This design comes from an exercise in tuning for a short achievable clock period and few clock cycles on the open sky130 flow, not from production work.
RTL that was checked went through simulation tests only; none was proved equivalent to the original.
Some runs may be left out. An edit can pass the tests and still lose a function that they never use.
The RTL of runs 2 to 6 was laid out without a check of its function.
No activity file was given, so power comes from the tool's default toggle rates.

===== design/flow/design.v =====
module pc_adder(a,b,c);
  input [31:0]a,b;
  output [31:0]c;
  assign c=a+b;
endmodule
module ALU(A,B,Result,ALUControl,OverFlow,Carry,Zero,Negative);
    input [31:0]A,B;
    input [2:0]ALUControl;
    output Carry,OverFlow,Zero,Negative;
    output [31:0]Result;
    wire Cout;
    wire [31:0]Sum;
    assign {Cout,Sum} = (ALUControl[0] == 1'b0) ? A + B :
                                          (A + ((~B)+1)) ;
    assign Result = (ALUControl == 3'b000) ? Sum :
                    (ALUControl == 3'b001) ? Sum :
                    (ALUControl == 3'b010) ? A & B :
                    (ALUControl == 3'b011) ? A | B :
                    (ALUControl == 3'b101) ? {{31{1'b0}},(Sum[31])} : {32{1'b0}};
    assign OverFlow = ((Sum[31] ^ A[31]) & 
                      (~(ALUControl[0] ^ B[31] ^ A[31])) &
                      (~ALUControl[1]));
    assign Carry = ((~ALUControl[1]) & Cout);
    assign Zero = &(~Result);
    assign Negative = Result[31];
endmodule
module alu_decoder (ALUOp,op,ALUControl,Funct3,Funct7);
  input [6:0] op,Funct7;
  input [1:0]ALUOp;
  input [2:0]Funct3;
  output [2:0] ALUControl;
  wire [1:0] concat;
  assign concat = {op[5],Funct7[5]};
  assign ALUControl = 
     (ALUOp == 2'b00) ? 3'b000:
     (ALUOp == 2'b01) ? 3'b001:
    ((ALUOp == 2'b10) & (Funct3 == 3'b010)) ? 3'b101 :
    ((ALUOp == 2'b10) & (Funct3 == 3'b110)) ? 3'b011 :
    ((ALUOp == 2'b10) & (Funct3 == 3'b111)) ? 3'b010 :
    ((ALUOp == 2'b10) & (Funct3 == 3'b000) & (concat == 2'b11)) ? 3'b001 :
    ((ALUOp == 2'b10) & (Funct3 == 3'b000) & (concat != 2'b11)) ? 3'b000 :3'b000;
    endmodule
module and_gate (a,b,c);
  input a,b;
  output c;
  assign c = a & b;
endmodule
module Main_Decoder(op,RegWrite,ImmSrc,ALUSrc,MemWrite,ResultSrc,Branch,ALUOp,PCSrc,Zero);
  input Zero;
  input [6:0]op;
    output RegWrite,ALUSrc,MemWrite,ResultSrc,Branch,PCSrc;
    output [1:0]ImmSrc,ALUOp;
  assign RegWrite = ((op == 7'b0000011) | (op  == 7'b0110011)) |(op == 7'b0010011) ? 1'b1 : 1'b0 ;
 assign MemWrite = (op == 7'b0100011) ? 1'b1 : 1'b0 ;
  assign ALUSrc = ((op == 7'b0000011) | (op  == 7'b0100011) | (op  == 7'b0010011)) ? 1'b1 : 1'b0 ;
 assign Branch = (op == 7'b1100011) ? 1'b1 : 1'b0 ;
 assign ResultSrc = (op == 7'b0000011) ? 1'b1 : 1'b0 ;
  assign ImmSrc = (op == 7'b0100011) ? 2'b01 : (op == 7'b1100011) ? 2'b10 : (op == 7'b0000011) | (op == 7'b0010011) ? 2'b00 :2'b00 ;
  assign ALUOp = (op == 7'b0110011) | (op == 7'b0010011) ? 2'b10 : (op == 7'b1100011) ? 2'b01 : 2'b00;
  assign  PCSrc = Zero & Branch;
  endmodule
module control_unit(op,RegWrite,ImmSrc,ALUSrc,MemWrite,ResultSrc,Branch,PCSrc,Zero,ALUControl,Funct3,Funct7);
  input [6:0]op,Funct7;
                    input Zero;
  input [2:0]Funct3;
    output RegWrite,ALUSrc,MemWrite,ResultSrc,Branch,PCSrc;
    output [1:0]ImmSrc;
    output [2:0]ALUControl;
 wire [1:0]ALUOp;
 Main_Decoder main_dec(.op(op)
             ,.RegWrite(RegWrite)
             ,.ImmSrc(ImmSrc)
             ,.ALUSrc(ALUSrc)
             ,.MemWrite(MemWrite)
             ,.ResultSrc(ResultSrc)
             ,.Branch(Branch)
             ,.ALUOp(ALUOp)
             ,.PCSrc(PCSrc)
             ,.Zero(Zero));
alu_decoder alu_dec (.ALUOp(ALUOp)
             ,.op(op)
             ,.ALUControl(ALUControl)
             ,.Funct3(Funct3)
             ,.Funct7(Funct7));                    
endmodule
module MUX (a,b,c,s);
  input [31:0]a,b;
  input s;
  output [31:0]c;
  assign c = (~s) ? a : b;
endmodule
module Program_Counter(clk,reset,pc_next,pc_out);
  input clk,reset;
  input [31:0] pc_next;
  output reg [31:0] pc_out;
  always @(posedge clk) begin
    if(reset) begin
      pc_out<=32'b0;
    end
    else begin
    pc_out<=pc_next;
    end
  end
endmodule
module register_file(clk,reset,A1,A2,A3,WD3,WE3,RD1,RD2);
  input [4:0] A1,A2,A3;
  input clk,reset,WE3;
  input [31:0] WD3;
  output [31:0] RD1,RD2;
  reg [31:0] Reg [31:0];
  always@(posedge clk) begin
    if(WE3 && (A3 != 5'd0)) begin
        Reg[A3] <= WD3;
      end
  end
  assign RD1 = (reset || (A1 == 5'd0)) ? 32'b0 : Reg[A1];
  assign RD2 = (reset || (A2 == 5'd0)) ? 32'b0 : Reg[A2];
endmodule
module sign_extend(in,out,ImmSrc);
  input [31:0] in;
  input [1:0] ImmSrc;
  output [31:0] out;
  assign out = (ImmSrc == 2'b00 ) ? {{20{in[31]}},in[31:20]} :( ImmSrc == 2'b01) ? {{20{in[31]}},in[31:25],in[11:7]}: 
    (ImmSrc == 2'b10) ? {{20{in[31]}},in[7],in[30:25],in[11:8],1'b0} :
    ({20{in[31:0]}});
endmodule
module top(clk,reset,imem_addr,imem_rdata,dmem_addr,dmem_wdata,dmem_we,dmem_rdata);
  input clk,reset;
  output [31:0] imem_addr;
  input [31:0] imem_rdata;
  output [31:0] dmem_addr;
  output [31:0] dmem_wdata;
  output dmem_we;
  input [31:0] dmem_rdata;
  wire [31:0] pc_instmem,instmem_cu,reg_mux,extend_top,srcA,srcB,ALU_datamem,datamem_out,mux_reg,bmux_pc,adder_mux,pc_input,shiftleft_wire,b_adder_wire,branch_pc;
  wire regwritewire,alusrc_wire,zero_wire,memwrite_wire,resultsrc_wire,pcsrc_wire,branch_wire,b_mux_control;
  wire [1:0] immsrc_wire;
  wire [2:0] alu_Control;
  Program_Counter pc(.clk(clk)
                     ,.reset(reset)
                     ,.pc_next(bmux_pc)
                     ,.pc_out(pc_instmem));
  assign imem_addr = pc_instmem;
  assign instmem_cu = (reset == 1'b1 ) ? 32'b0 : imem_rdata;
  register_file regfile(.clk(clk)
                ,.reset(reset)
                ,.A1(instmem_cu[19:15])
                ,.A2(instmem_cu[24:20])
                ,.A3(instmem_cu[11:7])
                ,.WD3(mux_reg)
                ,.WE3(regwritewire)
                ,.RD1(srcA)
                ,.RD2(reg_mux)); 
  control_unit cu(.op(instmem_cu[6:0])
                  ,.RegWrite(regwritewire)
                  ,.ImmSrc(immsrc_wire)
                  ,.ALUSrc(alusrc_wire)
                  ,.MemWrite(memwrite_wire)
                  ,.ResultSrc(resultsrc_wire)
                  ,.Branch(branch_wire)
                  ,.PCSrc(pcsrc_wire)
                  ,.Zero(zero_wire)
                  ,.ALUControl(alu_Control)
                  ,.Funct3(instmem_cu[14:12])
                  ,.Funct7(instmem_cu[31:25])); 
  sign_extend sign_ext (.in(instmem_cu)
                        ,.out(extend_top)
                        ,.ImmSrc(immsrc_wire));
  MUX mux_alu (.a(reg_mux)
               ,.b(extend_top)
               ,.c(srcB)
               ,.s(alusrc_wire));
  ALU alu(.A(srcA)
          ,.B(srcB)
          ,.Result(ALU_datamem)
          ,.ALUControl(alu_Control)
          ,.OverFlow()
          ,.Carry()
          ,.Zero(zero_wire)
          ,.Negative());
  assign dmem_addr = ALU_datamem;
  assign dmem_wdata = reg_mux;
  assign dmem_we = memwrite_wire;
  assign datamem_out = (reset) ? 32'b0 : dmem_rdata;
  MUX mux_datamem (.a(ALU_datamem)
               ,.b(datamem_out)
               ,.c(mux_reg)
               ,.s(resultsrc_wire));
  pc_adder addermux(.a(pc_instmem)
           ,.b(32'd4)
           ,.c(branch_pc));
  pc_adder branch_adder(.a(pc_instmem)
                        ,.b(extend_top)
                        ,.c(b_adder_wire));
  MUX branch_mux (.a(branch_pc)
                  ,.b(b_adder_wire)
                  ,.c(bmux_pc)
                  ,.s(b_mux_control));
  and_gate andgate (.a(branch_wire)
                    ,.b(zero_wire)
                    ,.c(b_mux_control));
endmodule

===== design/flow/run.sh =====
#!/bin/bash
# synth_recipe.tcl (not shown) runs the flow's synth.tcl, then flattens the netlist and writes it again
# the make line also repeats each setting of config.mk as NAME=value (left out here)
make -C /OpenROAD-flow-scripts/flow DESIGN_CONFIG=/design/flow/config.mk WORK_HOME=/design/flow/orfs CLKGATE_MAP_FILE= SYNTH_SCRIPT=/design/flow/synth_recipe.tcl finish

===== design/flow/config.mk =====
export PLATFORM = sky130hd
export DESIGN_NAME = top
export DESIGN_NICKNAME = top
export VERILOG_FILES = /design/flow/design.v
export SDC_FILE = /design/flow/constraint.sdc
export NUM_CORES = 4
export LEC_CHECK = 0
export CAP_MARGIN = 20
export CORE_MARGIN = 2
export CORE_UTILIZATION = 40
export SLEW_MARGIN = 20

===== design/flow/constraint.sdc =====
create_clock -name core_clock -period 12.0 [get_ports {clk}]
set_input_delay 2.4000 -clock core_clock [delete_from_list [all_inputs] [get_ports {clk}]]
set_output_delay 2.4000 -clock core_clock [all_outputs]
set_load 0.01 [all_outputs]

Run 1, placed standard cells:
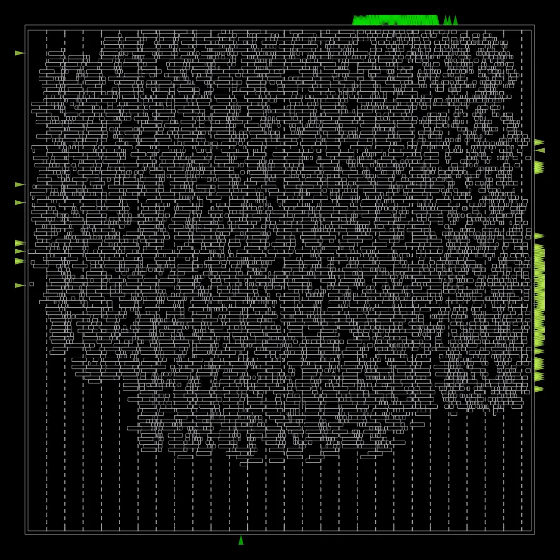
fill count: 13,000
Final Util: 46.2%
core box area: 144,000 µm²

Run 1, signal metal coverage by tile:
(1 px per µm) The die is cut into 38 by 38 equal tiles; dark blue is low, red is high, scaled to the fullest tile. Values are wire area over tile area, all layers added.
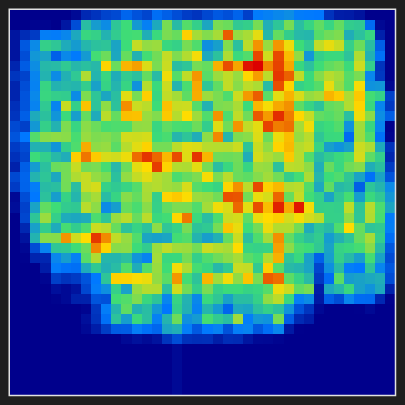
nearly empty tiles: 22%
mean over tiles: 0.28
emptiest ninth of the die: lower left

Run 1, cell area per tile:
(1 px per µm) The die is cut into 38 by 38 equal tiles; dark blue is low, red is high, 0 to 100% covered.
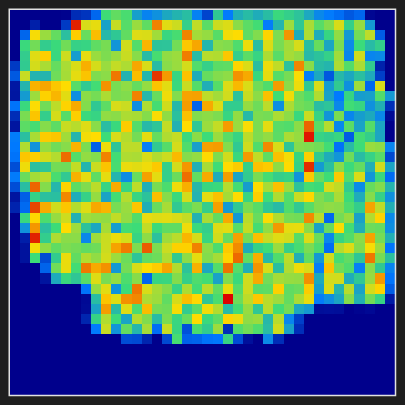
fullest tile: 100%
tiles over 75% full: 10%
mean over tiles: 43%
nearly empty tiles: 22%

Run 1, routing congestion map:
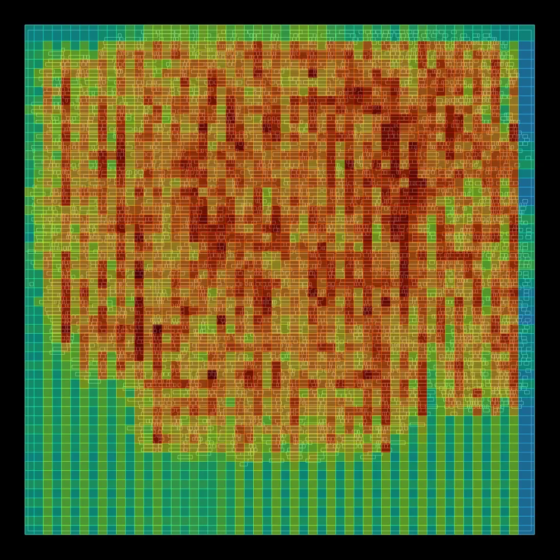
met2 Usage GRT: 45.8%
GR peak layer: met2
GRT Total Usage: 30.5%
grt met3 use: 8.15%
GR met1 Demand/Resource: 41.5%

==> results.tsv, run 1 <==
metric	value	unit
run status	finished clean	
P&R area growth vs syn	14.6	%
setup violators final	0	
drt initial violations	6770	
Wirelength per Cell	31.8	µm
largest net degree at the start of global routing	118	
Sinks on Clock Net	1056	
switch share	29.4	%
port buffer count	162	
vias post-DR	48700	
Synth Register Bits	1056	
Worst-Skew Late Latency	0.79	ns
area of the die	148000	µm²
Final Non-Filler Cells	7350	
Pleak	22.7	nW
Sw Pwr	2.89	mW
nets@finish	5553	
commonest non-fill, non-tap cell in the layout	edfxtp_1	
CTS resizes	0	
DP Wirelength	138000	µm
synth unique cells	91	
Root Driver	clkbuf_16	
worst rel slew slack	23.5	%
Hold Crit Class	flip-flop to flip-flop	
initial core utilization	40.4	%
Tot Pwr	9.84	mW
number of CTS-inserted buffers	111	
Die Ht	385	µm
placer congestion estimate	0.937	
I/O Pins	163	
sequential fraction of the synthesis area	54.1	%
vias in the first global route	45700	
startpoint types	primary input	
initial antenna violation count	8	
Worst Tran Pin Value	1.14	ns
Routed Antenna Nets	0	
drt drc	0	
main flop type after synthesis	edfxtp_1	
First-pass DRT Iterations	9	
Worst VDD drop	0.134	mV
largest fanout on the critical path	11	
share of layout cells above drive strength 1	9.68	%
DP Cell Count	7144	
logic gate share of total power	19.4	%
Final Cell Area	66400	µm²
max-cap check violation count	0	
setup TNS after final layout	0	ns
Clock Pin Slew Worst Setup and Hold Paths	0.07	ns
CP Data Required Time	9.60	ns
Synth Area per Inst	11.0	µm²
Synth Warn #	2	
Pwr Density	148	nW/µm²
clock skew	0.0917	ns
post-synthesis instance total	5282	
most frequent cells in the layout	1,024 x edfxtp_1, 555 x nand2_1, 387 x mux2i_1	
Post-CTS Hold Buffers	0	
critical path data arrival time	9.18	ns
clock share of power	36.0	%
Final period util	96.5	%
Reg power frac	44.7	%
first-pass GRT wire length	328000	µm
total setup buffers inserted after CTS	0	
clock buffer depth	3	
Area after DPL	62700	µm²
CTS tree	yes	
final hold vios	0	
RSZ-0062 raised after global routing	no	
endpoint type of the worst setup path	primary output	
Remaining Overflow, GRT	0	
critical path class	primary input to primary output	
ys async rst share	0	%
Max Fclk	86.4	MHz
H-tree depth	3	
post-layout min period	11.58	ns
ANT cells	0	
P_int	6.95	mW
Post-synth EDFFs	1024	
mapped cell area	58000	µm²
Max Slew Vio Count	0	
WL final	234000	µm
Die Width	385	µm
Vias/cell	6.63	
# rows	139	
Testbench counts for the RTL of run 1, summed over its fixed seeds: cycles 146,144.
==> run 1: final cells by class <==
| type | instances | area, µm² | area share (%) |
|---|---|---|---|
| sequential | 1056 | 31400 | 47.3 |
| multi-input combinational | 3691 | 25000 | 37.6 |
| timing repair buffer | 370 | 3510 | 5.29 |
| clock buffer | 138 | 2910 | 4.38 |
| tap | 1903 | 2380 | 3.58 |
| clock inverter | 68 | 782 | 1.18 |
| inverter | 124 | 465 | 0.701 |
==> run 1: path summary, 6_finish.rpt <==
kind,startpoint,to,slack [ns],cells after the start
max reg2reg,regfile.Reg[9][11],pc.pc_out[30],4.70,20
min,pc.pc_out[0],pc.pc_out[0],0.56,2
min reg2reg,pc.pc_out[0],pc.pc_out[0],0.56,2
max,imem_rdata[23],dmem_addr[0],0.42,21
==> run 1: routing by layer <==
layer	global-route usage [%]	part of all wire, %	vias up
li1	-	-	20500
met1	41.5	39	24200
met2	45.8	43	3447
met3	8.15	13	590
met4	13.3	4.8	14
met5	0	0.042	-
==> run 1: worst max-delay path: stages <==
cell             delay, ns
clkdlybuf4s50_1       0.63
o21ai_4               0.53
buf_4                 0.33
o21ai_0               0.12
o21ai_0               0.14
nor2_1                0.06
o21ai_0               0.85
inv_1                 0.32
a21oi_1               0.42
ha_1                  0.34
a21oi_1               0.14
o21ai_0               0.20
a2111oi_0             0.44
nand3_1               0.25
a311oi_1              0.33
o21bai_1              0.12
o21ai_0               0.22
xor2_1                0.12
or4_1                 0.50
nand2_1               0.13
clkdlybuf4s50_1       0.55
==> run 1: cell families (layout without fill, tap and decap cells) <==
kind of cell    count (synthesis)  after routing  share of synthesized area, %
flops                        1056           1056                          54.1
simple gates                 1438           1438                          11.4
buf+inv                       566            700                          3.72
mux                           454            454                          7.98
xor+xnor                       69             69                          1.04
fa+ha+maj                     133            133                          2.91
other cells                     1             32                       0.00647
compound gates               1565           1565                          18.8
==> run 1: state kept, by name (all words and copies together) (netlist names) <==
| signal | flops |
|---|---|
| regfile.Reg | 1024 |
| pc.pc_out | 32 |
==> run 1: cells in the mapped netlist (18+ instances only) <==
cell type / count / area, µm²
a21oi_1: 159 / 796
a311oi_1: 78 / 683
o21a_1: 29 / 218
o22ai_1: 170 / 1060
nand3_1: 45 / 225
mux2_2: 67 / 754
edfxtp_1: 1024 / 30700
a211oi_1: 331 / 2480
clkbuf_1: 367 / 1380
and3_1: 18 / 113
nor2_1: 354 / 1330
xnor2_1: 42 / 368
inv_1: 124 / 465
a221oi_1: 70 / 613
o21ai_0: 207 / 1040
dfxtp_1: 32 / 641
a22oi_1: 36 / 270
mux2i_1: 387 / 3870
buf_1: 58 / 218
xor2_1: 27 / 236
a221o_1: 68 / 681
a2111oi_0: 65 / 569
ha_1: 130 / 1630
a31oi_1: 231 / 1450
nor3_1: 106 / 531
nand2_1: 564 / 2120
a21o_1: 20 / 150
nor2b_1: 254 / 1590
==> run 1: through the flow <==
stage | util [%] | setup slack [ns] | hold slack (ns)
2_1_floorplan | - | 2.46 | 0.510
3_3_place_gp | 43.7 | 0.690 | 0.516
3_5_place_dp | 43.7 | 0.720 | 0.544
4_1_cts | 46.2 | 0.697 | 0.555
5_1_grt | 46.2 | 0.239 | 0.574
6_report | 46.2 | 0.424 | 0.561
==> run 1: power by group through the flow <==
stage	combinational, mW	sequential [mW]	clock (mW)
after detailed placement	1.85	4.47	0
final	1.91	4.40	3.54
after global placement	1.83	4.47	0
after global routing	2.00	4.40	3.70
after floorplan	0.991	4.47	0
after CTS	1.85	4.40	3.56
==> run 2: a larger rewrite; changed files in full <==
==> design/flow/design.v <==
module pc_adder(a,b,c);
  input [31:0]a,b;
  output [31:0]c;
  assign c=a+b;
endmodule
module ALU(A,B,Result,ALUControl,OverFlow,Carry,Zero,Negative);
    input [31:0]A,B;
    input [2:0]ALUControl;
    output Carry,OverFlow,Zero,Negative;
    output [31:0]Result;
    wire Cout;
    wire [31:0]Sum;
    assign {Cout,Sum} = (ALUControl[0] == 1'b0) ? A + B :
                                          (A + ((~B)+1)) ;
    assign Result = (ALUControl == 3'b000) ? Sum :
                    (ALUControl == 3'b001) ? Sum :
                    (ALUControl == 3'b010) ? A & B :
                    (ALUControl == 3'b011) ? A | B :
                    (ALUControl == 3'b101) ? {{31{1'b0}},(Sum[31])} : {32{1'b0}};
    assign OverFlow = ((Sum[31] ^ A[31]) & 
                      (~(ALUControl[0] ^ B[31] ^ A[31])) &
                      (~ALUControl[1]));
    assign Carry = ((~ALUControl[1]) & Cout);
    assign Zero = &(~Result);
    assign Negative = Result[31];
endmodule
module alu_decoder (ALUOp,op,ALUControl,Funct3,Funct7);
  input [6:0] op,Funct7;
  input [1:0]ALUOp;
  input [2:0]Funct3;
  output [2:0] ALUControl;
  wire [1:0] concat;
  assign concat = {op[5],Funct7[5]};
  assign ALUControl = 
     (ALUOp == 2'b00) ? 3'b000:
     (ALUOp == 2'b01) ? 3'b001:
    ((ALUOp == 2'b10) & (Funct3 == 3'b010)) ? 3'b101 :
    ((ALUOp == 2'b10) & (Funct3 == 3'b110)) ? 3'b011 :
    ((ALUOp == 2'b10) & (Funct3 == 3'b111)) ? 3'b010 :
    ((ALUOp == 2'b10) & (Funct3 == 3'b000) & (concat == 2'b11)) ? 3'b001 :
    ((ALUOp == 2'b10) & (Funct3 == 3'b000) & (concat != 2'b11)) ? 3'b000 :3'b000;
    endmodule
module and_gate (a,b,c);
  input a,b;
  output c;
  assign c = a & b;
endmodule
module Main_Decoder(op,RegWrite,ImmSrc,ALUSrc,MemWrite,ResultSrc,Branch,ALUOp,PCSrc,Zero);
  input Zero;
  input [6:0]op;
    output RegWrite,ALUSrc,MemWrite,ResultSrc,Branch,PCSrc;
    output [1:0]ImmSrc,ALUOp;
  assign RegWrite = ((op == 7'b0000011) | (op  == 7'b0110011)) |(op == 7'b0010011) ? 1'b1 : 1'b0 ;
 assign MemWrite = (op == 7'b0100011) ? 1'b1 : 1'b0 ;
  assign ALUSrc = ((op == 7'b0000011) | (op  == 7'b0100011) | (op  == 7'b0010011)) ? 1'b1 : 1'b0 ;
 assign Branch = (op == 7'b1100011) ? 1'b1 : 1'b0 ;
 assign ResultSrc = (op == 7'b0000011) ? 1'b1 : 1'b0 ;
  assign ImmSrc = (op == 7'b0100011) ? 2'b01 : (op == 7'b1100011) ? 2'b10 : (op == 7'b0000011) | (op == 7'b0010011) ? 2'b00 :2'b00 ;
  assign ALUOp = (op == 7'b0110011) | (op == 7'b0010011) ? 2'b10 : (op == 7'b1100011) ? 2'b01 : 2'b00;
  assign  PCSrc = Zero & Branch;
  endmodule
module control_unit(op,RegWrite,ImmSrc,ALUSrc,MemWrite,ResultSrc,Branch,PCSrc,Zero,ALUControl,Funct3,Funct7);
  input [6:0]op,Funct7;
                    input Zero;
  input [2:0]Funct3;
    output RegWrite,ALUSrc,MemWrite,ResultSrc,Branch,PCSrc;
    output [1:0]ImmSrc;
    output [2:0]ALUControl;
 wire [1:0]ALUOp;
 Main_Decoder main_dec(.op(op)
             ,.RegWrite(RegWrite)
             ,.ImmSrc(ImmSrc)
             ,.ALUSrc(ALUSrc)
             ,.MemWrite(MemWrite)
             ,.ResultSrc(ResultSrc)
             ,.Branch(Branch)
             ,.ALUOp(ALUOp)
             ,.PCSrc(PCSrc)
             ,.Zero(Zero));
alu_decoder alu_dec (.ALUOp(ALUOp)
             ,.op(op)
             ,.ALUControl(ALUControl)
             ,.Funct3(Funct3)
             ,.Funct7(Funct7));                    
endmodule
module MUX (a,b,c,s);
  input [31:0]a,b;
  input s;
  output [31:0]c;
  assign c = (~s) ? a : b;
endmodule
module Program_Counter(clk,reset,pc_next,pc_out);
  input clk,reset;
  input [31:0] pc_next;
  output reg [31:0] pc_out;
  always @(posedge clk) begin
    if(reset) begin
      pc_out<=32'b0;
    end
    else begin
    pc_out<=pc_next;
    end
  end
endmodule
module register_file(clk,reset,A1,A2,A3,WD3,WE3,RD1,RD2);
  input [4:0] A1,A2,A3;
  input clk,reset,WE3;
  input [31:0] WD3;
  output [31:0] RD1,RD2;
  reg [31:0] Reg [31:0];
  always@(posedge clk) begin
    if(WE3 && (A3 != 5'd0)) begin
        Reg[A3] <= WD3;
      end
  end
  assign RD1 = (reset || (A1 == 5'd0)) ? 32'b0 : Reg[A1];
  assign RD2 = (reset || (A2 == 5'd0)) ? 32'b0 : Reg[A2];
endmodule
module sign_extend(in,out,ImmSrc);
  input [31:0] in;
  input [1:0] ImmSrc;
  output [31:0] out;
  assign out = (ImmSrc == 2'b00 ) ? {{20{in[31]}},in[31:20]} :( ImmSrc == 2'b01) ? {{20{in[31]}},in[31:25],in[11:7]}: 
    (ImmSrc == 2'b10) ? {{20{in[31]}},in[7],in[30:25],in[11:8],1'b0} :
    ({20{in[31:0]}});
endmodule
module top(clk,reset,imem_addr,imem_rdata,dmem_addr,dmem_wdata,dmem_we,dmem_rdata);
  input clk,reset;
  output [31:0] imem_addr;
  input [31:0] imem_rdata;
  output [31:0] dmem_addr;
  output [31:0] dmem_wdata;
  output dmem_we;
  input [31:0] dmem_rdata;
  localparam NBTB = 4;
  reg [31:0] pc_f;
  reg        x_valid, x_pred;
  reg [31:0] x_ir, x_pc;
  reg        m_rw, m_load, m_we;
  reg [4:0]  m_rd;
  reg [31:0] m_res, m_wdata;
  reg        w_rw, w_load;
  reg [4:0]  w_rd;
  reg [31:0] w_res, w_ld;
  reg [31:0] rf [1:31];
  reg [NBTB-1:0] btb_v;
  reg [31:0] btb_pc  [0:NBTB-1];
  reg [31:0] btb_tgt [0:NBTB-1];
  reg [$clog2(NBTB)-1:0] btb_ptr;
  assign imem_addr  = pc_f;
  assign dmem_addr  = m_res;
  assign dmem_wdata = m_wdata;
  assign dmem_we    = m_we;
  wire [6:0] op  = x_ir[6:0];
  wire [2:0] f3  = x_ir[14:12];
  wire [4:0] rs1 = x_ir[19:15];
  wire [4:0] rs2 = x_ir[24:20];
  wire [4:0] rd  = x_ir[11:7];
  wire is_r  = (op == 7'b0110011);
  wire is_i  = (op == 7'b0010011);
  wire is_lw = (op == 7'b0000011);
  wire is_sw = (op == 7'b0100011);
  wire is_br = (op == 7'b1100011);
  wire regw  = is_r | is_i | is_lw;
  wire [31:0] imm_i = {{20{x_ir[31]}}, x_ir[31:20]};
  wire [31:0] imm_s = {{20{x_ir[31]}}, x_ir[31:25], x_ir[11:7]};
  wire [31:0] imm_b = {{20{x_ir[31]}}, x_ir[7], x_ir[30:25], x_ir[11:8], 1'b0};
  wire [31:0] w_val = w_load ? w_ld : w_res;
  function [31:0] rdreg(input [4:0] a);
    rdreg = (a == 5'd0) ? 32'd0 : rf[a];
  endfunction
  wire fm1 = m_rw & ~m_load & (m_rd == rs1);
  wire fm2 = m_rw & ~m_load & (m_rd == rs2);
  wire fw1 = w_rw & (w_rd == rs1);
  wire fw2 = w_rw & (w_rd == rs2);
  wire [31:0] a = fm1 ? m_res : fw1 ? w_val : rdreg(rs1);
  wire [31:0] b = fm2 ? m_res : fw2 ? w_val : rdreg(rs2);
  wire use2 = is_r | is_sw | is_br;
  wire stall = x_valid & m_rw & m_load &
               ((m_rd == rs1) | (use2 & (m_rd == rs2)));
  wire        alu_sub = is_br | (is_r & (f3 == 3'b000) & x_ir[30]) |
                        ((is_r | is_i) & (f3 == 3'b010));
  wire [31:0] opb = is_r ? b : is_sw ? imm_s : imm_i;
  wire [31:0] sum = a + (alu_sub ? ~opb : opb) + {31'd0, alu_sub};
  reg  [31:0] res;
  always @* begin
    res = sum;
    if (is_r | is_i) begin
      case (f3)
        3'b010: res = {31'd0, sum[31]};
        3'b110: res = a | opb;
        3'b111: res = a & opb;
        default: res = sum;
      endcase
    end
  end
  wire taken    = is_br & (a == b);
  wire go       = x_valid & ~stall;
  wire redirect = go & (taken != x_pred);
  wire [31:0] tgt_t = x_pc + imm_b;
  wire [31:0] tgt_n = x_pc + 32'd4;
  wire [31:0] redir_pc = taken ? tgt_t : tgt_n;
  reg hit;
  reg [31:0] hit_tgt;
  integer k;
  always @* begin
    hit = 1'b0; hit_tgt = pc_f + 32'd4;
    for (k = 0; k < NBTB; k = k + 1)
      if (btb_v[k] && btb_pc[k] == pc_f) begin hit = 1'b1; hit_tgt = btb_tgt[k]; end
  end
  reg xhit;
  reg [$clog2(NBTB)-1:0] xidx;
  always @* begin
    xhit = 1'b0; xidx = 0;
    for (k = 0; k < NBTB; k = k + 1)
      if (btb_v[k] && btb_pc[k] == x_pc) begin xhit = 1'b1; xidx = k; end
  end
  always @(posedge clk) begin
    if (reset) begin
      pc_f <= 32'd0;
      x_valid <= 1'b0; x_pred <= 1'b0;
      m_rw <= 1'b0; m_load <= 1'b0; m_we <= 1'b0;
      w_rw <= 1'b0; w_load <= 1'b0;
      btb_v <= 0; btb_ptr <= 0;
    end else begin
      if (redirect) begin
        pc_f <= redir_pc;
        x_valid <= 1'b0; x_pred <= 1'b0;
      end else if (!stall) begin
        pc_f <= hit ? hit_tgt : pc_f + 32'd4;
        x_valid <= 1'b1; x_pred <= hit;
        x_ir <= imem_rdata; x_pc <= pc_f;
      end
      m_rw   <= go & regw & (rd != 5'd0);
      m_load <= go & is_lw;
      m_we   <= go & is_sw;
      m_rd   <= rd;
      m_res  <= res;
      m_wdata <= b;
      w_rw   <= m_rw; w_load <= m_load; w_rd <= m_rd;
      w_res  <= m_res; w_ld <= dmem_rdata;
      if (go & is_br & taken & ~xhit) begin
        btb_v[btb_ptr] <= 1'b1;
        btb_ptr <= btb_ptr + 1'b1;
      end else if (go & is_br & ~taken & xhit) begin
        btb_v[xidx] <= 1'b0;
      end
    end
    if (go & is_br & taken & ~xhit) begin
      btb_pc[btb_ptr] <= x_pc;
      btb_tgt[btb_ptr] <= tgt_t;
    end
    if (w_rw) rf[w_rd] <= w_val;
  end
endmodule
Run 2, routing congestion map:
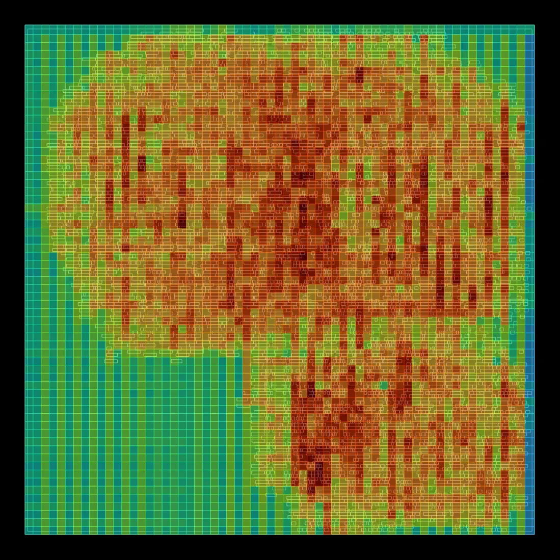
GR met1 Demand/Resource: 39.8%
GRT Total Usage: 29.0%
Final Util: 45.7%

Run 2, signal wires on met2:
(1 px per µm) Cells faint in the background.
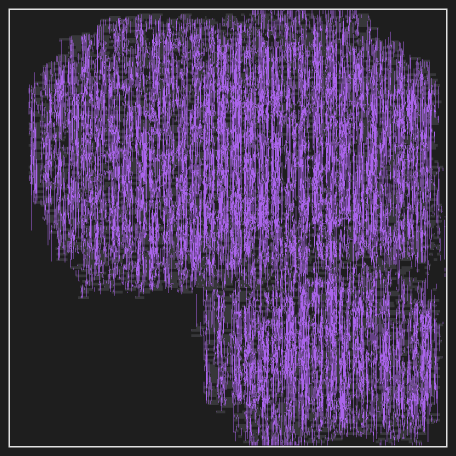
wire length on this layer: 123 mm
nets with wire on the layer: 4,566
longest straight run: 137 µm
share of all routed wire: 44%

==> results.tsv, run 2 <==
metric	value	unit	change
run status	finished clean		unchanged
Hold Crit Class	flip-flop to flip-flop		unchanged
Max Fclk	129	MHz	was 86.4 MHz
Hold Startpoint	pc_f[4]		was pc.pc_out[0]
vias post-DR	50800		was 48,700
synth cell count leaders	1,446 x edfxtp_1, 416 x mux4_2, 267 x xnor2_1		was 1,024 x edfxtp_1, 564 x nand2_1, 387 x mux2i_1
Synth top area share	58.2	%	was 53.0%
Final Cell Area	84700	µm²	was 66,400 µm²
final hold vios	0		unchanged
Synth Area per Inst	14.9	µm²	was 11.0 µm²
Slowest-stage cell, CP	and2_4		was o21ai_0
first-pass GRT wire length	386000	µm	was 328,000 µm
# rows	158		was 139
CTS tree	yes		unchanged
mapped cell area	74600	µm²	was 58,000 µm²
placer congestion estimate	0.976		was 0.937
worst rel slew slack	16.6	%	was 23.5%
First-pass DRT Iterations	9		unchanged
Worst VDD drop	0.117	mV	was 0.134 mV
critical path's top delay family	simple AND/OR/NAND/NOR gates		was compound AO/OA/AOI/OAI gates
largest net degree at the start of global routing	101		was 118
drt drc	0		unchanged
Worst-Skew Late Latency	0.84	ns	was 0.79 ns
post-layout min period	7.74	ns	was 11.58 ns
endpoint type of the worst setup path	flip-flop		was primary output
Max Slew Vio Count	0		unchanged
main flop type after synthesis	edfxtp_1		unchanged
Clock Pin Slew Worst Setup and Hold Paths	0.06	ns	was 0.07 ns
RSZ-0062 raised after global routing	no		unchanged
number of CTS-inserted buffers	162		was 111
Die Width	436	µm	was 385 µm
clock skew	0.0695	ns	was 0.0917 ns
Final period util	64.5	%	was 96.5%
Remaining Overflow, GRT	0		unchanged
fill count	16300		was 13,000
port buffer count	162		unchanged
H-tree depth	4		was 3
setup TNS after final layout	0	ns	unchanged
commonest non-fill, non-tap cell in the layout	edfxtp_1		unchanged
sequential fraction of the synthesis area	59.7	%	was 54.1%
critical path class	flip-flop to flip-flop		was primary input to primary output
initial antenna violation count	10		was 8
WL final	282000	µm	was 234,000 µm
Worst Tran Pin Value	1.25	ns	was 1.14 ns
most frequent cells in the layout	1,446 x edfxtp_1, 416 x mux4_2, 267 x xnor2_1		was 1,024 x edfxtp_1, 555 x nand2_1, 387 x mux2i_1
Wirelength per Cell	36.4	µm	was 31.8 µm
nets@finish	5288		was 5,553
ys async rst share	0	%	unchanged
area leader, netlist	edfxtp_1		unchanged
Top reg by flops	rf		was regfile.Reg
post-synthesis instance total	4998		was 5,282
share of layout cells above drive strength 1	18.7	%	was 9.68%
max-cap check violation count	0		unchanged
Routed Antenna Nets	0		unchanged
most instantiated library cell after synthesis	edfxtp_1		unchanged
top flop regs	rf x992, btb_pc x128, btb_tgt x124		was regfile.Reg x1024, pc.pc_out x32
drt initial violations	8388		was 6,770
Die Ht	436	µm	was 385 µm
CP Data Required Time	12.50	ns	was 9.60 ns
CP most frequent cell	buf_4		was o21ai_0
Vias/cell	6.54		was 6.63
Pleak	27.7	nW	was 22.7 nW
Area after DPL	79400	µm²	was 62,700 µm²
crit-path max cell delay	0.77	ns	was 0.85 ns
P&R area growth vs syn	13.5	%	was 14.6%
setup violators final	0		unchanged
Worst Path Buf+Inv	4		unchanged
Post-CTS Hold Buffers	0		unchanged
DP Wirelength	181000	µm	was 138,000 µm
Synth Warn #	1		was 2
I/O Pins	163		unchanged
Synth Register Bits	1501		was 1,056
synth unique cells	87		was 91
Pwr Density	154	nW/µm²	was 148 nW/µm²
Sinks on Clock Net	1501		was 1,056
Post-synth EDFFs	1446		was 1,024
critical path data arrival time	8.24	ns	was 9.18 ns
clock buffer depth	3		unchanged
largest fanout on the critical path	41		was 11
vias in the first global route	48200		was 45,700
Root Driver	clkbuf_16		unchanged
CP Cell Sequence	buf_4 -> buf_4 -> mux4_2 -> a22oi_1 -> nand4_1 -> a221o_1 -> xor2_1 -> nand4_1 -> nor4_1 -> and3_1 -> buf_4 -> mux2i_2 -> and2_4 -> buf_12		was clkdlybuf4s50_1 -> o21ai_4 -> buf_4 -> o21ai_0 -> o21ai_0 -> nor2_1 -> o21ai_0 -> inv_1 -> a21oi_1 -> ha_1 -> a21oi_1 -> o21ai_0 -> a2111oi_0 -> nand3_1 -> a311oi_1 -> o21bai_1 -> o21ai_0 -> xor2_1 -> or4_1 -> nand2_1 -> clkdlybuf4s50_1
area of the die	190000	µm²	was 148,000 µm²
max FFs per register	992		was 1,024
CTS resizes	0		unchanged
startpoint types	flip-flop		was primary input
Area contributors post-synth	edfxtp_1 58%, mux4_2 13%, xnor2_1 3.1%, mux2i_1 3.0%, xor2_1 2.0%		was edfxtp_1 53%, mux2i_1 6.7%, a211oi_1 4.3%, nand2_1 3.7%, ha_1 2.8%
total setup buffers inserted after CTS	0		unchanged
Run 2, cell area per tile:
The die is cut into 22 by 22 equal tiles; dark blue is low, red is high, 0 to 100% covered.
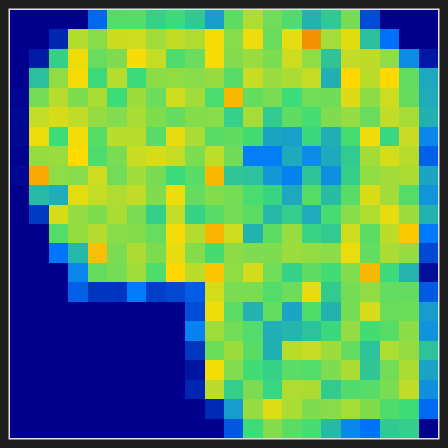
core box area: 185,000 µm²
initial core utilization: 40.2%

Run 2, signal metal coverage by tile:
The die is cut into 22 by 22 equal tiles; dark blue is low, red is high, scaled to the fullest tile. Values are wire area over tile area, all layers added.
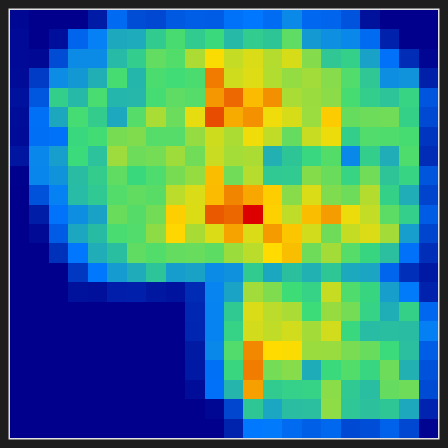
nearly empty tiles: 19%
emptiest ninth of the die: lower left
fullest tile: 0.71
mean over tiles: 0.26
tiles over half the peak: 36%

[run 2: cell count changes after synthesis, sizes merged, moves of 141 or more]
| cell | change |
|---|---|
| a211oi | -258 |
| a31oi | -194 |
| clkbuf | -141 |
| edfxtp | +422 |
| mux2i | -160 |
| mux4 | +416 |
| nand2 | -339 |
| nor2b | -229 |
| xnor2 | +225 |
| xor2 | +147 |
[run 2: through the flow]
stage	util, %	setup WS (ns)	power (mW)	hold slack, ns	cells
6_report	45.7	4.26	13.0	0.479	7767
2_1_floorplan	-	4.81	7.28	0.416	4998
3_5_place_dp	42.8	4.28	8.08	0.465	7468
5_1_grt	45.7	3.90	13.3	0.500	7762
3_3_place_gp	42.8	4.22	8.08	0.447	7466
4_1_cts	45.7	4.27	13.0	0.479	7762
[run 2: worst reg2reg max path: cells and delay by family (launching register included)]
family / cells / cell delay [ns]
xor gates and xnor gates: 1 / 0.34
and+or+nand+nor: 5 / 2.14
buffers and inverters: 4 / 2.06
muxes: 2 / 1.43
AOI/OAI and AO/OA: 2 / 0.76
DFF: 1 / 0.66
[run 2: cell families after synthesis]
| group | Yosys count | share of synthesized area [%] |
|---|---|---|
| mux | 691 | 16.4 |
| xor+xnor | 441 | 5.18 |
| compound gates | 836 | 7.82 |
| fa+ha+maj | 99 | 1.58 |
| buf+inv | 431 | 2.64 |
| flops | 1501 | 59.7 |
| simple gates | 999 | 6.73 |
[run 2: where the power goes]
part	switching (mW)	total (mW)	internal, mW
Combinational	1.18	1.84	0.660
Clock	2.19	5.00	2.81
Sequential	0.195	6.21	6.01
Total	3.56	13.0	9.48
[run 2: final cells by class]
class / count / area [µm²] / area share [%]
Antenna cell: 5 / 12.5 / 0.0148
Clock buffer: 200 / 4320 / 5.10
Clock inverter: 94 / 931 / 1.10
Inverter: 80 / 305 / 0.361
Multi-Input combinational cell: 3066 / 28400 / 33.6
Sequential cell: 1501 / 44600 / 52.6
Tap cell: 2480 / 3100 / 3.66
Timing Repair Buffer: 341 / 3030 / 3.57
[run 2: metal layers]
metal	track usage, %	up-vias	wire length [µm]
li1	-	20300	-
met2	42.8	3663	123000
met4	13.9	4	15800
met5	0	-	29
met1	39.8	26100	108000
met3	7.65	656	35100
[run 2: path summary, 6_finish.rpt]
kind / to / slack [ns] / depth (start not counted)
worst min register to register: pc_f[4] / 0.48 / 1
worst min-delay path: pc_f[4] / 0.48 / 1
worst max-delay path: x_pc[29] / 4.26 / 14
worst max register to register: x_pc[29] / 4.26 / 14
==> run 3, diff against run 2 <==
--- a/design/flow/design.v
+++ b/design/flow/design.v
@@ -133,15 +133,19 @@
   output dmem_we;
   input [31:0] dmem_rdata;
   localparam NBTB = 4;
+  localparam USE_BTB = 1;
   reg [31:0] pc_f;
   reg        x_valid, x_pred;
-  reg [31:0] x_ir, x_pc;
+  reg [31:0] x_ir, x_pc, x_ra, x_rb;
   reg        m_rw, m_load, m_we;
   reg [4:0]  m_rd;
   reg [31:0] m_res, m_wdata;
   reg        w_rw, w_load;
   reg [4:0]  w_rd;
   reg [31:0] w_res, w_ld;
+  reg        z_rw;
+  reg [4:0]  z_rd;
+  reg [31:0] z_val;
   reg [31:0] rf [1:31];
   reg [NBTB-1:0] btb_v;
   reg [31:0] btb_pc  [0:NBTB-1];
@@ -151,6 +155,26 @@
   assign dmem_addr  = m_res;
   assign dmem_wdata = m_wdata;
   assign dmem_we    = m_we;
+  wire [31:0] fi = imem_rdata;
+  function [31:0] rdreg(input [4:0] a);
+    rdreg = (a == 5'd0) ? 32'd0 : rf[a];
+  endfunction
+  wire [31:0] f_ra = rdreg(fi[19:15]);
+  wire [31:0] f_rb = rdreg(fi[24:20]);
+  wire f_br   = (fi[6:0] == 7'b1100011);
+  wire f_spred = f_br & ((fi[19:15] == fi[24:20]) | fi[31]);
+  wire [31:0] f_immb = {{20{fi[31]}}, fi[7], fi[30:25], fi[11:8], 1'b0};
+  wire [31:0] f_stgt = pc_f + f_immb;
+  reg hit;
+  reg [31:0] hit_tgt;
+  integer k;
+  always @* begin
+    hit = 1'b0; hit_tgt = 32'd0;
+    for (k = 0; k < NBTB; k = k + 1)
+      if (USE_BTB && btb_v[k] && btb_pc[k] == pc_f) begin hit = 1'b1; hit_tgt = btb_tgt[k]; end
+  end
+  wire f_pred = hit | f_spred;
+  wire [31:0] f_next = hit ? hit_tgt : f_spred ? f_stgt : pc_f + 32'd4;
   wire [6:0] op  = x_ir[6:0];
   wire [2:0] f3  = x_ir[14:12];
   wire [4:0] rs1 = x_ir[19:15];
@@ -166,15 +190,14 @@
   wire [31:0] imm_s = {{20{x_ir[31]}}, x_ir[31:25], x_ir[11:7]};
   wire [31:0] imm_b = {{20{x_ir[31]}}, x_ir[7], x_ir[30:25], x_ir[11:8], 1'b0};
   wire [31:0] w_val = w_load ? w_ld : w_res;
-  function [31:0] rdreg(input [4:0] a);
-    rdreg = (a == 5'd0) ? 32'd0 : rf[a];
-  endfunction
   wire fm1 = m_rw & ~m_load & (m_rd == rs1);
   wire fm2 = m_rw & ~m_load & (m_rd == rs2);
   wire fw1 = w_rw & (w_rd == rs1);
   wire fw2 = w_rw & (w_rd == rs2);
-  wire [31:0] a = fm1 ? m_res : fw1 ? w_val : rdreg(rs1);
-  wire [31:0] b = fm2 ? m_res : fw2 ? w_val : rdreg(rs2);
+  wire fz1 = z_rw & (z_rd == rs1);
+  wire fz2 = z_rw & (z_rd == rs2);
+  wire [31:0] a = fm1 ? m_res : fw1 ? w_val : fz1 ? z_val : x_ra;
+  wire [31:0] b = fm2 ? m_res : fw2 ? w_val : fz2 ? z_val : x_rb;
   wire use2 = is_r | is_sw | is_br;
   wire stall = x_valid & m_rw & m_load &
                ((m_rd == rs1) | (use2 & (m_rd == rs2)));
@@ -200,14 +223,6 @@
   wire [31:0] tgt_t = x_pc + imm_b;
   wire [31:0] tgt_n = x_pc + 32'd4;
   wire [31:0] redir_pc = taken ? tgt_t : tgt_n;
-  reg hit;
-  reg [31:0] hit_tgt;
-  integer k;
-  always @* begin
-    hit = 1'b0; hit_tgt = pc_f + 32'd4;
-    for (k = 0; k < NBTB; k = k + 1)
-      if (btb_v[k] && btb_pc[k] == pc_f) begin hit = 1'b1; hit_tgt = btb_tgt[k]; end
-  end
   reg xhit;
   reg [$clog2(NBTB)-1:0] xidx;
   always @* begin
@@ -221,32 +236,37 @@
       x_valid <= 1'b0; x_pred <= 1'b0;
       m_rw <= 1'b0; m_load <= 1'b0; m_we <= 1'b0;
       w_rw <= 1'b0; w_load <= 1'b0;
+      z_rw <= 1'b0;
       btb_v <= 0; btb_ptr <= 0;
     end else begin
       if (redirect) begin
         pc_f <= redir_pc;
         x_valid <= 1'b0; x_pred <= 1'b0;
       end else if (!stall) begin
-        pc_f <= hit ? hit_tgt : pc_f + 32'd4;
-        x_valid <= 1'b1; x_pred <= hit;
-        x_ir <= imem_rdata; x_pc <= pc_f;
+        pc_f <= f_next;
+        x_valid <= 1'b1; x_pred <= f_pred;
       end
       m_rw   <= go & regw & (rd != 5'd0);
       m_load <= go & is_lw;
       m_we   <= go & is_sw;
-      m_rd   <= rd;
-      m_res  <= res;
-      m_wdata <= b;
-      w_rw   <= m_rw; w_load <= m_load; w_rd <= m_rd;
-      w_res  <= m_res; w_ld <= dmem_rdata;
-      if (go & is_br & taken & ~xhit) begin
+      w_rw   <= m_rw; w_load <= m_load;
+      z_rw   <= w_rw;
+      if (go & is_br & taken & ~xhit & ~x_pred) begin
         btb_v[btb_ptr] <= 1'b1;
         btb_ptr <= btb_ptr + 1'b1;
       end else if (go & is_br & ~taken & xhit) begin
         btb_v[xidx] <= 1'b0;
       end
     end
-    if (go & is_br & taken & ~xhit) begin
+    if (stall) begin
+      x_ra <= a; x_rb <= b;
+    end else begin
+      x_ir <= fi; x_pc <= pc_f; x_ra <= f_ra; x_rb <= f_rb;
+    end
+    m_rd <= rd; m_res <= res; m_wdata <= b;
+    w_rd <= m_rd; w_res <= m_res; w_ld <= dmem_rdata;
+    z_rd <= w_rd; z_val <= w_val;
+    if (go & is_br & taken & ~xhit & ~x_pred) begin
       btb_pc[btb_ptr] <= x_pc;
       btb_tgt[btb_ptr] <= tgt_t;
     end
==> design/flow/flow/run.sh (new file) <==
#!/bin/bash
set -uo pipefail
bash standard.sh SETUP_SLACK_MARGIN=8.6 finish > flow_standard.log 2>&1
==> design/flow/standard.sh (new file) <==
#!/bin/bash
# synth_recipe.tcl (not shown) runs the flow's synth.tcl, then flattens the netlist and writes it again
# the make line also repeats each setting of config.mk as NAME=value (left out here)
make -C /OpenROAD-flow-scripts/flow DESIGN_CONFIG=/design/flow/config.mk WORK_HOME=/design/flow/orfs CLKGATE_MAP_FILE= SYNTH_SCRIPT=/design/flow/synth_recipe.tcl "${@:-finish}"
--- a/design/flow/config.mk
+++ b/design/flow/config.mk
@@ -5,6 +5,7 @@
 export SDC_FILE = /design/flow/constraint.sdc
 export NUM_CORES = 4
 export LEC_CHECK = 0
+export ABC_CLOCK_PERIOD_IN_PS = 3000
 export CAP_MARGIN = 20
 export CORE_MARGIN = 2
 export CORE_UTILIZATION = 40
removed: design/flow/run.sh
Run 3, signal wires on met2:
(1 px per µm) Cells faint in the background.
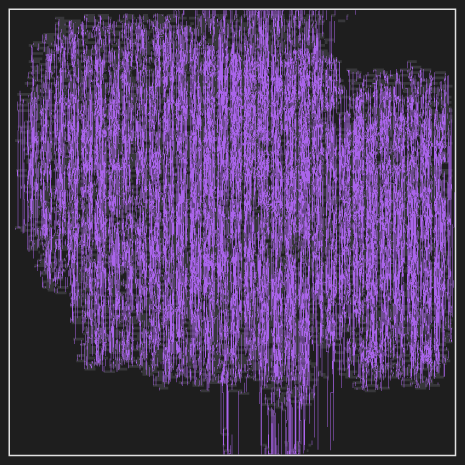
share of all routed wire: 46%
longest straight run: 128 µm
nets with wire on the layer: 5,509

Run 3, cell area per tile:
The die is cut into 22 by 22 equal tiles; dark blue is low, red is high, 0 to 100% covered.
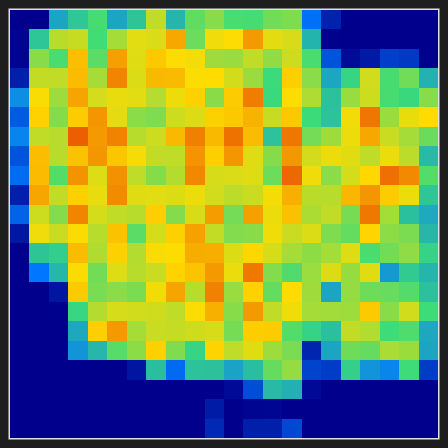
tiles over 75% full: 18%
fullest tile: 89%
nearly empty tiles: 19%

==> results.tsv, run 3 <==
metric	value	unit	change
Worst VDD drop	0.130	mV	was 0.117 mV
worst rel slew slack	22.0	%	was 16.6%
Final Non-Filler Cells	8663		was 7,767
Sw Pwr	4.19	mW	was 3.56 mW
synth unique cells	89		was 87
startpoint types	flip-flop		unchanged
Synth Warn #	1		unchanged
I/O Pins	163		unchanged
Synth top area share	50.6	%	was 58.2%
Post-synth EDFFs	1308		was 1,446
drt drc	0		unchanged
largest net degree at the start of global routing	63		was 101
Post-CTS Hold Buffers	0		unchanged
Slowest-stage cell, CP	a221o_1		was and2_4
compound-cell area share of the yosys netlist	6.26	%	was 7.82%
Pleak	35.4	nW	was 27.7 nW
most frequent cells in the layout	1,308 x edfxtp_1, 576 x mux4_2, 397 x buf_4		was 1,446 x edfxtp_1, 416 x mux4_2, 267 x xnor2_1
placer congestion estimate	0.908		was 0.976
Root Driver	clkbuf_16		unchanged
CP most frequent cell	a21oi_2		was buf_4
vias in the first global route	54300		was 48,200
Area contributors post-synth	edfxtp_1 51%, mux4_2 17%, dfxtp_1 7.3%, xnor2_1 3.1%, mux2i_1 2.5%		was edfxtp_1 58%, mux4_2 13%, xnor2_1 3.1%, mux2i_1 3.0%, xor2_1 2.0%
critical path data arrival time	5.63	ns	was 8.24 ns
first-pass GRT wire length	430000	µm	was 386,000 µm
area leader, netlist	edfxtp_1		unchanged
P_int	10.5	mW	was 9.48 mW
endpoint type of the worst setup path	flip-flop		unchanged
initial antenna violation count	12		was 10
post-layout min period	4.96	ns	was 7.74 ns
clock buffer depth	3		unchanged
setup TNS after final layout	0	ns	unchanged
drt initial violations	7935		was 8,388
synth cell count leaders	1,308 x edfxtp_1, 576 x mux4_2, 285 x dfxtp_1		was 1,446 x edfxtp_1, 416 x mux4_2, 267 x xnor2_1
Hold Crit Class	flip-flop to flip-flop		unchanged
Die Ht	445	µm	was 436 µm
DP Cell Count	7720		was 7,468
Wirelength per Cell	36.8	µm	was 36.4 µm
main flop type after synthesis	edfxtp_1		unchanged
logic gate share of total power	17.7	%	was 14.1%
Post-Synth Simple-Gate Area	6.22	%	was 6.73%
Hold Startpoint	m_res[29]		was pc_f[4]
Synth Area in XOR/XNOR	5.46	%	was 5.18%
H-tree depth	4		unchanged
P&R area growth vs syn	30.0	%	was 13.5%
Synth Area per Inst	14.8	µm²	was 14.9 µm²
switch share	28.5	%	was 27.3%
share of layout cells above drive strength 1	38.5	%	was 18.7%
run status	finished clean		unchanged
ys async rst share	0	%	unchanged
Reg power frac	46.2	%	was 47.6%
CP Data Required Time	12.67	ns	was 12.50 ns
Vias/cell	6.51		was 6.54
Max Fclk	202	MHz	was 129 MHz
most instantiated library cell after synthesis	edfxtp_1		unchanged
Pwr Density	146	nW/µm²	was 154 nW/µm²
# rows	161		was 158
largest family of logic cells by synthesized area	multiplexers		unchanged
Tot Pwr	14.7	mW	was 13.0 mW
Clock Pin Slew Worst Setup and Hold Paths	0.06	ns	about the same
mapped cell area	77700	µm²	was 74,600 µm²
max FFs per register	992		unchanged
Worst-Skew Late Latency	0.86	ns	was 0.84 ns
setup violators final	0		unchanged
First-pass DRT Iterations	7		was 9
Final period util	41.3	%	was 64.5%
post-synthesis mux area share	19.9	%	was 16.4%
Worst Tran Pin Value	1.17	ns	was 1.25 ns
clock skew	0.0660	ns	was 0.0695 ns
top flop regs	rf x992, btb_pc x128, btb_tgt x124		unchanged
final hold vios	0		unchanged
Synth Register Bits	1593		was 1,501
Top reg by flops	rf		unchanged
initial core utilization	40.3	%	was 40.2%
reg2reg start	x_ir[22]		
Die Width	445	µm	was 436 µm
clock share of power	36.0	%	was 38.4%
crit path from	x_ir[22]		
Sinks on Clock Net	1593		was 1,501
commonest non-fill, non-tap cell in the layout	edfxtp_1		unchanged
post-synthesis instance total	5236		was 4,998
GRT Total Usage	31.1	%	was 29.0%
DP Wirelength	168000	µm	was 181,000 µm
nets@finish	6155		was 5,288
critical path class	flip-flop to flip-flop		unchanged
RSZ-0062 raised after global routing	yes		was no
Run 3, placed standard cells:
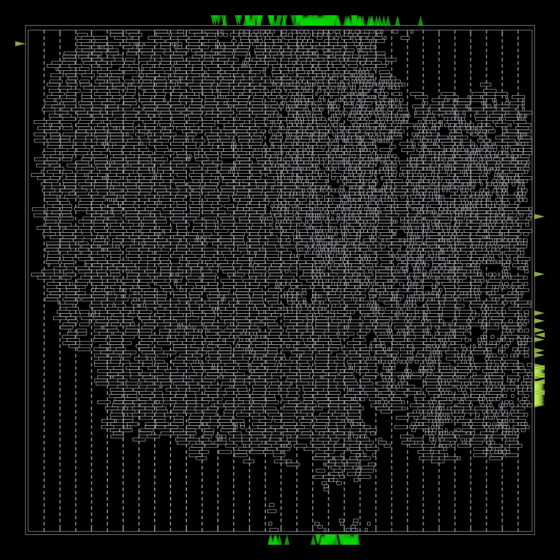
sequential share of cell area: 44.8%
FF+latch count: 1,593
core box area: 193,000 µm²
Final Util: 52.4%

Run 3, signal metal coverage by tile:
The die is cut into 22 by 22 equal tiles; dark blue is low, red is high, scaled to the fullest tile. Values are wire area over tile area, all layers added.
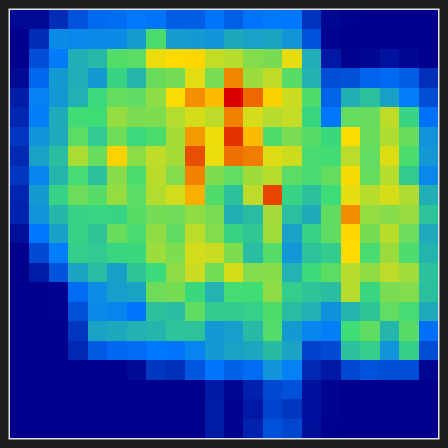
vias post-DR: 56,400
WL final: 319,000 µm

-- run 3: cell count changes after synthesis, moves of 56 or more --
| cell | previous run | this run |
|---|---|---|
| dfxtp_1 | 55 | 285 |
| mux4_2 | 416 | 576 |
| edfxtp_1 | 1446 | 1308 |
| a22oi_1 | 92 | 9 |
| a21oi_1 | 159 | 228 |
| inv_1 | 77 | 142 |
| buf_1 | 16 | 79 |
| o21ai_0 | 104 | 160 |
-- run 3: worst max-delay path, delay by kind of cell, from the launching register on --
| kind | cells | cell delay, ns |
|---|---|---|
| DFF | 1 | 0.40 |
| buffers and inverters | 5 | 0.76 |
| and+or+nand+nor | 4 | 0.58 |
| xor gates and xnor gates | 3 | 0.50 |
| adders and majority gates | 1 | 0.28 |
| AOI/OAI and AO/OA | 13 | 2.28 |
-- run 3: worst paths after layout --
check | end | cells after the start | slack [ns]
worst min-delay path | w_res[29] | 0 | 0.40
worst min register to register | w_res[29] | 0 | 0.40
worst max-delay path | m_res[26] | 26 | 7.04
worst max register to register | m_res[26] | 26 | 7.04
-- run 3: cell type report --
cell class	count	area (µm²)
fill	15300	91800
sequential	1593	45200
multi-input combinational	3166	34400
timing repair buffer	906	11900
clock buffer	223	4620
tap	2526	3160
clock inverter	91	988
inverter	143	593
timing repair inverter	10	50.0
antenna	5	12.5
-- run 3: logic make-up (layout without fill, tap and decap cells) --
group	after synthesis	count (layout)
DFF	1593	1593
and+or+nand+nor	966	986
muxes	821	824
AOI/OAI and AO/OA	766	766
buffers and inverters	500	1373
xor gates and xnor gates	483	483
adders and majority gates	107	107
other	0	5
-- run 3: power groups by stage --
stage / clock, mW / combinational [mW] / sequential, mW
after floorplan: 0 / 1.05 / 6.78
after global placement: 0 / 1.76 / 6.91
after detailed placement: 0 / 1.79 / 6.91
after CTS: 5.34 / 2.37 / 6.79
after global routing: 5.55 / 2.67 / 6.80
final: 5.31 / 2.61 / 6.81
-- run 3: repair_timing --
item / CTS / global route
setup buffers: 374 / 103
cloned: 114 / 29
pin swaps: 128 / 133
endpoints found under the setup margin: 582 / 578
resized for setup: 1375 / 233
-- run 3: metal layers --
metal | vias to the layer above | wire length, µm | track usage (%)
li1 | 22400 | - | -
met1 | 28700 | 107000 | 36.9
met2 | 4115 | 147000 | 49.7
met3 | 1252 | 34700 | 7.49
met4 | 8 | 29700 | 22.6
met5 | - | 69 | 0
-- run 3: per-stage QoR --
stage | instance area [µm²] | setup WS, ns | hold slack [ns] | utilization (%)
after floorplan | 79500 | 7.17 | 0.326 | -
after global placement | 83300 | 5.24 | 0.416 | 43.2
after detailed placement | 83300 | 5.56 | 0.414 | 43.2
after CTS | 98300 | 7.17 | 0.414 | 51.0
after global routing | 101000 | 6.93 | 0.396 | 52.4
final | 101000 | 7.04 | 0.396 | 52.4
==> run 4, diff against run 3 <==
==> design/flow/run.sh (new file) <==
#!/bin/bash
# synth_recipe.tcl (not shown) runs the flow's synth.tcl, then flattens the netlist and writes it again
# the make line also repeats each setting of config.mk as NAME=value (left out here)
make -C /OpenROAD-flow-scripts/flow DESIGN_CONFIG=/design/flow/config.mk WORK_HOME=/design/flow/orfs CLKGATE_MAP_FILE= SYNTH_SCRIPT=/design/flow/synth_recipe.tcl finish
--- a/design/flow/config.mk
+++ b/design/flow/config.mk
@@ -9,4 +9,5 @@
 export CAP_MARGIN = 20
 export CORE_MARGIN = 2
 export CORE_UTILIZATION = 40
+export SETUP_SLACK_MARGIN = 5
 export SLEW_MARGIN = 20
removed: design/flow/flow/run.sh
removed: design/flow/standard.sh
Run 4, signal wires on met2:
(1 px per µm) Cells faint in the background.
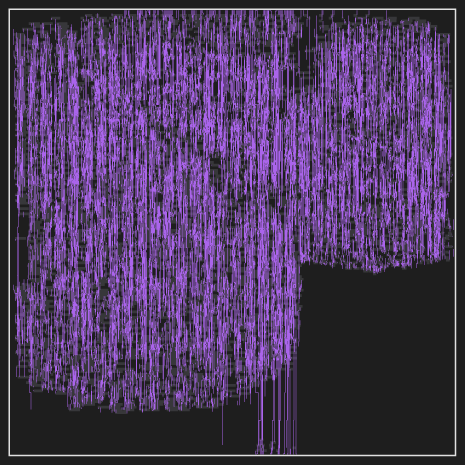
share of all routed wire: 49%
longest straight run: 154 µm
main direction: vertical
wire length on this layer: 126 mm
nets with wire on the layer: 4,780

Run 4, placed standard cells:
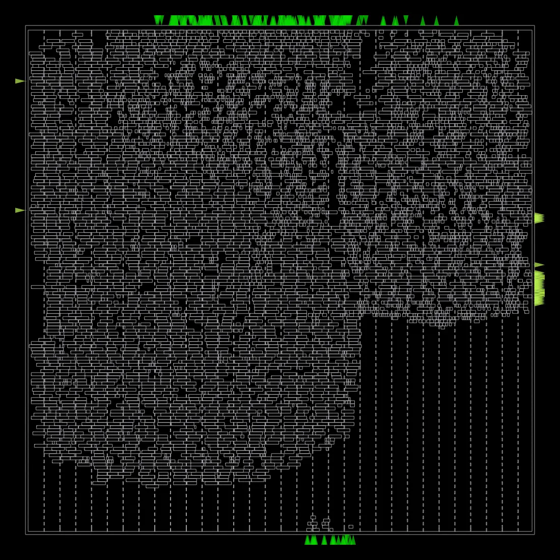
sequential share of cell area: 51.0%
Final Util: 45.8%

==> results.tsv, run 4 <==
metric	value	unit	change
run status	finished clean		unchanged
drt initial violations	5634		was 7,935
nets@finish	5527		was 6,155
# rows	161		unchanged
Post-Synth Simple-Gate Area	6.22	%	unchanged
synth unique cells	89		unchanged
initial antenna violation count	11		was 12
Die Ht	445	µm	unchanged
critical path class	flip-flop to flip-flop		unchanged
Synth Area per Inst	14.8	µm²	unchanged
Synth top area share	50.6	%	unchanged
post-synthesis instance total	5236		unchanged
critical path data arrival time	7.16	ns	was 5.63 ns
clock buffer depth	3		unchanged
ys async rst share	0	%	unchanged
Pwr Density	156	nW/µm²	was 146 nW/µm²
H-tree depth	4		unchanged
Die Width	445	µm	unchanged
Worst Slack Setup Final	5.23	ns	was 7.04 ns
largest fanout on the critical path	33		was 5
CTS tree	yes		unchanged
Synth Register Bits	1593		unchanged
Sinks on Clock Net	1593		unchanged
most instantiated library cell after synthesis	edfxtp_1		unchanged
most frequent cells in the layout	1,308 x edfxtp_1, 576 x mux4_2, 283 x dfxtp_1		was 1,308 x edfxtp_1, 576 x mux4_2, 397 x buf_4
Hold Startpoint	m_rd[0]		was m_res[29]
area of the die	198000	µm²	unchanged
Worst Reg-to-Reg Cells	13		was 26
Post-synth EDFFs	1308		unchanged
share of layout cells above drive strength 1	20.4	%	was 38.5%
setup TNS after final layout	0	ns	unchanged
Synth Area in XOR/XNOR	5.46	%	unchanged
max-cap check violation count	0		unchanged
drt drc	0		unchanged
hold path cells	0		unchanged
Area contributors post-synth	edfxtp_1 51%, mux4_2 17%, dfxtp_1 7.3%, xnor2_1 3.1%, mux2i_1 2.5%		unchanged
vias post-DR	49400		was 56,400
Worst Tran Pin Value	1.23	ns	was 1.17 ns
RSZ-0062 raised after global routing	no		was yes
Max Fclk	148	MHz	was 202 MHz
P&R area growth vs syn	13.6	%	was 30.0%
reg2reg setup slack	5.23	ns	was 7.04 ns
vias in the first global route	48700		was 54,300
Max Slew Vio Count	0		unchanged
First-pass DRT Iterations	6		was 7
commonest non-fill, non-tap cell in the layout	edfxtp_1		unchanged
Worst VDD drop	0.134	mV	was 0.130 mV
Hold EP	w_rd[0]		was w_res[29]
Clock Pin Slew Worst Setup and Hold Paths	0.06	ns	about the same
post-synthesis mux area share	19.9	%	unchanged
synth cell count leaders	1,308 x edfxtp_1, 576 x mux4_2, 285 x dfxtp_1		unchanged
r2r endpoint	btb_tgt[1][19]		was m_res[26]
core box area	193000	µm²	unchanged
startpoint types	flip-flop		unchanged
max FFs per register	992		unchanged
first-pass GRT wire length	362000	µm	was 430,000 µm
DP Wirelength	162000	µm	was 168,000 µm
number of CTS-inserted buffers	169		was 168
hold slack final	0.412	ns	was 0.396 ns
Synth Warn #	1		unchanged
total setup buffers inserted after CTS	0		was 374
fraction of the mapped netlist area in adder cells	1.73	%	unchanged
largest net degree at the start of global routing	105		was 63
placer congestion estimate	0.951		was 0.908
final hold vios	0		unchanged
Hold Crit Class	flip-flop to flip-flop		unchanged
top flop regs	rf x992, btb_pc x128, btb_tgt x124		unchanged
setup violators final	0		unchanged
endpoint type of the worst setup path	flip-flop		unchanged
main flop type after synthesis	edfxtp_1		unchanged
reg2reg start	x_ir[22]		unchanged
Worst-Skew Late Latency	0.84	ns	was 0.86 ns
WL final	256000	µm	was 319,000 µm
Vias/cell	6.16		was 6.51
worst rel slew slack	18.0	%	was 22.0%
pre-CTS setup slack	5.01	ns	was 5.56 ns
clock skew	0.0920	ns	was 0.0660 ns
Final period util	56.4	%	was 41.3%
I/O Pins	163		unchanged
Top reg by flops	rf		unchanged
Routed Antenna Nets	0		unchanged
Run 4, routing congestion map:
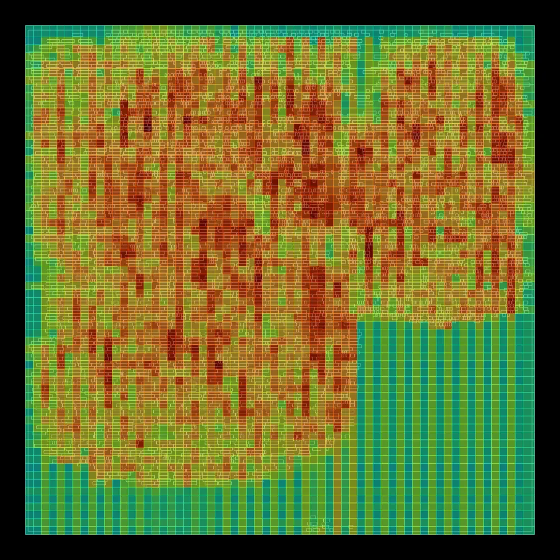
GRT Total Usage: 25.5%
grt met3 use: 3.93%
met2 Usage GRT: 42.6%
Wirelength per Cell: 31.9 µm

Run 4, signal metal coverage by tile:
The die is cut into 22 by 22 equal tiles; dark blue is low, red is high, scaled to the fullest tile. Values are wire area over tile area, all layers added.
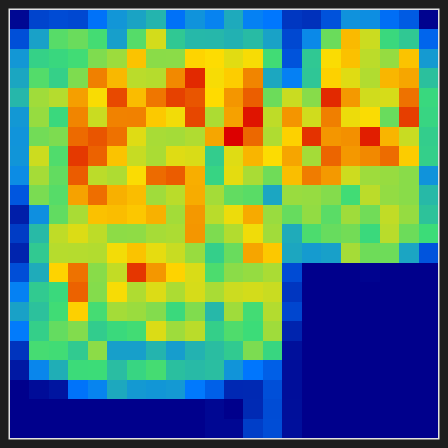
fullest tile: 0.47
mean over tiles: 0.21
emptiest ninth of the die: lower right
nearly empty tiles: 19%
tiles over half the peak: 52%

run 4: cells by family (layout without fill, tap and decap cells):
kind of cell | count (synthesis) | after routing
buf+inv | 500 | 763
flops | 1593 | 1593
simple gates | 966 | 967
other cells | 0 | 3
fa+ha+maj | 107 | 107
xor+xnor | 483 | 483
mux | 821 | 821
compound gates | 766 | 766
run 4: where the power goes:
group / internal, mW / total (mW) / switching, mW
logic: 0.590 / 1.76 / 1.17
clock network: 2.96 / 5.25 / 2.29
registers: 6.57 / 6.76 / 0.193
run 4: stage by stage:
step / std cells / cell area [µm²] / power, mW
floorplan: 5236 / 77700 / 7.74
global placement: 7709 / 82500 / 8.58
detailed placement: 7711 / 82500 / 8.61
CTS: 8022 / 88100 / 13.8
global route: 8029 / 88200 / 14.2
finish: 8029 / 88200 / 13.8
run 4: layout make-up:
cell class                 count  area [µm²]
inverter                     143         542
multi-input combinational   3144       31100
timing repair buffer         309        2850
clock inverter                78         861
tap                         2526        3160
fill                       16700      105000
sequential                  1593       45000
clock buffer                 233        4720
antenna                        3        7.51
run 4: how the worst max path moves through the flow:
stage / startpoint / to / cells past startpoint / slack [ns]
finish: x_ir[22] / btb_tgt[1][19] / 13 / 5.23
global route: x_ir[22] / m_res[20] / 19 / 5.03
CTS: x_ir[22] / btb_tgt[1][19] / 13 / 5.00
detailed placement: x_ir[15] / btb_tgt[1][16] / 14 / 5.01
global placement: x_ir[15] / btb_tgt[1][14] / 14 / 5.03
floorplan: x_ir[16] / btb_pc[0][0] / 12 / 6.76
run 4: critical path, cell delays in order (launching register included):
cell      delay, ns
edfxtp_1       0.56
xnor2_1        0.29
nand4_2        0.50
nor2_4         0.64
mux2_2         0.40
o221ai_1       0.89
xnor2_1        0.20
nand3_1        0.17
nor4_4         0.32
nand3_1        0.24
buf_4          0.27
nor4_4         0.62
and2_4         0.55
buf_4          0.59
run 4: routing by layer:
metal | up-vias | part of all wire, % | global-route usage, %
met5 | - | 0 | 0
met4 | 0 | 5.4 | 12.4
met3 | 558 | 7.0 | 3.93
met2 | 2283 | 49 | 42.6
met1 | 25600 | 38 | 32.4
li1 | 21000 | - | -
run 4: what timing repair did:
action | 4_1_cts | 5_1_grt
endpoints found under the hold margin | 0 | 0
hold buffers | 0 | 0
gates resized for setup | 1 | 4
gates cloned | 0 | 1
pin swaps | 0 | 1
setup endpoints to repair | 45 | 109
## Run 5: files that changed since run 4, shown whole
removed: design/flow/run.sh
==> design/flow/design.v <==
module pc_adder(a,b,c);
  input [31:0]a,b;
  output [31:0]c;
  assign c=a+b;
endmodule
module ALU(A,B,Result,ALUControl,OverFlow,Carry,Zero,Negative);
    input [31:0]A,B;
    input [2:0]ALUControl;
    output Carry,OverFlow,Zero,Negative;
    output [31:0]Result;
    wire Cout;
    wire [31:0]Sum;
    assign {Cout,Sum} = (ALUControl[0] == 1'b0) ? A + B :
                                          (A + ((~B)+1)) ;
    assign Result = (ALUControl == 3'b000) ? Sum :
                    (ALUControl == 3'b001) ? Sum :
                    (ALUControl == 3'b010) ? A & B :
                    (ALUControl == 3'b011) ? A | B :
                    (ALUControl == 3'b101) ? {{31{1'b0}},(Sum[31])} : {32{1'b0}};
    assign OverFlow = ((Sum[31] ^ A[31]) & 
                      (~(ALUControl[0] ^ B[31] ^ A[31])) &
                      (~ALUControl[1]));
    assign Carry = ((~ALUControl[1]) & Cout);
    assign Zero = &(~Result);
    assign Negative = Result[31];
endmodule
module alu_decoder (ALUOp,op,ALUControl,Funct3,Funct7);
  input [6:0] op,Funct7;
  input [1:0]ALUOp;
  input [2:0]Funct3;
  output [2:0] ALUControl;
  wire [1:0] concat;
  assign concat = {op[5],Funct7[5]};
  assign ALUControl = 
     (ALUOp == 2'b00) ? 3'b000:
     (ALUOp == 2'b01) ? 3'b001:
    ((ALUOp == 2'b10) & (Funct3 == 3'b010)) ? 3'b101 :
    ((ALUOp == 2'b10) & (Funct3 == 3'b110)) ? 3'b011 :
    ((ALUOp == 2'b10) & (Funct3 == 3'b111)) ? 3'b010 :
    ((ALUOp == 2'b10) & (Funct3 == 3'b000) & (concat == 2'b11)) ? 3'b001 :
    ((ALUOp == 2'b10) & (Funct3 == 3'b000) & (concat != 2'b11)) ? 3'b000 :3'b000;
    endmodule
module and_gate (a,b,c);
  input a,b;
  output c;
  assign c = a & b;
endmodule
module Main_Decoder(op,RegWrite,ImmSrc,ALUSrc,MemWrite,ResultSrc,Branch,ALUOp,PCSrc,Zero);
  input Zero;
  input [6:0]op;
    output RegWrite,ALUSrc,MemWrite,ResultSrc,Branch,PCSrc;
    output [1:0]ImmSrc,ALUOp;
  assign RegWrite = ((op == 7'b0000011) | (op  == 7'b0110011)) |(op == 7'b0010011) ? 1'b1 : 1'b0 ;
 assign MemWrite = (op == 7'b0100011) ? 1'b1 : 1'b0 ;
  assign ALUSrc = ((op == 7'b0000011) | (op  == 7'b0100011) | (op  == 7'b0010011)) ? 1'b1 : 1'b0 ;
 assign Branch = (op == 7'b1100011) ? 1'b1 : 1'b0 ;
 assign ResultSrc = (op == 7'b0000011) ? 1'b1 : 1'b0 ;
  assign ImmSrc = (op == 7'b0100011) ? 2'b01 : (op == 7'b1100011) ? 2'b10 : (op == 7'b0000011) | (op == 7'b0010011) ? 2'b00 :2'b00 ;
  assign ALUOp = (op == 7'b0110011) | (op == 7'b0010011) ? 2'b10 : (op == 7'b1100011) ? 2'b01 : 2'b00;
  assign  PCSrc = Zero & Branch;
  endmodule
module control_unit(op,RegWrite,ImmSrc,ALUSrc,MemWrite,ResultSrc,Branch,PCSrc,Zero,ALUControl,Funct3,Funct7);
  input [6:0]op,Funct7;
                    input Zero;
  input [2:0]Funct3;
    output RegWrite,ALUSrc,MemWrite,ResultSrc,Branch,PCSrc;
    output [1:0]ImmSrc;
    output [2:0]ALUControl;
 wire [1:0]ALUOp;
 Main_Decoder main_dec(.op(op)
             ,.RegWrite(RegWrite)
             ,.ImmSrc(ImmSrc)
             ,.ALUSrc(ALUSrc)
             ,.MemWrite(MemWrite)
             ,.ResultSrc(ResultSrc)
             ,.Branch(Branch)
             ,.ALUOp(ALUOp)
             ,.PCSrc(PCSrc)
             ,.Zero(Zero));
alu_decoder alu_dec (.ALUOp(ALUOp)
             ,.op(op)
             ,.ALUControl(ALUControl)
             ,.Funct3(Funct3)
             ,.Funct7(Funct7));                    
endmodule
module MUX (a,b,c,s);
  input [31:0]a,b;
  input s;
  output [31:0]c;
  assign c = (~s) ? a : b;
endmodule
module Program_Counter(clk,reset,pc_next,pc_out);
  input clk,reset;
  input [31:0] pc_next;
  output reg [31:0] pc_out;
  always @(posedge clk) begin
    if(reset) begin
      pc_out<=32'b0;
    end
    else begin
    pc_out<=pc_next;
    end
  end
endmodule
module register_file(clk,reset,A1,A2,A3,WD3,WE3,RD1,RD2);
  input [4:0] A1,A2,A3;
  input clk,reset,WE3;
  input [31:0] WD3;
  output [31:0] RD1,RD2;
  reg [31:0] Reg [31:0];
  always@(posedge clk) begin
    if(WE3 && (A3 != 5'd0)) begin
        Reg[A3] <= WD3;
      end
  end
  assign RD1 = (reset || (A1 == 5'd0)) ? 32'b0 : Reg[A1];
  assign RD2 = (reset || (A2 == 5'd0)) ? 32'b0 : Reg[A2];
endmodule
module sign_extend(in,out,ImmSrc);
  input [31:0] in;
  input [1:0] ImmSrc;
  output [31:0] out;
  assign out = (ImmSrc == 2'b00 ) ? {{20{in[31]}},in[31:20]} :( ImmSrc == 2'b01) ? {{20{in[31]}},in[31:25],in[11:7]}: 
    (ImmSrc == 2'b10) ? {{20{in[31]}},in[7],in[30:25],in[11:8],1'b0} :
    ({20{in[31:0]}});
endmodule
module top(clk,reset,imem_addr,imem_rdata,dmem_addr,dmem_wdata,dmem_we,dmem_rdata);
  input clk,reset;
  output [31:0] imem_addr;
  input [31:0] imem_rdata;
  output [31:0] dmem_addr;
  output [31:0] dmem_wdata;
  output dmem_we;
  input [31:0] dmem_rdata;
  localparam NBTB = 4;
  function [31:0] ks_add;
    input [31:0] x, y;
    input cin;
    reg [31:0] p, g, pp, gg, ng, np;
    integer i, l, d;
    begin
      p = x ^ y;
      g = x & y;
      gg = g;
      gg[0] = g[0] | (p[0] & cin);
      pp = p;
      for (l = 0; l < 5; l = l + 1) begin
        d = 1 << l;
        ng = gg; np = pp;
        for (i = 0; i < 32; i = i + 1)
          if (i >= d) begin
            ng[i] = gg[i] | (pp[i] & gg[i-d]);
            np[i] = pp[i] & pp[i-d];
          end
        gg = ng; pp = np;
      end
      ks_add = p ^ {gg[30:0], cin};
    end
  endfunction
  reg [31:0] pc_f;
  reg        x_valid, x_pred;
  reg [31:0] x_ir, x_ra, x_rb, x_imm, x_btgt, x_pc, x_pc4;
  reg        x_isr, x_isi, x_islw, x_issw, x_isbr, x_rseq, x_rdnz;
  reg [4:0]  x_sel;                        
  reg        x_am, x_aw, x_az, x_bm, x_bw, x_bz;
  reg        m_rw, m_load, m_we;
  reg [4:0]  m_rd;
  reg [31:0] m_res, m_wdata;
  reg        w_rw, w_load;
  reg [4:0]  w_rd;
  reg [31:0] w_res, w_ld;
  reg        z_rw;
  reg [4:0]  z_rd;
  reg [31:0] z_val;
  reg [31:0] rf [1:31];
  reg [NBTB-1:0] btb_v;
  reg [31:0] btb_pc  [0:NBTB-1];
  reg [31:0] btb_tgt [0:NBTB-1];
  reg [$clog2(NBTB)-1:0] btb_ptr;
  assign imem_addr  = pc_f;
  assign dmem_addr  = m_res;
  assign dmem_wdata = m_wdata;
  assign dmem_we    = m_we;
  wire [4:0] rs1 = x_ir[19:15];
  wire [4:0] rs2 = x_ir[24:20];
  wire [4:0] rd  = x_ir[11:7];
  wire pm1 = x_am & m_load;               
  wire pm2 = x_bm & m_load;
  wire fm1 = x_am & ~m_load;
  wire fm2 = x_bm & ~m_load;
  wire fwl1 = ~x_am & x_aw & w_load;
  wire fwl2 = ~x_bm & x_bw & w_load;
  wire fwr1 = ~x_am & x_aw & ~w_load;
  wire fwr2 = ~x_bm & x_bw & ~w_load;
  wire fz1 = ~x_am & ~x_aw & x_az;
  wire fz2 = ~x_bm & ~x_bw & x_bz;
  wire fr1 = ~x_am & ~x_aw & ~x_az;
  wire fr2 = ~x_bm & ~x_bw & ~x_bz;
  wire [31:0] a = ({32{pm1}} & dmem_rdata) | ({32{fm1}} & m_res) | ({32{fwl1}} & w_ld) | ({32{fwr1}} & w_res) |
                  ({32{fz1}} & z_val) | ({32{fr1}} & x_ra);
  wire [31:0] b = ({32{pm2}} & dmem_rdata) | ({32{fm2}} & m_res) | ({32{fwl2}} & w_ld) | ({32{fwr2}} & w_res) |
                  ({32{fz2}} & z_val) | ({32{fr2}} & x_rb);
  wire [31:0] opb = x_isr ? b : x_imm;
  wire stall = 1'b0;
  wire go    = x_valid;
  wire [31:0] sum_add = ks_add(a, opb, 1'b0);
  wire [31:0] sum_sub = ks_add(a, ~opb, 1'b1);
  wire [31:0] res = ({32{x_sel[0]}} & sum_add) | ({32{x_sel[1]}} & sum_sub) |
                    {31'd0, x_sel[2] & sum_sub[31]} |
                    ({32{x_sel[3]}} & (a | opb)) | ({32{x_sel[4]}} & (a & opb));
  wire taken    = x_isbr & (a == b);
  wire redirect = go & (taken ^ x_pred);
  wire [31:0] redir_pc = taken ? x_btgt : x_pc4;
  wire [31:0] w_val = w_load ? w_ld : w_res;
  wire [31:0] fi = imem_rdata;
  wire [6:0]  fop = fi[6:0];
  wire [2:0]  ff3 = fi[14:12];
  wire [4:0]  frs1 = fi[19:15];
  wire [4:0]  frs2 = fi[24:20];
  wire f_isr  = (fop == 7'b0110011);
  wire f_isi  = (fop == 7'b0010011);
  wire f_islw = (fop == 7'b0000011);
  wire f_issw = (fop == 7'b0100011);
  wire f_isbr = (fop == 7'b1100011);
  wire f_alu  = f_isr | f_isi;
  wire [4:0] f_sel;
  assign f_sel[2] = f_alu & (ff3 == 3'b010);
  assign f_sel[3] = f_alu & (ff3 == 3'b110);
  assign f_sel[4] = f_alu & (ff3 == 3'b111);
  assign f_sel[1] = f_isr & (ff3 == 3'b000) & fi[30];
  assign f_sel[0] = ~(f_sel[1] | f_sel[2] | f_sel[3] | f_sel[4]);
  wire [31:0] f_imm = f_issw ? {{20{fi[31]}}, fi[31:25], fi[11:7]}
                             : {{20{fi[31]}}, fi[31:20]};
  wire [31:0] f_immb = {{20{fi[31]}}, fi[7], fi[30:25], fi[11:8], 1'b0};
  function [31:0] rdreg(input [4:0] ad);
    rdreg = (ad == 5'd0) ? 32'd0 : rf[ad];
  endfunction
  wire [31:0] f_ra = rdreg(frs1);
  wire [31:0] f_rb = rdreg(frs2);
  wire nm_rw = go & (x_isr | x_isi | x_islw) & x_rdnz;
  wire [31:0] f_stgt = ks_add(pc_f, f_immb, 1'b0);
  wire [31:0] f_pc4  = pc_f + 32'd4;
  wire f_spred = f_isbr & ((frs1 == frs2) | fi[31]);
  reg hit;
  reg [31:0] hit_tgt;
  integer k;
  always @* begin
    hit = 1'b0; hit_tgt = 32'd0;
    for (k = 0; k < NBTB; k = k + 1)
      if (btb_v[k] && btb_pc[k] == pc_f) begin hit = 1'b1; hit_tgt = btb_tgt[k]; end
  end
  wire f_pred = hit | f_spred;
  wire [31:0] f_next = hit ? hit_tgt : f_spred ? f_stgt : f_pc4;
  reg xhit;
  reg [$clog2(NBTB)-1:0] xidx;
  always @* begin
    xhit = 1'b0; xidx = 0;
    for (k = 0; k < NBTB; k = k + 1)
      if (btb_v[k] && btb_pc[k] == x_pc) begin xhit = 1'b1; xidx = k; end
  end
  wire btb_ins = go & x_isbr & taken & ~xhit & ~x_pred;
  always @(posedge clk) begin
    if (reset) begin
      pc_f <= 32'd0;
      x_valid <= 1'b0; x_pred <= 1'b0;
      m_rw <= 1'b0; m_load <= 1'b0; m_we <= 1'b0;
      w_rw <= 1'b0; w_load <= 1'b0;
      z_rw <= 1'b0;
      btb_v <= 0; btb_ptr <= 0;
    end else begin
      if (redirect) begin
        pc_f <= redir_pc;
        x_valid <= 1'b0; x_pred <= 1'b0;
      end else if (!stall) begin
        pc_f <= f_next;
        x_valid <= 1'b1; x_pred <= f_pred;
      end
      m_rw   <= nm_rw;
      m_load <= go & x_islw;
      m_we   <= go & x_issw;
      w_rw   <= m_rw; w_load <= m_load;
      z_rw   <= w_rw;
      if (btb_ins) begin
        btb_v[btb_ptr] <= 1'b1;
        btb_ptr <= btb_ptr + 1'b1;
      end else if (go & x_isbr & ~taken & xhit) begin
        btb_v[xidx] <= 1'b0;
      end
    end
    if (stall) begin
      x_ra <= a; x_rb <= b;
      x_am <= 1'b0;
      x_aw <= m_rw & (m_rd == rs1);
      x_az <= w_rw & (w_rd == rs1);
      x_bm <= 1'b0;
      x_bw <= m_rw & (m_rd == rs2);
      x_bz <= w_rw & (w_rd == rs2);
    end else begin
      x_ir <= fi; x_pc <= pc_f; x_pc4 <= f_pc4; x_btgt <= f_stgt;
      x_ra <= f_ra; x_rb <= f_rb; x_imm <= f_imm;
      x_isr <= f_isr; x_isi <= f_isi; x_islw <= f_islw; x_issw <= f_issw; x_isbr <= f_isbr;
      x_rseq <= (frs1 == frs2); x_rdnz <= (fi[11:7] != 5'd0);
      x_sel <= f_sel;
      x_am <= nm_rw & (rd == frs1);
      x_aw <= m_rw & (m_rd == frs1);
      x_az <= w_rw & (w_rd == frs1);
      x_bm <= nm_rw & (rd == frs2);
      x_bw <= m_rw & (m_rd == frs2);
      x_bz <= w_rw & (w_rd == frs2);
    end
    m_rd <= rd; m_res <= res;
    m_wdata <= b;
    w_rd <= m_rd; w_res <= m_res; w_ld <= dmem_rdata;
    z_rd <= w_rd; z_val <= w_val;
    if (btb_ins) begin
      btb_pc[btb_ptr] <= x_pc;
      btb_tgt[btb_ptr] <= x_btgt;
    end
    if (w_rw) rf[w_rd] <= w_val;
  end
endmodule
==> design/flow/flow/run.sh <==
#!/bin/bash
set -uo pipefail
bash standard.sh SETUP_SLACK_MARGIN=8.6 finish > flow_standard.log 2>&1
==> design/flow/standard.sh <==
#!/bin/bash
# synth_recipe.tcl (not shown) runs the flow's synth.tcl, then flattens the netlist and writes it again
# the make line also repeats each setting of config.mk as NAME=value (left out here)
make -C /OpenROAD-flow-scripts/flow DESIGN_CONFIG=/design/flow/config.mk WORK_HOME=/design/flow/orfs CLKGATE_MAP_FILE= SYNTH_SCRIPT=/design/flow/synth_recipe.tcl "${@:-finish}"
==> design/flow/config.mk <==
export PLATFORM = sky130hd
export DESIGN_NAME = top
export DESIGN_NICKNAME = top
export VERILOG_FILES = /design/flow/design.v
export SDC_FILE = /design/flow/constraint.sdc
export NUM_CORES = 4
export LEC_CHECK = 0
export ABC_CLOCK_PERIOD_IN_PS = 3000
export CAP_MARGIN = 20
export CORE_MARGIN = 2
export CORE_UTILIZATION = 40
export SLEW_MARGIN = 20
Run 5, placed standard cells:
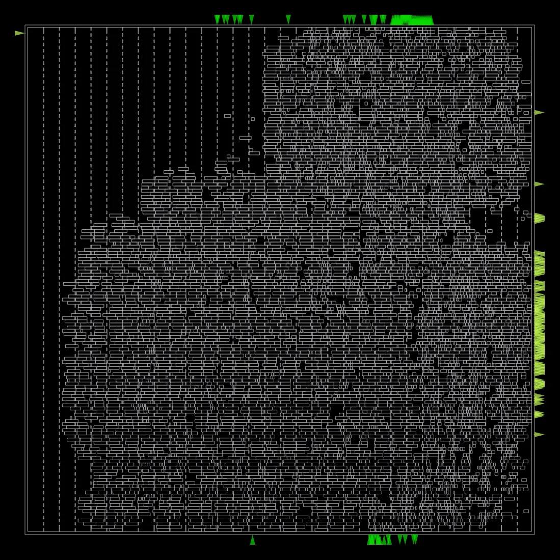
fill count: 15,500
# Taps: 2,542
Final Util: 52.0%
Final Non-Filler Cells: 8,610
# rows: 162

Run 5, signal wires on met2:
(1 px per µm) Cells faint in the background.
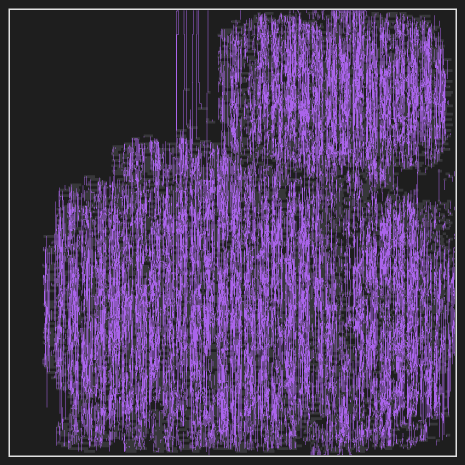
longest straight run: 172 µm
wire length on this layer: 134 mm
main direction: vertical
share of all routed wire: 46%

==> results.tsv, run 5 <==
metric	value	unit	change
run status	finished clean		unchanged
synth cell count leaders	1,244 x edfxtp_1, 444 x mux4_2, 406 x dfxtp_1		was 1,308 x edfxtp_1, 576 x mux4_2, 285 x dfxtp_1
final hold vios	0		unchanged
sequential fraction of the synthesis area	58.4	%	was 57.9%
max-cap check violation count	0		unchanged
post-synthesis instance total	5336		was 5,236
initial core utilization	40.1	%	was 40.3%
initial antenna violation count	19		was 11
critical path class	primary input to flip-flop		was flip-flop to flip-flop
Worst VDD drop	0.142	mV	was 0.134 mV
Die Ht	445	µm	about the same
P&R area growth vs syn	29.6	%	was 13.6%
Worst Slack Setup Final	6.90	ns	was 5.23 ns
vias in the first global route	52700		was 48,700
DP Cell Count	7784		was 7,711
Synth Register Bits	1650		was 1,593
ys async rst share	0	%	unchanged
crit-path max cell delay	0.51	ns	was 0.89 ns
area leader, netlist	edfxtp_1		unchanged
clock skew	0.0880	ns	was 0.0920 ns
port buffer count	162		unchanged
Max Slew Vio Count	0		unchanged
crit path from	dmem_rdata[13]		was x_ir[22]
number of CTS-inserted buffers	176		was 169
CTS tree	yes		unchanged
CP Data Required Time	12.79	ns	was 12.39 ns
max FFs per register	992		unchanged
Final period util	42.5	%	was 56.4%
critical path data arrival time	5.89	ns	was 7.16 ns
endpoint type of the worst setup path	flip-flop		unchanged
Clock Pin Slew Worst Setup and Hold Paths	0.06	ns	about the same
commonest non-fill, non-tap cell in the layout	edfxtp_1		unchanged
setup TNS after final layout	0	ns	unchanged
Reg power frac	45.8	%	was 49.1%
Area contributors post-synth	edfxtp_1 48%, mux4_2 13%, dfxtp_1 10%, mux2i_1 4.2%, xor2_1 2.3%		was edfxtp_1 51%, mux4_2 17%, dfxtp_1 7.3%, xnor2_1 3.1%, mux2i_1 2.5%
Die Width	445	µm	about the same
Synth top area share	47.9	%	was 50.6%
Pwr Density	146	nW/µm²	was 156 nW/µm²
mapped cell area	77900	µm²	was 77,700 µm²
RSZ-0062 raised after global routing	yes		was no
area of the die	198000	µm²	about the same
Vias/cell	6.32		was 6.16
Post-CTS Hold Buffers	0		unchanged
Slowest-stage cell, CP	or4b_4		was o221ai_1
Remaining Overflow, GRT	0		unchanged
Post-synth EDFFs	1244		was 1,308
P_int	10.8	mW	was 10.1 mW
Worst Tran Pin Value	1.25	ns	was 1.23 ns
Hold Crit Class	flip-flop to flip-flop		unchanged
CP Cell Sequence	clkdlybuf4s50_1 -> mux2_2 -> mux2i_4 -> a21oi_2 -> inv_1 -> ha_1 -> a21oi_1 -> o311ai_2 -> a221oi_2 -> o31ai_4 -> buf_6 -> a211oi_4 -> nor3_2 -> or4b_4 -> nand3_1		was xnor2_1 -> nand4_2 -> nor2_4 -> mux2_2 -> o221ai_1 -> xnor2_1 -> nand3_1 -> nor4_4 -> nand3_1 -> buf_4 -> nor4_4 -> and2_4 -> buf_4
pre-CTS setup slack	4.93	ns	was 5.01 ns
WP depth	15		was 13
largest fanout on the critical path	5		was 33
Synth Area per Inst	14.6	µm²	was 14.8 µm²
synth unique cells	85		was 89
top flop regs	rf x992, btb_pc x128, btb_tgt x124		unchanged
Worst-Skew Late Latency	0.86	ns	was 0.84 ns
first-pass GRT wire length	401000	µm	was 362,000 µm
clock share of power	37.9	%	was 38.1%
hold path cells	0		unchanged
Top reg by flops	rf		unchanged
most frequent cells in the layout	1,244 x edfxtp_1, 444 x mux4_2, 347 x buf_4		was 1,308 x edfxtp_1, 576 x mux4_2, 283 x dfxtp_1
nets@finish	6120		was 5,527
Tot Pwr	14.7	mW	was 13.8 mW
drt drc	0		unchanged
switch share	26.9	%	was 26.6%
post-layout min period	5.10	ns	was 6.77 ns
Max Fclk	196	MHz	was 148 MHz
Hold Startpoint	m_res[18]		was m_rd[0]
drt initial violations	7154		was 5,634
Sw Pwr	3.96	mW	was 3.66 mW
largest net degree at the start of global routing	50		was 105
reg2reg start	w_load		was x_ir[22]
core box area	194000	µm²	was 193,000 µm²
Root Driver	clkbuf_16		unchanged
Pleak	35.2	nW	was 29.8 nW
Sinks on Clock Net	1650		was 1,593
setup violators final	0		unchanged
Worst Reg-to-Reg Cells	13		unchanged
Routed Antenna Nets	0		unchanged
placer congestion estimate	0.914		was 0.951
most instantiated library cell after synthesis	edfxtp_1		unchanged
startpoint types	primary input		was flip-flop
Worst Path Buf+Inv	3		was 2
share of layout cells above drive strength 1	37.9	%	was 20.4%
clock buffer depth	3		unchanged
H-tree depth	4		unchanged
critical path's top delay family	compound AO/OA/AOI/OAI gates		was simple AND/OR/NAND/NOR gates
logic gate share of total power	16.3	%	was 12.8%
worst rel slew slack	16.2	%	was 18.0%
Synth Warn #	1		unchanged
main flop type after synthesis	edfxtp_1		unchanged
DP Wirelength	159000	µm	was 162,000 µm
WL final	291000	µm	was 256,000 µm
First-pass DRT Iterations	7		was 6
I/O Pins	163		unchanged
Run 5, signal metal coverage by tile:
The die is cut into 22 by 22 equal tiles; dark blue is low, red is high, scaled to the fullest tile. Values are wire area over tile area, all layers added.
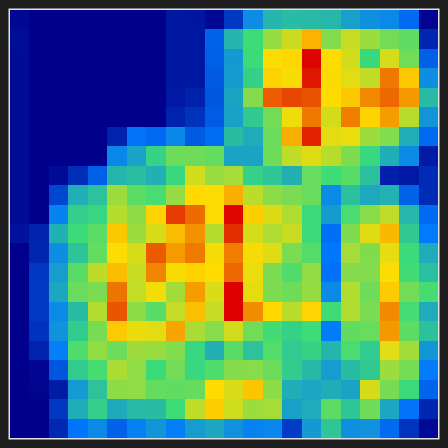
Wirelength per Cell: 33.8 µm
GRT Total Usage: 28.5%
vias post-DR: 54,400

Run 5, cell area per tile:
The die is cut into 22 by 22 equal tiles; dark blue is low, red is high, 0 to 100% covered.
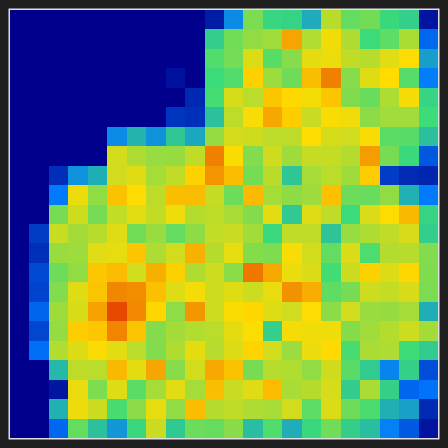
nearly empty tiles: 18%
tiles over 75% full: 12%
fullest tile: 92%
emptiest ninth of the die: upper left
mean over tiles: 49%

==> run 5: changes by cell type after synthesis, sizes merged, moves of 64 or more <==
cell    delta
mux4     -132
a221oi   +136
nand3     -73
mux2i    +128
mux2      +93
dfxtp    +121
edfxtp    -64
o22ai     -76
xnor2    -100
==> run 5: per-stage QoR <==
step	area, µm²	hold WS [ns]
after floorplan	80700	0.350
after global placement	84200	0.364
after detailed placement	84200	0.363
after CTS	98100	0.375
after global routing	101000	0.383
final	101000	0.380
==> run 5: cell type report <==
cell class                 count  area (µm²)  share of cell area (%)
multi-input combinational   3139       35400                    35.0
tap                         2542        3180                    3.15
clock buffer                 237        4840                    4.79
sequential                  1650       45700                    45.3
timing repair buffer         772       10100                    10.0
clock inverter                88        1090                    1.08
antenna                        2        5.00                 0.00495
inverter                     180         679                   0.672
==> run 5: worst paths after layout <==
| path | to | slack [ns] |
|---|---|---|
| setup / recovery | m_res[0] | 6.90 |
| hold / removal | w_res[18] | 0.38 |
| setup reg to reg | m_res[28] | 7.13 |
| hold reg to reg | w_res[18] | 0.38 |
==> run 5: logic make-up after synthesis <==
kind of cell | count (synthesis) | synth area share (%)
mux | 910 | 19.0
flops | 1650 | 58.4
buf+inv | 555 | 2.81
xor+xnor | 379 | 4.26
compound gates | 835 | 7.68
simple gates | 872 | 5.64
fa+ha+maj | 135 | 2.20
==> run 5: repair_timing <==
action	CTS	global route
buffers inserted	292	99
setup endpoints to repair	512	506
pin swaps	176	164
gates resized for setup	1359	276
gates cloned	79	26
==> run 5: power by group through the flow <==
stage	Clock [mW]	Sequential [mW]	Combinational (mW)
after CTS	5.62	6.74	2.19
after global routing	5.86	6.75	2.51
after global placement	0	6.85	1.71
after floorplan	0	6.78	1.10
after detailed placement	0	6.85	1.74
final	5.57	6.74	2.40
==> run 5: routing by layer <==
layer | share of wire [%] | GRT usage (%) | up-vias
met2 | 46 | 44.6 | 3372
met5 | 0.025 | 0 | -
li1 | - | - | 22300
met1 | 38 | 38.4 | 28100
met3 | 10 | 5.81 | 654
met4 | 5.0 | 12.5 | 10
==> run 6, diff against run 5 <==
--- a/design/flow/design.v
+++ b/design/flow/design.v
@@ -163,9 +163,10 @@
   reg        x_isr, x_isi, x_islw, x_issw, x_isbr, x_rseq, x_rdnz;
   reg [4:0]  x_sel;                        
   reg        x_am, x_aw, x_az, x_bm, x_bw, x_bz;
-  reg        m_rw, m_load, m_we;
+  reg        m_rw, m_load, m_we, m_late, m_pa, m_pb;
+  reg [4:0]  m_sel;
   reg [4:0]  m_rd;
-  reg [31:0] m_res, m_wdata;
+  reg [31:0] m_res, m_wdata, m_a, m_b;
   reg        w_rw, w_load;
   reg [4:0]  w_rd;
   reg [31:0] w_res, w_ld;
@@ -184,10 +185,11 @@
   wire [4:0] rs1 = x_ir[19:15];
   wire [4:0] rs2 = x_ir[24:20];
   wire [4:0] rd  = x_ir[11:7];
-  wire pm1 = x_am & m_load;               
-  wire pm2 = x_bm & m_load;
-  wire fm1 = x_am & ~m_load;
-  wire fm2 = x_bm & ~m_load;
+  wire m_pend = m_load | m_late;          
+  wire pm1 = x_am & m_pend;
+  wire pm2 = x_bm & m_pend;
+  wire fm1 = x_am & ~m_pend;
+  wire fm2 = x_bm & ~m_pend;
   wire fwl1 = ~x_am & x_aw & w_load;
   wire fwl2 = ~x_bm & x_bw & w_load;
   wire fwr1 = ~x_am & x_aw & ~w_load;
@@ -196,13 +198,15 @@
   wire fz2 = ~x_bm & ~x_bw & x_bz;
   wire fr1 = ~x_am & ~x_aw & ~x_az;
   wire fr2 = ~x_bm & ~x_bw & ~x_bz;
-  wire [31:0] a = ({32{pm1}} & dmem_rdata) | ({32{fm1}} & m_res) | ({32{fwl1}} & w_ld) | ({32{fwr1}} & w_res) |
+  wire [31:0] a = ({32{fm1}} & m_res) | ({32{fwl1}} & w_ld) | ({32{fwr1}} & w_res) |
                   ({32{fz1}} & z_val) | ({32{fr1}} & x_ra);
-  wire [31:0] b = ({32{pm2}} & dmem_rdata) | ({32{fm2}} & m_res) | ({32{fwl2}} & w_ld) | ({32{fwr2}} & w_res) |
+  wire [31:0] b = ({32{fm2}} & m_res) | ({32{fwl2}} & w_ld) | ({32{fwr2}} & w_res) |
                   ({32{fz2}} & z_val) | ({32{fr2}} & x_rb);
   wire [31:0] opb = x_isr ? b : x_imm;
-  wire stall = 1'b0;
-  wire go    = x_valid;
+  wire late  = x_valid & (x_isr | x_isi) & (pm1 | (x_isr & pm2));
+  wire stall = x_valid & (((x_islw | x_issw) & pm1) |
+                          (x_isbr & (pm1 | pm2) & ~x_rseq));
+  wire go    = x_valid & ~stall;
   wire [31:0] sum_add = ks_add(a, opb, 1'b0);
   wire [31:0] sum_sub = ks_add(a, ~opb, 1'b1);
   wire [31:0] res = ({32{x_sel[0]}} & sum_add) | ({32{x_sel[1]}} & sum_sub) |
@@ -212,6 +216,13 @@
   wire redirect = go & (taken ^ x_pred);
   wire [31:0] redir_pc = taken ? x_btgt : x_pc4;
   wire [31:0] w_val = w_load ? w_ld : w_res;
+  wire [31:0] la = m_pa ? w_val : m_a;
+  wire [31:0] lb = m_pb ? w_val : m_b;
+  wire [31:0] lsum_add = ks_add(la, lb, 1'b0);
+  wire [31:0] lsum_sub = ks_add(la, ~lb, 1'b1);
+  wire [31:0] lres = ({32{m_sel[0]}} & lsum_add) | ({32{m_sel[1]}} & lsum_sub) |
+                     {31'd0, m_sel[2] & lsum_sub[31]} |
+                     ({32{m_sel[3]}} & (la | lb)) | ({32{m_sel[4]}} & (la & lb));
   wire [31:0] fi = imem_rdata;
   wire [6:0]  fop = fi[6:0];
   wire [2:0]  ff3 = fi[14:12];
@@ -263,7 +274,7 @@
     if (reset) begin
       pc_f <= 32'd0;
       x_valid <= 1'b0; x_pred <= 1'b0;
-      m_rw <= 1'b0; m_load <= 1'b0; m_we <= 1'b0;
+      m_rw <= 1'b0; m_load <= 1'b0; m_we <= 1'b0; m_late <= 1'b0;
       w_rw <= 1'b0; w_load <= 1'b0;
       z_rw <= 1'b0;
       btb_v <= 0; btb_ptr <= 0;
@@ -278,6 +289,7 @@
       m_rw   <= nm_rw;
       m_load <= go & x_islw;
       m_we   <= go & x_issw;
+      m_late <= late;
       w_rw   <= m_rw; w_load <= m_load;
       z_rw   <= w_rw;
       if (btb_ins) begin
@@ -309,8 +321,9 @@
       x_bz <= w_rw & (w_rd == frs2);
     end
     m_rd <= rd; m_res <= res;
-    m_wdata <= b;
-    w_rd <= m_rd; w_res <= m_res; w_ld <= dmem_rdata;
+    m_wdata <= pm2 ? (m_load ? dmem_rdata : lres) : b;
+    m_a <= a; m_b <= opb; m_pa <= pm1; m_pb <= x_isr & pm2; m_sel <= x_sel;
+    w_rd <= m_rd; w_res <= m_late ? lres : m_res; w_ld <= dmem_rdata;
     z_rd <= w_rd; z_val <= w_val;
     if (btb_ins) begin
       btb_pc[btb_ptr] <= x_pc;
Run 6, cell area per tile:
The die is cut into 24 by 24 equal tiles; dark blue is low, red is high, 0 to 100% covered.
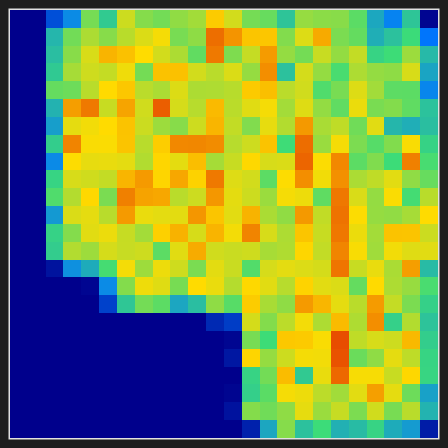
mean over tiles: 50%
emptiest ninth of the die: lower left
tiles over 75% full: 16%
fullest tile: 91%
nearly empty tiles: 22%

Run 6, signal wires on met2:
(1 px per µm) Cells faint in the background.
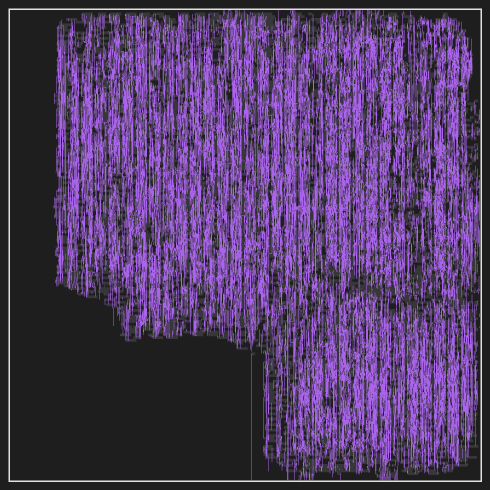
wire length on this layer: 155 mm
longest straight run: 155 µm
main direction: vertical

==> results.tsv, run 6 <==
metric	value	unit	change
post-synthesis instance total	6498		was 5,336
CP Cell Sequence	buf_12 -> buf_8 -> mux2i_4 -> buf_12 -> buf_12 -> inv_16 -> a222oi_1 -> buf_4 -> buf_6 -> buf_6 -> buf_6 -> xor2_2 -> nor4_2 -> nand4_1 -> nor4_4 -> buf_6 -> nand2_8 -> nor3_4 -> buf_6 -> and3_4 -> and2_4 -> buf_12		was clkdlybuf4s50_1 -> mux2_2 -> mux2i_4 -> a21oi_2 -> inv_1 -> ha_1 -> a21oi_1 -> o311ai_2 -> a221oi_2 -> o31ai_4 -> buf_6 -> a211oi_4 -> nor3_2 -> or4b_4 -> nand3_1
area leader, netlist	edfxtp_1		unchanged
Worst Tran Pin Value	1.26	ns	was 1.25 ns
placer congestion estimate	0.922		was 0.914
Top reg by flops	rf		unchanged
most instantiated library cell after synthesis	edfxtp_1		unchanged
max FFs per register	992		unchanged
RSZ-0062 raised after global routing	yes		unchanged
Tot Pwr	16.3	mW	was 14.7 mW
Sw Pwr	4.76	mW	was 3.96 mW
reg2reg setup slack	7.37	ns	was 7.13 ns
main flop type after synthesis	edfxtp_1		unchanged
Post-synth EDFFs	1376		was 1,244
Worst Path Buf+Inv	12		was 3
endpoint type of the worst setup path	flip-flop		unchanged
initial antenna violation count	11		was 19
setup TNS after final layout	0	ns	unchanged
H-tree depth	4		unchanged
Die Width	470	µm	was 445 µm
Max Fclk	216	MHz	was 196 MHz
top flop regs	rf x992, btb_pc x128, btb_tgt x124		unchanged
# rows	171		was 162
Post-CTS Hold Buffers	0		unchanged
Synth top area share	47.5	%	was 47.9%
hold slack final	0.408	ns	was 0.380 ns
CP Data Required Time	12.56	ns	was 12.79 ns
Routed Antenna Nets	0		unchanged
CTS tree	yes		unchanged
Root Driver	clkbuf_16		unchanged
First-pass DRT Iterations	8		was 7
Pwr Density	143	nW/µm²	was 146 nW/µm²
Hold Crit Class	flip-flop to flip-flop		unchanged
Synth Register Bits	1733		was 1,650
worst rel slew slack	16.2	%	about the same
Pleak	41.6	nW	was 35.2 nW
Remaining Overflow, GRT	0		unchanged
number of CTS-inserted buffers	185		was 176
Synth Area per Inst	13.4	µm²	was 14.6 µm²
clock skew	0.0956	ns	was 0.0880 ns
Sinks on Clock Net	1733		was 1,650
nets@finish	7668		was 6,120
initial core utilization	40.1	%	about the same
largest fanout on the critical path	7		was 5
port buffer count	162		unchanged
startpoint types	flip-flop		was primary input
Worst-Skew Late Latency	0.88	ns	was 0.86 ns
Hold Startpoint	m_rd[1]		was m_res[18]
DP Cell Count	9213		was 7,784
Worst VDD drop	0.165	mV	was 0.142 mV
share of layout cells above drive strength 1	37.0	%	was 37.9%
commonest non-fill, non-tap cell in the layout	edfxtp_1		unchanged
run status	finished clean		unchanged
setup violators final	0		unchanged
P_int	11.6	mW	was 10.8 mW
largest net degree at the start of global routing	65		was 50
reg2reg start	w_load		unchanged
core box area	217000	µm²	was 194,000 µm²
Final period util	38.6	%	was 42.5%
max-cap check violation count	0		unchanged
Die Ht	470	µm	was 445 µm
Worst Reg-to-Reg Cells	22		was 13
mapped cell area	87000	µm²	was 77,900 µm²
I/O Pins	163		unchanged
critical path class	flip-flop to flip-flop		was primary input to flip-flop
crit-path max cell delay	0.40	ns	was 0.51 ns
logic gate share of total power	21.7	%	was 16.3%
CP most frequent cell	buf_6		
area of the die	221000	µm²	was 198,000 µm²
sequential fraction of the synthesis area	55.7	%	was 58.4%
P&R area growth vs syn	31.0	%	was 29.6%
post-layout min period	4.63	ns	was 5.10 ns
switch share	29.1	%	was 26.9%
clock buffer depth	3		unchanged
Run 6, signal metal coverage by tile:
The die is cut into 24 by 24 equal tiles; dark blue is low, red is high, scaled to the fullest tile. Values are wire area over tile area, all layers added.
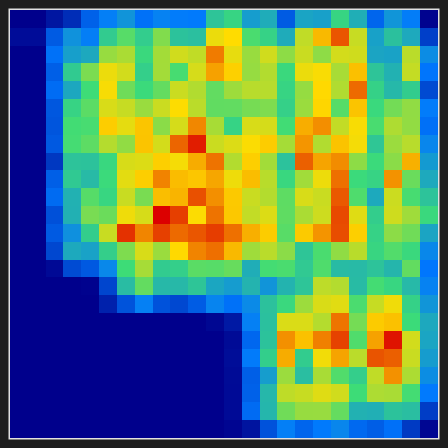
GRT Total Usage: 29.6%
vias post-DR: 66,600
Wirelength per Cell: 33.1 µm
WL final: 343,000 µm

Run 6, routing congestion map:
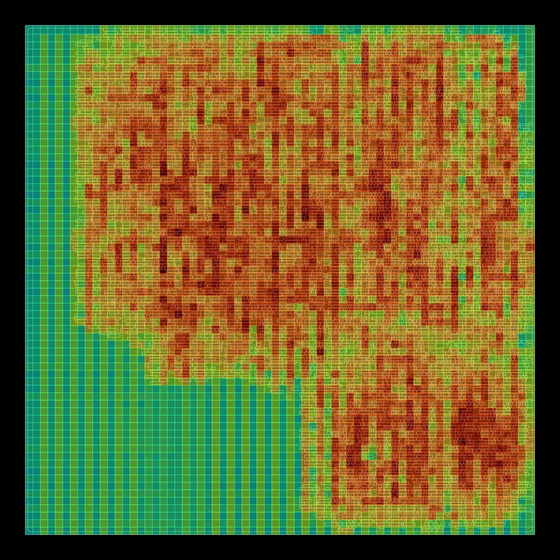
Final Util: 52.6%
GR met1 Demand/Resource: 39.1%

-- run 6: cell count changes after synthesis, moves of 91 or more --
cell      change
a21oi_1     +284
a221oi_1     -91
edfxtp_1    +132
ha_1         +97
inv_1        +92
nor2_1      +132
o21ai_0     +108
-- run 6: through the flow --
step           area, µm²  setup slack (ns)
6_report          114000              7.37
4_1_cts           110000              7.33
2_1_floorplan      89100              7.05
3_5_place_dp       93100              5.18
3_3_place_gp       93000              5.41
5_1_grt           114000              7.20
-- run 6: how the worst max path moves through the flow --
| stage | start | slack (ns) | endpoint | depth (start not counted) |
|---|---|---|---|---|
| 4_1_cts | w_load | 7.33 | m_wdata[31] | 17 |
| 6_report | w_load | 7.37 | btb_tgt[0][6] | 22 |
| 2_1_floorplan | imem_rdata[8] | 7.05 | pc_f[31] | 14 |
| 3_5_place_dp | w_load | 5.18 | btb_tgt[0][26] | 12 |
| 5_1_grt | w_load | 7.20 | m_res[31] | 24 |
| 3_3_place_gp | w_load | 5.41 | btb_tgt[0][26] | 12 |
-- run 6: routing by layer --
metal  wire length [µm]  global-route usage (%)
met4              17300                    13.0
met3              41700                    7.86
met1             129000                    39.1
met5                 12                       0
met2             155000                    46.0
-- run 6: power groups by stage --
stage | clock [mW] | sequential, mW | combinational [mW]
after floorplan | 0 | 7.18 | 1.44
after global placement | 0 | 7.26 | 2.22
after detailed placement | 0 | 7.27 | 2.25
after CTS | 5.68 | 7.12 | 3.13
after global routing | 5.92 | 7.14 | 3.68
final | 5.66 | 7.14 | 3.55
-- run 6: repair_timing --
| item | 4_1_cts | 5_1_grt |
|---|---|---|
| pin swaps | 273 | 324 |
| gates cloned | 93 | 23 |
| setup buffers | 509 | 197 |
| setup endpoints to repair | 710 | 570 |
| resized for setup | 1569 | 468 |
-- run 6: cell type report --
type	instances	area, µm²
repair inverters	12	86.3
inverters	278	1300
well taps	2854	3570
diodes	1	2.50
clock inverters	89	903
repair buffers	1102	12800
flip-flops and latches	1733	48700
clock buffers	251	5010
multi-input cells	4057	41600
fillers	17500	103000
-- run 6: logic make-up (layout without fill, tap and decap cells) --
family                   count (synthesis)  count (layout)  synth area share (%)
other                                    0               1                     0
AO/OA/AOI/OAI                         1461            1461                  11.2
adder cells (fa/ha/maj)                233             233                  3.38
XOR/XNOR                               403             403                  4.06
AND/OR/NAND/NOR                       1078            1109                  6.02
multiplexers                           851             851                  16.3
flip-flops                            1733            1733                  55.7
buffers and inverters                  739            1732                  3.36
==> run 7, diff against run 6 <==
--- a/design/flow/design.v
+++ b/design/flow/design.v
@@ -133,6 +133,7 @@
   output dmem_we;
   input [31:0] dmem_rdata;
   localparam NBTB = 4;
+  localparam BTBW = 2;                     
   function [31:0] ks_add;
     input [31:0] x, y;
     input cin;
@@ -177,7 +178,7 @@
   reg [NBTB-1:0] btb_v;
   reg [31:0] btb_pc  [0:NBTB-1];
   reg [31:0] btb_tgt [0:NBTB-1];
-  reg [$clog2(NBTB)-1:0] btb_ptr;
+  reg [BTBW-1:0] btb_ptr;
   assign imem_addr  = pc_f;
   assign dmem_addr  = m_res;
   assign dmem_wdata = m_wdata;
@@ -263,7 +264,7 @@
   wire f_pred = hit | f_spred;
   wire [31:0] f_next = hit ? hit_tgt : f_spred ? f_stgt : f_pc4;
   reg xhit;
-  reg [$clog2(NBTB)-1:0] xidx;
+  reg [BTBW-1:0] xidx;
   always @* begin
     xhit = 1'b0; xidx = 0;
     for (k = 0; k < NBTB; k = k + 1)
Run 7, placed standard cells:
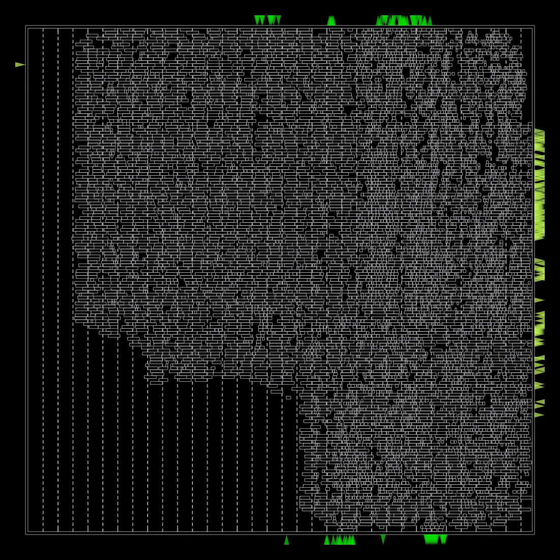
FF+latch count: 1,733
core box area: 217,000 µm²
# rows: 171
Final Non-Filler Cells: 10,400
fill count: 17,500

==> results.tsv, run 7 <==
metric	value	unit	change
run status	finished clean		unchanged
fraction of the mapped netlist area in adder cells	3.38	%	unchanged
met2 Usage GRT	46.0	%	unchanged
CP Cell Sequence	buf_12 -> buf_8 -> mux2i_4 -> buf_12 -> buf_12 -> inv_16 -> a222oi_1 -> buf_4 -> buf_6 -> buf_6 -> buf_6 -> xor2_2 -> nor4_2 -> nand4_1 -> nor4_4 -> buf_6 -> nand2_8 -> nor3_4 -> buf_6 -> and3_4 -> and2_4 -> buf_12		unchanged
Worst Path Buf+Inv	12		unchanged
Area after DPL	93100	µm²	unchanged
Slowest-stage cell, CP	dfxtp_4		unchanged
most frequent cells in the layout	1,376 x edfxtp_1, 581 x buf_4, 436 x mux4_2		unchanged
mapped cell area	87000	µm²	unchanged
Post-synth EDFFs	1376		unchanged
clock skew	0.0956	ns	unchanged
max FFs per register	992		unchanged
largest family of logic cells by synthesized area	multiplexers		unchanged
First-pass DRT Iterations	8		unchanged
largest net degree at the start of global routing	65		unchanged
crit-path max cell delay	0.40	ns	about the same
Worst-Skew Late Latency	0.88	ns	about the same
Synth Register Bits	1733		unchanged
area of the die	221000	µm²	unchanged
Worst VDD drop	0.165	mV	unchanged
Pleak	41.6	nW	unchanged
Top reg by flops	rf		unchanged
worst rel slew slack	16.2	%	unchanged
setup violators final	0		unchanged
vias in the first global route	63300		unchanged
GR peak layer	met2		unchanged
H-tree depth	4		unchanged
Max Slew Vio Count	0		unchanged
nets@finish	7668		unchanged
Root Driver	clkbuf_16		unchanged
Final period util	38.6	%	unchanged
ys async rst share	0	%	unchanged
Synth top area share	47.5	%	unchanged
share of layout cells above drive strength 1	37.0	%	unchanged
post-synthesis instance total	6498		unchanged
drt drc	0		unchanged
port buffer count	162		unchanged
synth cell count leaders	1,376 x edfxtp_1, 455 x a21oi_1, 436 x mux4_2		unchanged
max-cap check violation count	0		unchanged
WL final	343000	µm	unchanged
initial antenna violation count	11		unchanged
Pwr Density	143	nW/µm²	unchanged
top flop regs	rf x992, btb_pc x128, btb_tgt x124		unchanged
Clock Pin Slew Worst Setup and Hold Paths	0.06	ns	about the same
first-pass GRT wire length	472000	µm	unchanged
Synth Warn #	1		unchanged
Final Cell Area	114000	µm²	unchanged
Sinks on Clock Net	1733		unchanged
critical path class	flip-flop to flip-flop		unchanged
post-layout min period	4.63	ns	unchanged
final hold vios	0		unchanged
I/O Pins	163		unchanged
area leader, netlist	edfxtp_1		unchanged
Synth Area in XOR/XNOR	4.06	%	unchanged
GRT Total Usage	29.6	%	unchanged
GR met1 Demand/Resource	39.1	%	unchanged
startpoint types	flip-flop		unchanged
CP most frequent cell	buf_6		unchanged
Die Width	470	µm	unchanged
Die Ht	470	µm	unchanged
DP Wirelength	187000	µm	unchanged
critical path data arrival time	5.19	ns	about the same
Remaining Overflow, GRT	0		unchanged
setup TNS after final layout	0	ns	unchanged
Wirelength per Cell	33.1	µm	unchanged
Multi-input gate area	41600	µm²	unchanged
P&R area growth vs syn	31.0	%	unchanged
Post-CTS Hold Buffers	0		unchanged
reg2reg setup slack	7.37	ns	about the same
Post-Synth Simple-Gate Area	6.02	%	unchanged
commonest non-fill, non-tap cell in the layout	edfxtp_1		unchanged
Testbench counts for the RTL of run 7, summed over its fixed seeds: cycles 155,137.
## run 7: cell counts in the layout (fill, tap and decap cells not counted)
No cell type changed its count.
## run 7: routing by layer
metal  share of wire, %  wire length, µm
met1                 38           129000
met3                 12            41700
met5             0.0035               12
met2                 45           155000
met4                5.0            17300
## run 7: worst reg2reg max path, delay by kind of cell (launching register included)
kind,cells,cell delay (ns)
AND/OR/NAND/NOR,7,1.70
multiplexers,1,0.25
flip-flops,1,0.40
AO/OA/AOI/OAI,1,0.34
buffers and inverters,12,1.57
XOR/XNOR,1,0.07
## run 7: area by class of cell
class                           count  share of cell area, %
Antenna cell                        1                0.00220
Clock buffer                      251                   4.39
Clock inverter                     89                  0.793
Inverter                          278                   1.14
Multi-Input combinational cell   4057                   36.5
Sequential cell                  1733                   42.8
Tap cell                         2854                   3.13
Timing Repair Buffer             1102                   11.2
Timing Repair inverter             12                 0.0758
## run 7: path summary, 6_finish.rpt
| check | startpoint | end | depth (start not counted) |
|---|---|---|---|
| hold / removal | m_rd[1] | w_rd[1] | 0 |
| setup reg to reg | w_load | btb_tgt[0][6] | 22 |
| setup / recovery | w_load | btb_tgt[0][6] | 22 |
| hold reg to reg | m_rd[1] | w_rd[1] | 0 |
## run 7: kinds of logic (layout without fill, tap and decap cells)
logic type                 Yosys count  count (layout)
DFF                               1733            1733
AOI/OAI and AO/OA                 1461            1461
and+or+nand+nor                   1078            1109
muxes                              851             851
buffers and inverters              739            1732
xor gates and xnor gates           403             403
adders and majority gates          233             233
other                                0               1
## run 7: through the flow
step / cells / setup slack [ns] / hold slack, ns / util, % / power (mW)
finish: 10400 / 7.37 / 0.408 / 52.6 / 16.3
detailed placement: 9213 / 5.18 / 0.390 / 42.9 / 9.52
global placement: 9212 / 5.41 / 0.404 / 42.9 / 9.48
CTS: 10200 / 7.33 / 0.404 / 50.7 / 15.9
global route: 10400 / 7.20 / 0.425 / 52.6 / 16.7
floorplan: 6498 / 7.05 / 0.346 / - / 8.61
## run 7: where the power goes
part,switching (mW),internal [mW]
Sequential,0.173,6.96
Combinational,2.07,1.49
Clock,2.52,3.14
## run 7: timing repair
item	CTS	global route
resized for setup	1569	468
gates cloned	93	23
buffers inserted	509	197
pin swaps	273	324
setup endpoints to repair	710	570
==> run 8, diff against run 7 <==
--- a/design/flow/design.v
+++ b/design/flow/design.v
@@ -168,9 +168,9 @@
   reg [4:0]  m_sel;
   reg [4:0]  m_rd;
   reg [31:0] m_res, m_wdata, m_a, m_b;
-  reg        w_rw, w_load;
+  reg        w_rw;
   reg [4:0]  w_rd;
-  reg [31:0] w_res, w_ld;
+  reg [31:0] w_val;
   reg        z_rw;
   reg [4:0]  z_rd;
   reg [31:0] z_val;
@@ -179,6 +179,9 @@
   reg [31:0] btb_pc  [0:NBTB-1];
   reg [31:0] btb_tgt [0:NBTB-1];
   reg [BTBW-1:0] btb_ptr;
+  reg        bi_ins, bi_rm;                
+  reg [BTBW-1:0] bi_idx;
+  reg [31:0] bi_pc, bi_tgt;
   assign imem_addr  = pc_f;
   assign dmem_addr  = m_res;
   assign dmem_wdata = m_wdata;
@@ -191,17 +194,15 @@
   wire pm2 = x_bm & m_pend;
   wire fm1 = x_am & ~m_pend;
   wire fm2 = x_bm & ~m_pend;
-  wire fwl1 = ~x_am & x_aw & w_load;
-  wire fwl2 = ~x_bm & x_bw & w_load;
-  wire fwr1 = ~x_am & x_aw & ~w_load;
-  wire fwr2 = ~x_bm & x_bw & ~w_load;
+  wire fw1 = ~x_am & x_aw;
+  wire fw2 = ~x_bm & x_bw;
   wire fz1 = ~x_am & ~x_aw & x_az;
   wire fz2 = ~x_bm & ~x_bw & x_bz;
   wire fr1 = ~x_am & ~x_aw & ~x_az;
   wire fr2 = ~x_bm & ~x_bw & ~x_bz;
-  wire [31:0] a = ({32{fm1}} & m_res) | ({32{fwl1}} & w_ld) | ({32{fwr1}} & w_res) |
+  wire [31:0] a = ({32{fm1}} & m_res) | ({32{fw1}} & w_val) |
                   ({32{fz1}} & z_val) | ({32{fr1}} & x_ra);
-  wire [31:0] b = ({32{fm2}} & m_res) | ({32{fwl2}} & w_ld) | ({32{fwr2}} & w_res) |
+  wire [31:0] b = ({32{fm2}} & m_res) | ({32{fw2}} & w_val) |
                   ({32{fz2}} & z_val) | ({32{fr2}} & x_rb);
   wire [31:0] opb = x_isr ? b : x_imm;
   wire late  = x_valid & (x_isr | x_isi) & (pm1 | (x_isr & pm2));
@@ -216,7 +217,6 @@
   wire taken    = x_isbr & (a == b);
   wire redirect = go & (taken ^ x_pred);
   wire [31:0] redir_pc = taken ? x_btgt : x_pc4;
-  wire [31:0] w_val = w_load ? w_ld : w_res;
   wire [31:0] la = m_pa ? w_val : m_a;
   wire [31:0] lb = m_pb ? w_val : m_b;
   wire [31:0] lsum_add = ks_add(la, lb, 1'b0);
@@ -276,9 +276,10 @@
       pc_f <= 32'd0;
       x_valid <= 1'b0; x_pred <= 1'b0;
       m_rw <= 1'b0; m_load <= 1'b0; m_we <= 1'b0; m_late <= 1'b0;
-      w_rw <= 1'b0; w_load <= 1'b0;
+      w_rw <= 1'b0;
       z_rw <= 1'b0;
       btb_v <= 0; btb_ptr <= 0;
+      bi_ins <= 1'b0; bi_rm <= 1'b0;
     end else begin
       if (redirect) begin
         pc_f <= redir_pc;
@@ -291,13 +292,15 @@
       m_load <= go & x_islw;
       m_we   <= go & x_issw;
       m_late <= late;
-      w_rw   <= m_rw; w_load <= m_load;
+      w_rw   <= m_rw;
       z_rw   <= w_rw;
-      if (btb_ins) begin
+      bi_ins <= btb_ins;
+      bi_rm  <= go & x_isbr & ~taken & xhit;
+      if (bi_ins) begin
         btb_v[btb_ptr] <= 1'b1;
         btb_ptr <= btb_ptr + 1'b1;
-      end else if (go & x_isbr & ~taken & xhit) begin
-        btb_v[xidx] <= 1'b0;
+      end else if (bi_rm) begin
+        btb_v[bi_idx] <= 1'b0;
       end
     end
     if (stall) begin
@@ -324,11 +327,13 @@
     m_rd <= rd; m_res <= res;
     m_wdata <= pm2 ? (m_load ? dmem_rdata : lres) : b;
     m_a <= a; m_b <= opb; m_pa <= pm1; m_pb <= x_isr & pm2; m_sel <= x_sel;
-    w_rd <= m_rd; w_res <= m_late ? lres : m_res; w_ld <= dmem_rdata;
+    w_rd <= m_rd;
+    w_val <= m_late ? lres : m_load ? dmem_rdata : m_res;
     z_rd <= w_rd; z_val <= w_val;
-    if (btb_ins) begin
-      btb_pc[btb_ptr] <= x_pc;
-      btb_tgt[btb_ptr] <= x_btgt;
+    bi_idx <= xidx; bi_pc <= x_pc; bi_tgt <= x_btgt;
+    if (bi_ins) begin
+      btb_pc[btb_ptr] <= bi_pc;
+      btb_tgt[btb_ptr] <= bi_tgt;
     end
     if (w_rw) rf[w_rd] <= w_val;
   end
Run 8, placed standard cells:
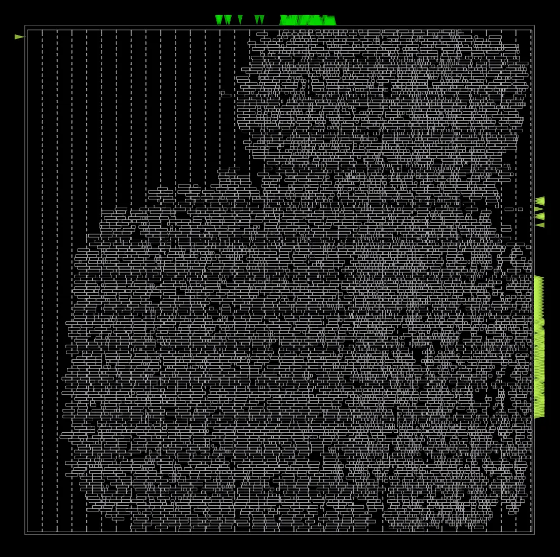
fill count: 17,800
# Taps: 2,958
# rows: 172
sequential share of cell area: 42.4%
FF+latch count: 1,767

Run 8, cell area per tile:
The die is cut into 24 by 24 equal tiles; dark blue is low, red is high, 0 to 100% covered.
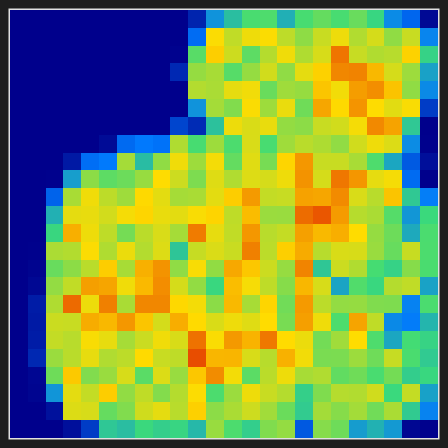
mean over tiles: 50%
nearly empty tiles: 19%
emptiest ninth of the die: upper left
tiles over 75% full: 15%
fullest tile: 91%

==> results.tsv, run 8 <==
metric	value	unit	change
run status	finished clean		unchanged
area of the die	226000	µm²	was 221,000 µm²
first-pass GRT wire length	504000	µm	was 472,000 µm
mapped cell area	88700	µm²	was 87,000 µm²
Final period util	36.0	%	was 38.6%
sequential fraction of the synthesis area	55.4	%	was 55.7%
CP Data Required Time	12.75	ns	was 12.56 ns
Hold Crit Class	flip-flop to flip-flop		unchanged
Slowest-stage cell, CP	dfxtp_4		unchanged
Final Cell Area	117000	µm²	was 114,000 µm²
Sinks on Clock Net	1767		was 1,733
clock skew	0.0701	ns	was 0.0956 ns
nets@finish	7710		was 7,668
initial core utilization	40.3	%	was 40.1%
share of layout cells above drive strength 1	37.8	%	was 37.0%
area leader, netlist	edfxtp_1		unchanged
critical path class	flip-flop to flip-flop		unchanged
Post-Synth Simple-Gate Area	6.25	%	was 6.02%
startpoint types	flip-flop		unchanged
post-synthesis instance total	6621		was 6,498
DP Wirelength	200000	µm	was 187,000 µm
main flop type after synthesis	edfxtp_1		unchanged
vias in the first global route	65400		was 63,300
drt initial violations	9809		was 10,100
Synth Area per Inst	13.4	µm²	about the same
post-synthesis mux area share	16.5	%	was 16.3%
Post-synth EDFFs	1376		unchanged
post-layout min period	4.32	ns	was 4.63 ns
Routed Antenna Nets	0		unchanged
port buffer count	162		unchanged
Area after DPL	94800	µm²	was 93,100 µm²
synth cell count leaders	1,376 x edfxtp_1, 428 x mux4_2, 413 x a21oi_1		was 1,376 x edfxtp_1, 455 x a21oi_1, 436 x mux4_2
Vias/cell	6.53		was 6.41
Worst VDD drop	0.171	mV	was 0.165 mV
placer congestion estimate	0.956		was 0.922
fraction of the mapped netlist area in adder cells	3.32	%	was 3.38%
critical path's top delay family	compound AO/OA/AOI/OAI gates		was simple AND/OR/NAND/NOR gates
Clock Pin Slew Worst Setup and Hold Paths	0.07	ns	was 0.06 ns
most frequent cells in the layout	1,376 x edfxtp_1, 561 x buf_4, 428 x mux4_2		was 1,376 x edfxtp_1, 581 x buf_4, 436 x mux4_2
CTS tree	yes		unchanged
top flop regs	rf x992, btb_pc x128, btb_tgt x124		unchanged
setup TNS after final layout	0	ns	unchanged
P&R area growth vs syn	31.6	%	was 31.0%
Synth Warn #	1		unchanged
worst rel slew slack	25.8	%	was 16.2%
endpoint type of the worst setup path	flip-flop		unchanged
core box area	220000	µm²	was 217,000 µm²
Synth Register Bits	1767		was 1,733
Die Width	475	µm	was 470 µm
max FFs per register	992		unchanged
Max Slew Vio Count	0		unchanged
Synth top area share	46.6	%	was 47.5%
Top reg by flops	rf		unchanged
Worst Tran Pin Value	1.11	ns	was 1.26 ns
I/O Pins	163		unchanged
max-cap check violation count	0		unchanged
H-tree depth	4		unchanged
Testbench counts for the RTL of run 8, summed over its fixed seeds: cycles 155,137.
Run 8, signal metal coverage by tile:
The die is cut into 24 by 24 equal tiles; dark blue is low, red is high, scaled to the fullest tile. Values are wire area over tile area, all layers added.
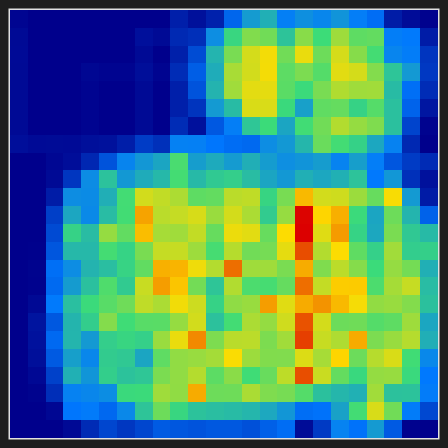
WL final: 371,000 µm
Wirelength per Cell: 35.2 µm
GRT Total Usage: 31.6%

Run 8, signal wires on met2:
(1 px per µm) Cells faint in the background.
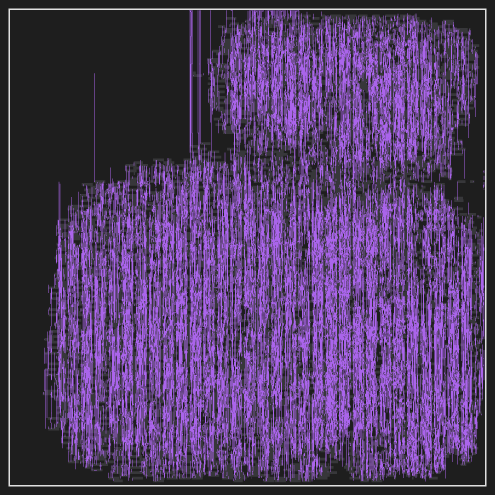
nets with wire on the layer: 6,821
longest straight run: 142 µm
share of all routed wire: 44%

-- run 8: changes by cell type after synthesis, moves of 44 or more --
cell | before | now
nor2_1 | 359 | 255
a211oi_1 | 36 | 82
nand2_1 | 241 | 285
mux2i_1 | 291 | 384
buf_2 | 33 | 94
a21o_1 | 111 | 62
clkbuf_1 | 340 | 296
-- run 8: power by group --
part | internal, mW | switching, mW | leakage, nW
Clock | 3.46 | 2.60 | 3.09
Combinational | 1.34 | 1.86 | 22.4
Sequential | 7.09 | 0.423 | 15.9
-- run 8: per-layer routing --
layer	vias to the layer above	GRT usage, %	wire [µm]
li1	27500	-	-
met3	1266	8.02	45600
met4	12	17.9	26100
met2	5078	48.0	164000
met1	35000	41.1	136000
met5	-	0	83
-- run 8: cells by family (layout without fill, tap and decap cells) --
| kind of cell | Yosys count | count (layout) |
|---|---|---|
| adder cells (fa/ha/maj) | 233 | 233 |
| other | 0 | 11 |
| AO/OA/AOI/OAI | 1505 | 1506 |
| AND/OR/NAND/NOR | 1104 | 1108 |
| multiplexers | 917 | 920 |
| XOR/XNOR | 378 | 378 |
| flip-flops | 1767 | 1767 |
| buffers and inverters | 717 | 1660 |
-- run 8: timing repair --
item	CTS	global route
resized for setup	1791	407
setup buffers	440	183
setup endpoints to repair	370	295
pin swaps	275	264
hold buffers	0	0
cloned	97	15
-- run 8: area by class of cell --
type,count,area (µm²)
timing repair buffer,1062,13000
fill,17800,103000
clock buffer,252,5170
inverter,243,997
clock inverter,99,1160
sequential,1767,49500
antenna,11,27.5
tap,2958,3700
timing repair inverter,4,50.0
multi-input combinational,4145,43200
-- run 8: path summary, 6_finish.rpt --
check                     to        from  cells after the start  slack, ns
setup / recovery   m_res[30]        x_bz                     19       7.68
hold / removal    bi_tgt[17]  x_btgt[17]                      0       0.37
setup reg to reg   m_res[30]        x_bz                     19       7.68
hold reg to reg   bi_tgt[17]  x_btgt[17]                      0       0.37
-- run 8: metrics by stage --
stage	setup slack, ns	utilization (%)	instances	power (mW)
2_1_floorplan	7.37	-	6621	8.73
3_3_place_gp	5.38	43.1	9444	9.69
3_5_place_dp	5.24	43.1	9444	9.72
4_1_cts	7.94	51.4	10300	16.4
5_1_grt	7.73	53.0	10500	17.1
6_report	7.68	53.0	10500	16.8

[static timing again, ports no longer ideal]
Ports are ideal in the flow. The routed layouts listed here were re-timed in OpenROAD. Step 1 assumes that a clkbuf_16 drives the clock port and a buf_2 every other input. Step 2 adds t to the input delays and takes it off the output delays; t is the mean of the earliest and latest rising clock arrival at the registers after step 1. Input paths then give back, and output paths get back, about the clock's delay inside the block. a / b / c = ideal / step 1 / step 2; a / b = the first two.
run	shift t [ns]	slack for setup (ns)	hold slack, ns
run 1	0.820	0.424 / 0.329 / 0.329	0.561 / 0.561 / 0.561
run 2	0.891	4.261 / 4.261 / 4.261	0.479 / 0.479 / 0.479
run 3	0.924	7.043 / 7.043 / 6.521	0.396 / 0.396 / 0.396
run 4	0.877	5.231 / 5.231 / 5.231	0.412 / 0.412 / 0.412
run 5	0.899	6.901 / 6.929 / 6.030	0.380 / 0.380 / 0.380
run 6	0.937	7.368 / 7.368 / 6.617	0.408 / 0.408 / 0.408
run 7	0.937	7.368 / 7.368 / 6.617	0.408 / 0.408 / 0.408
run 8	0.931	7.683 / 7.683 / 6.957	0.371 / 0.371 / 0.371
After both steps setup and hold are still met in every run listed. The setup slack of run 5, which loses most, moves by +0.028 ns with the drivers and by -0.871 ns with both steps.
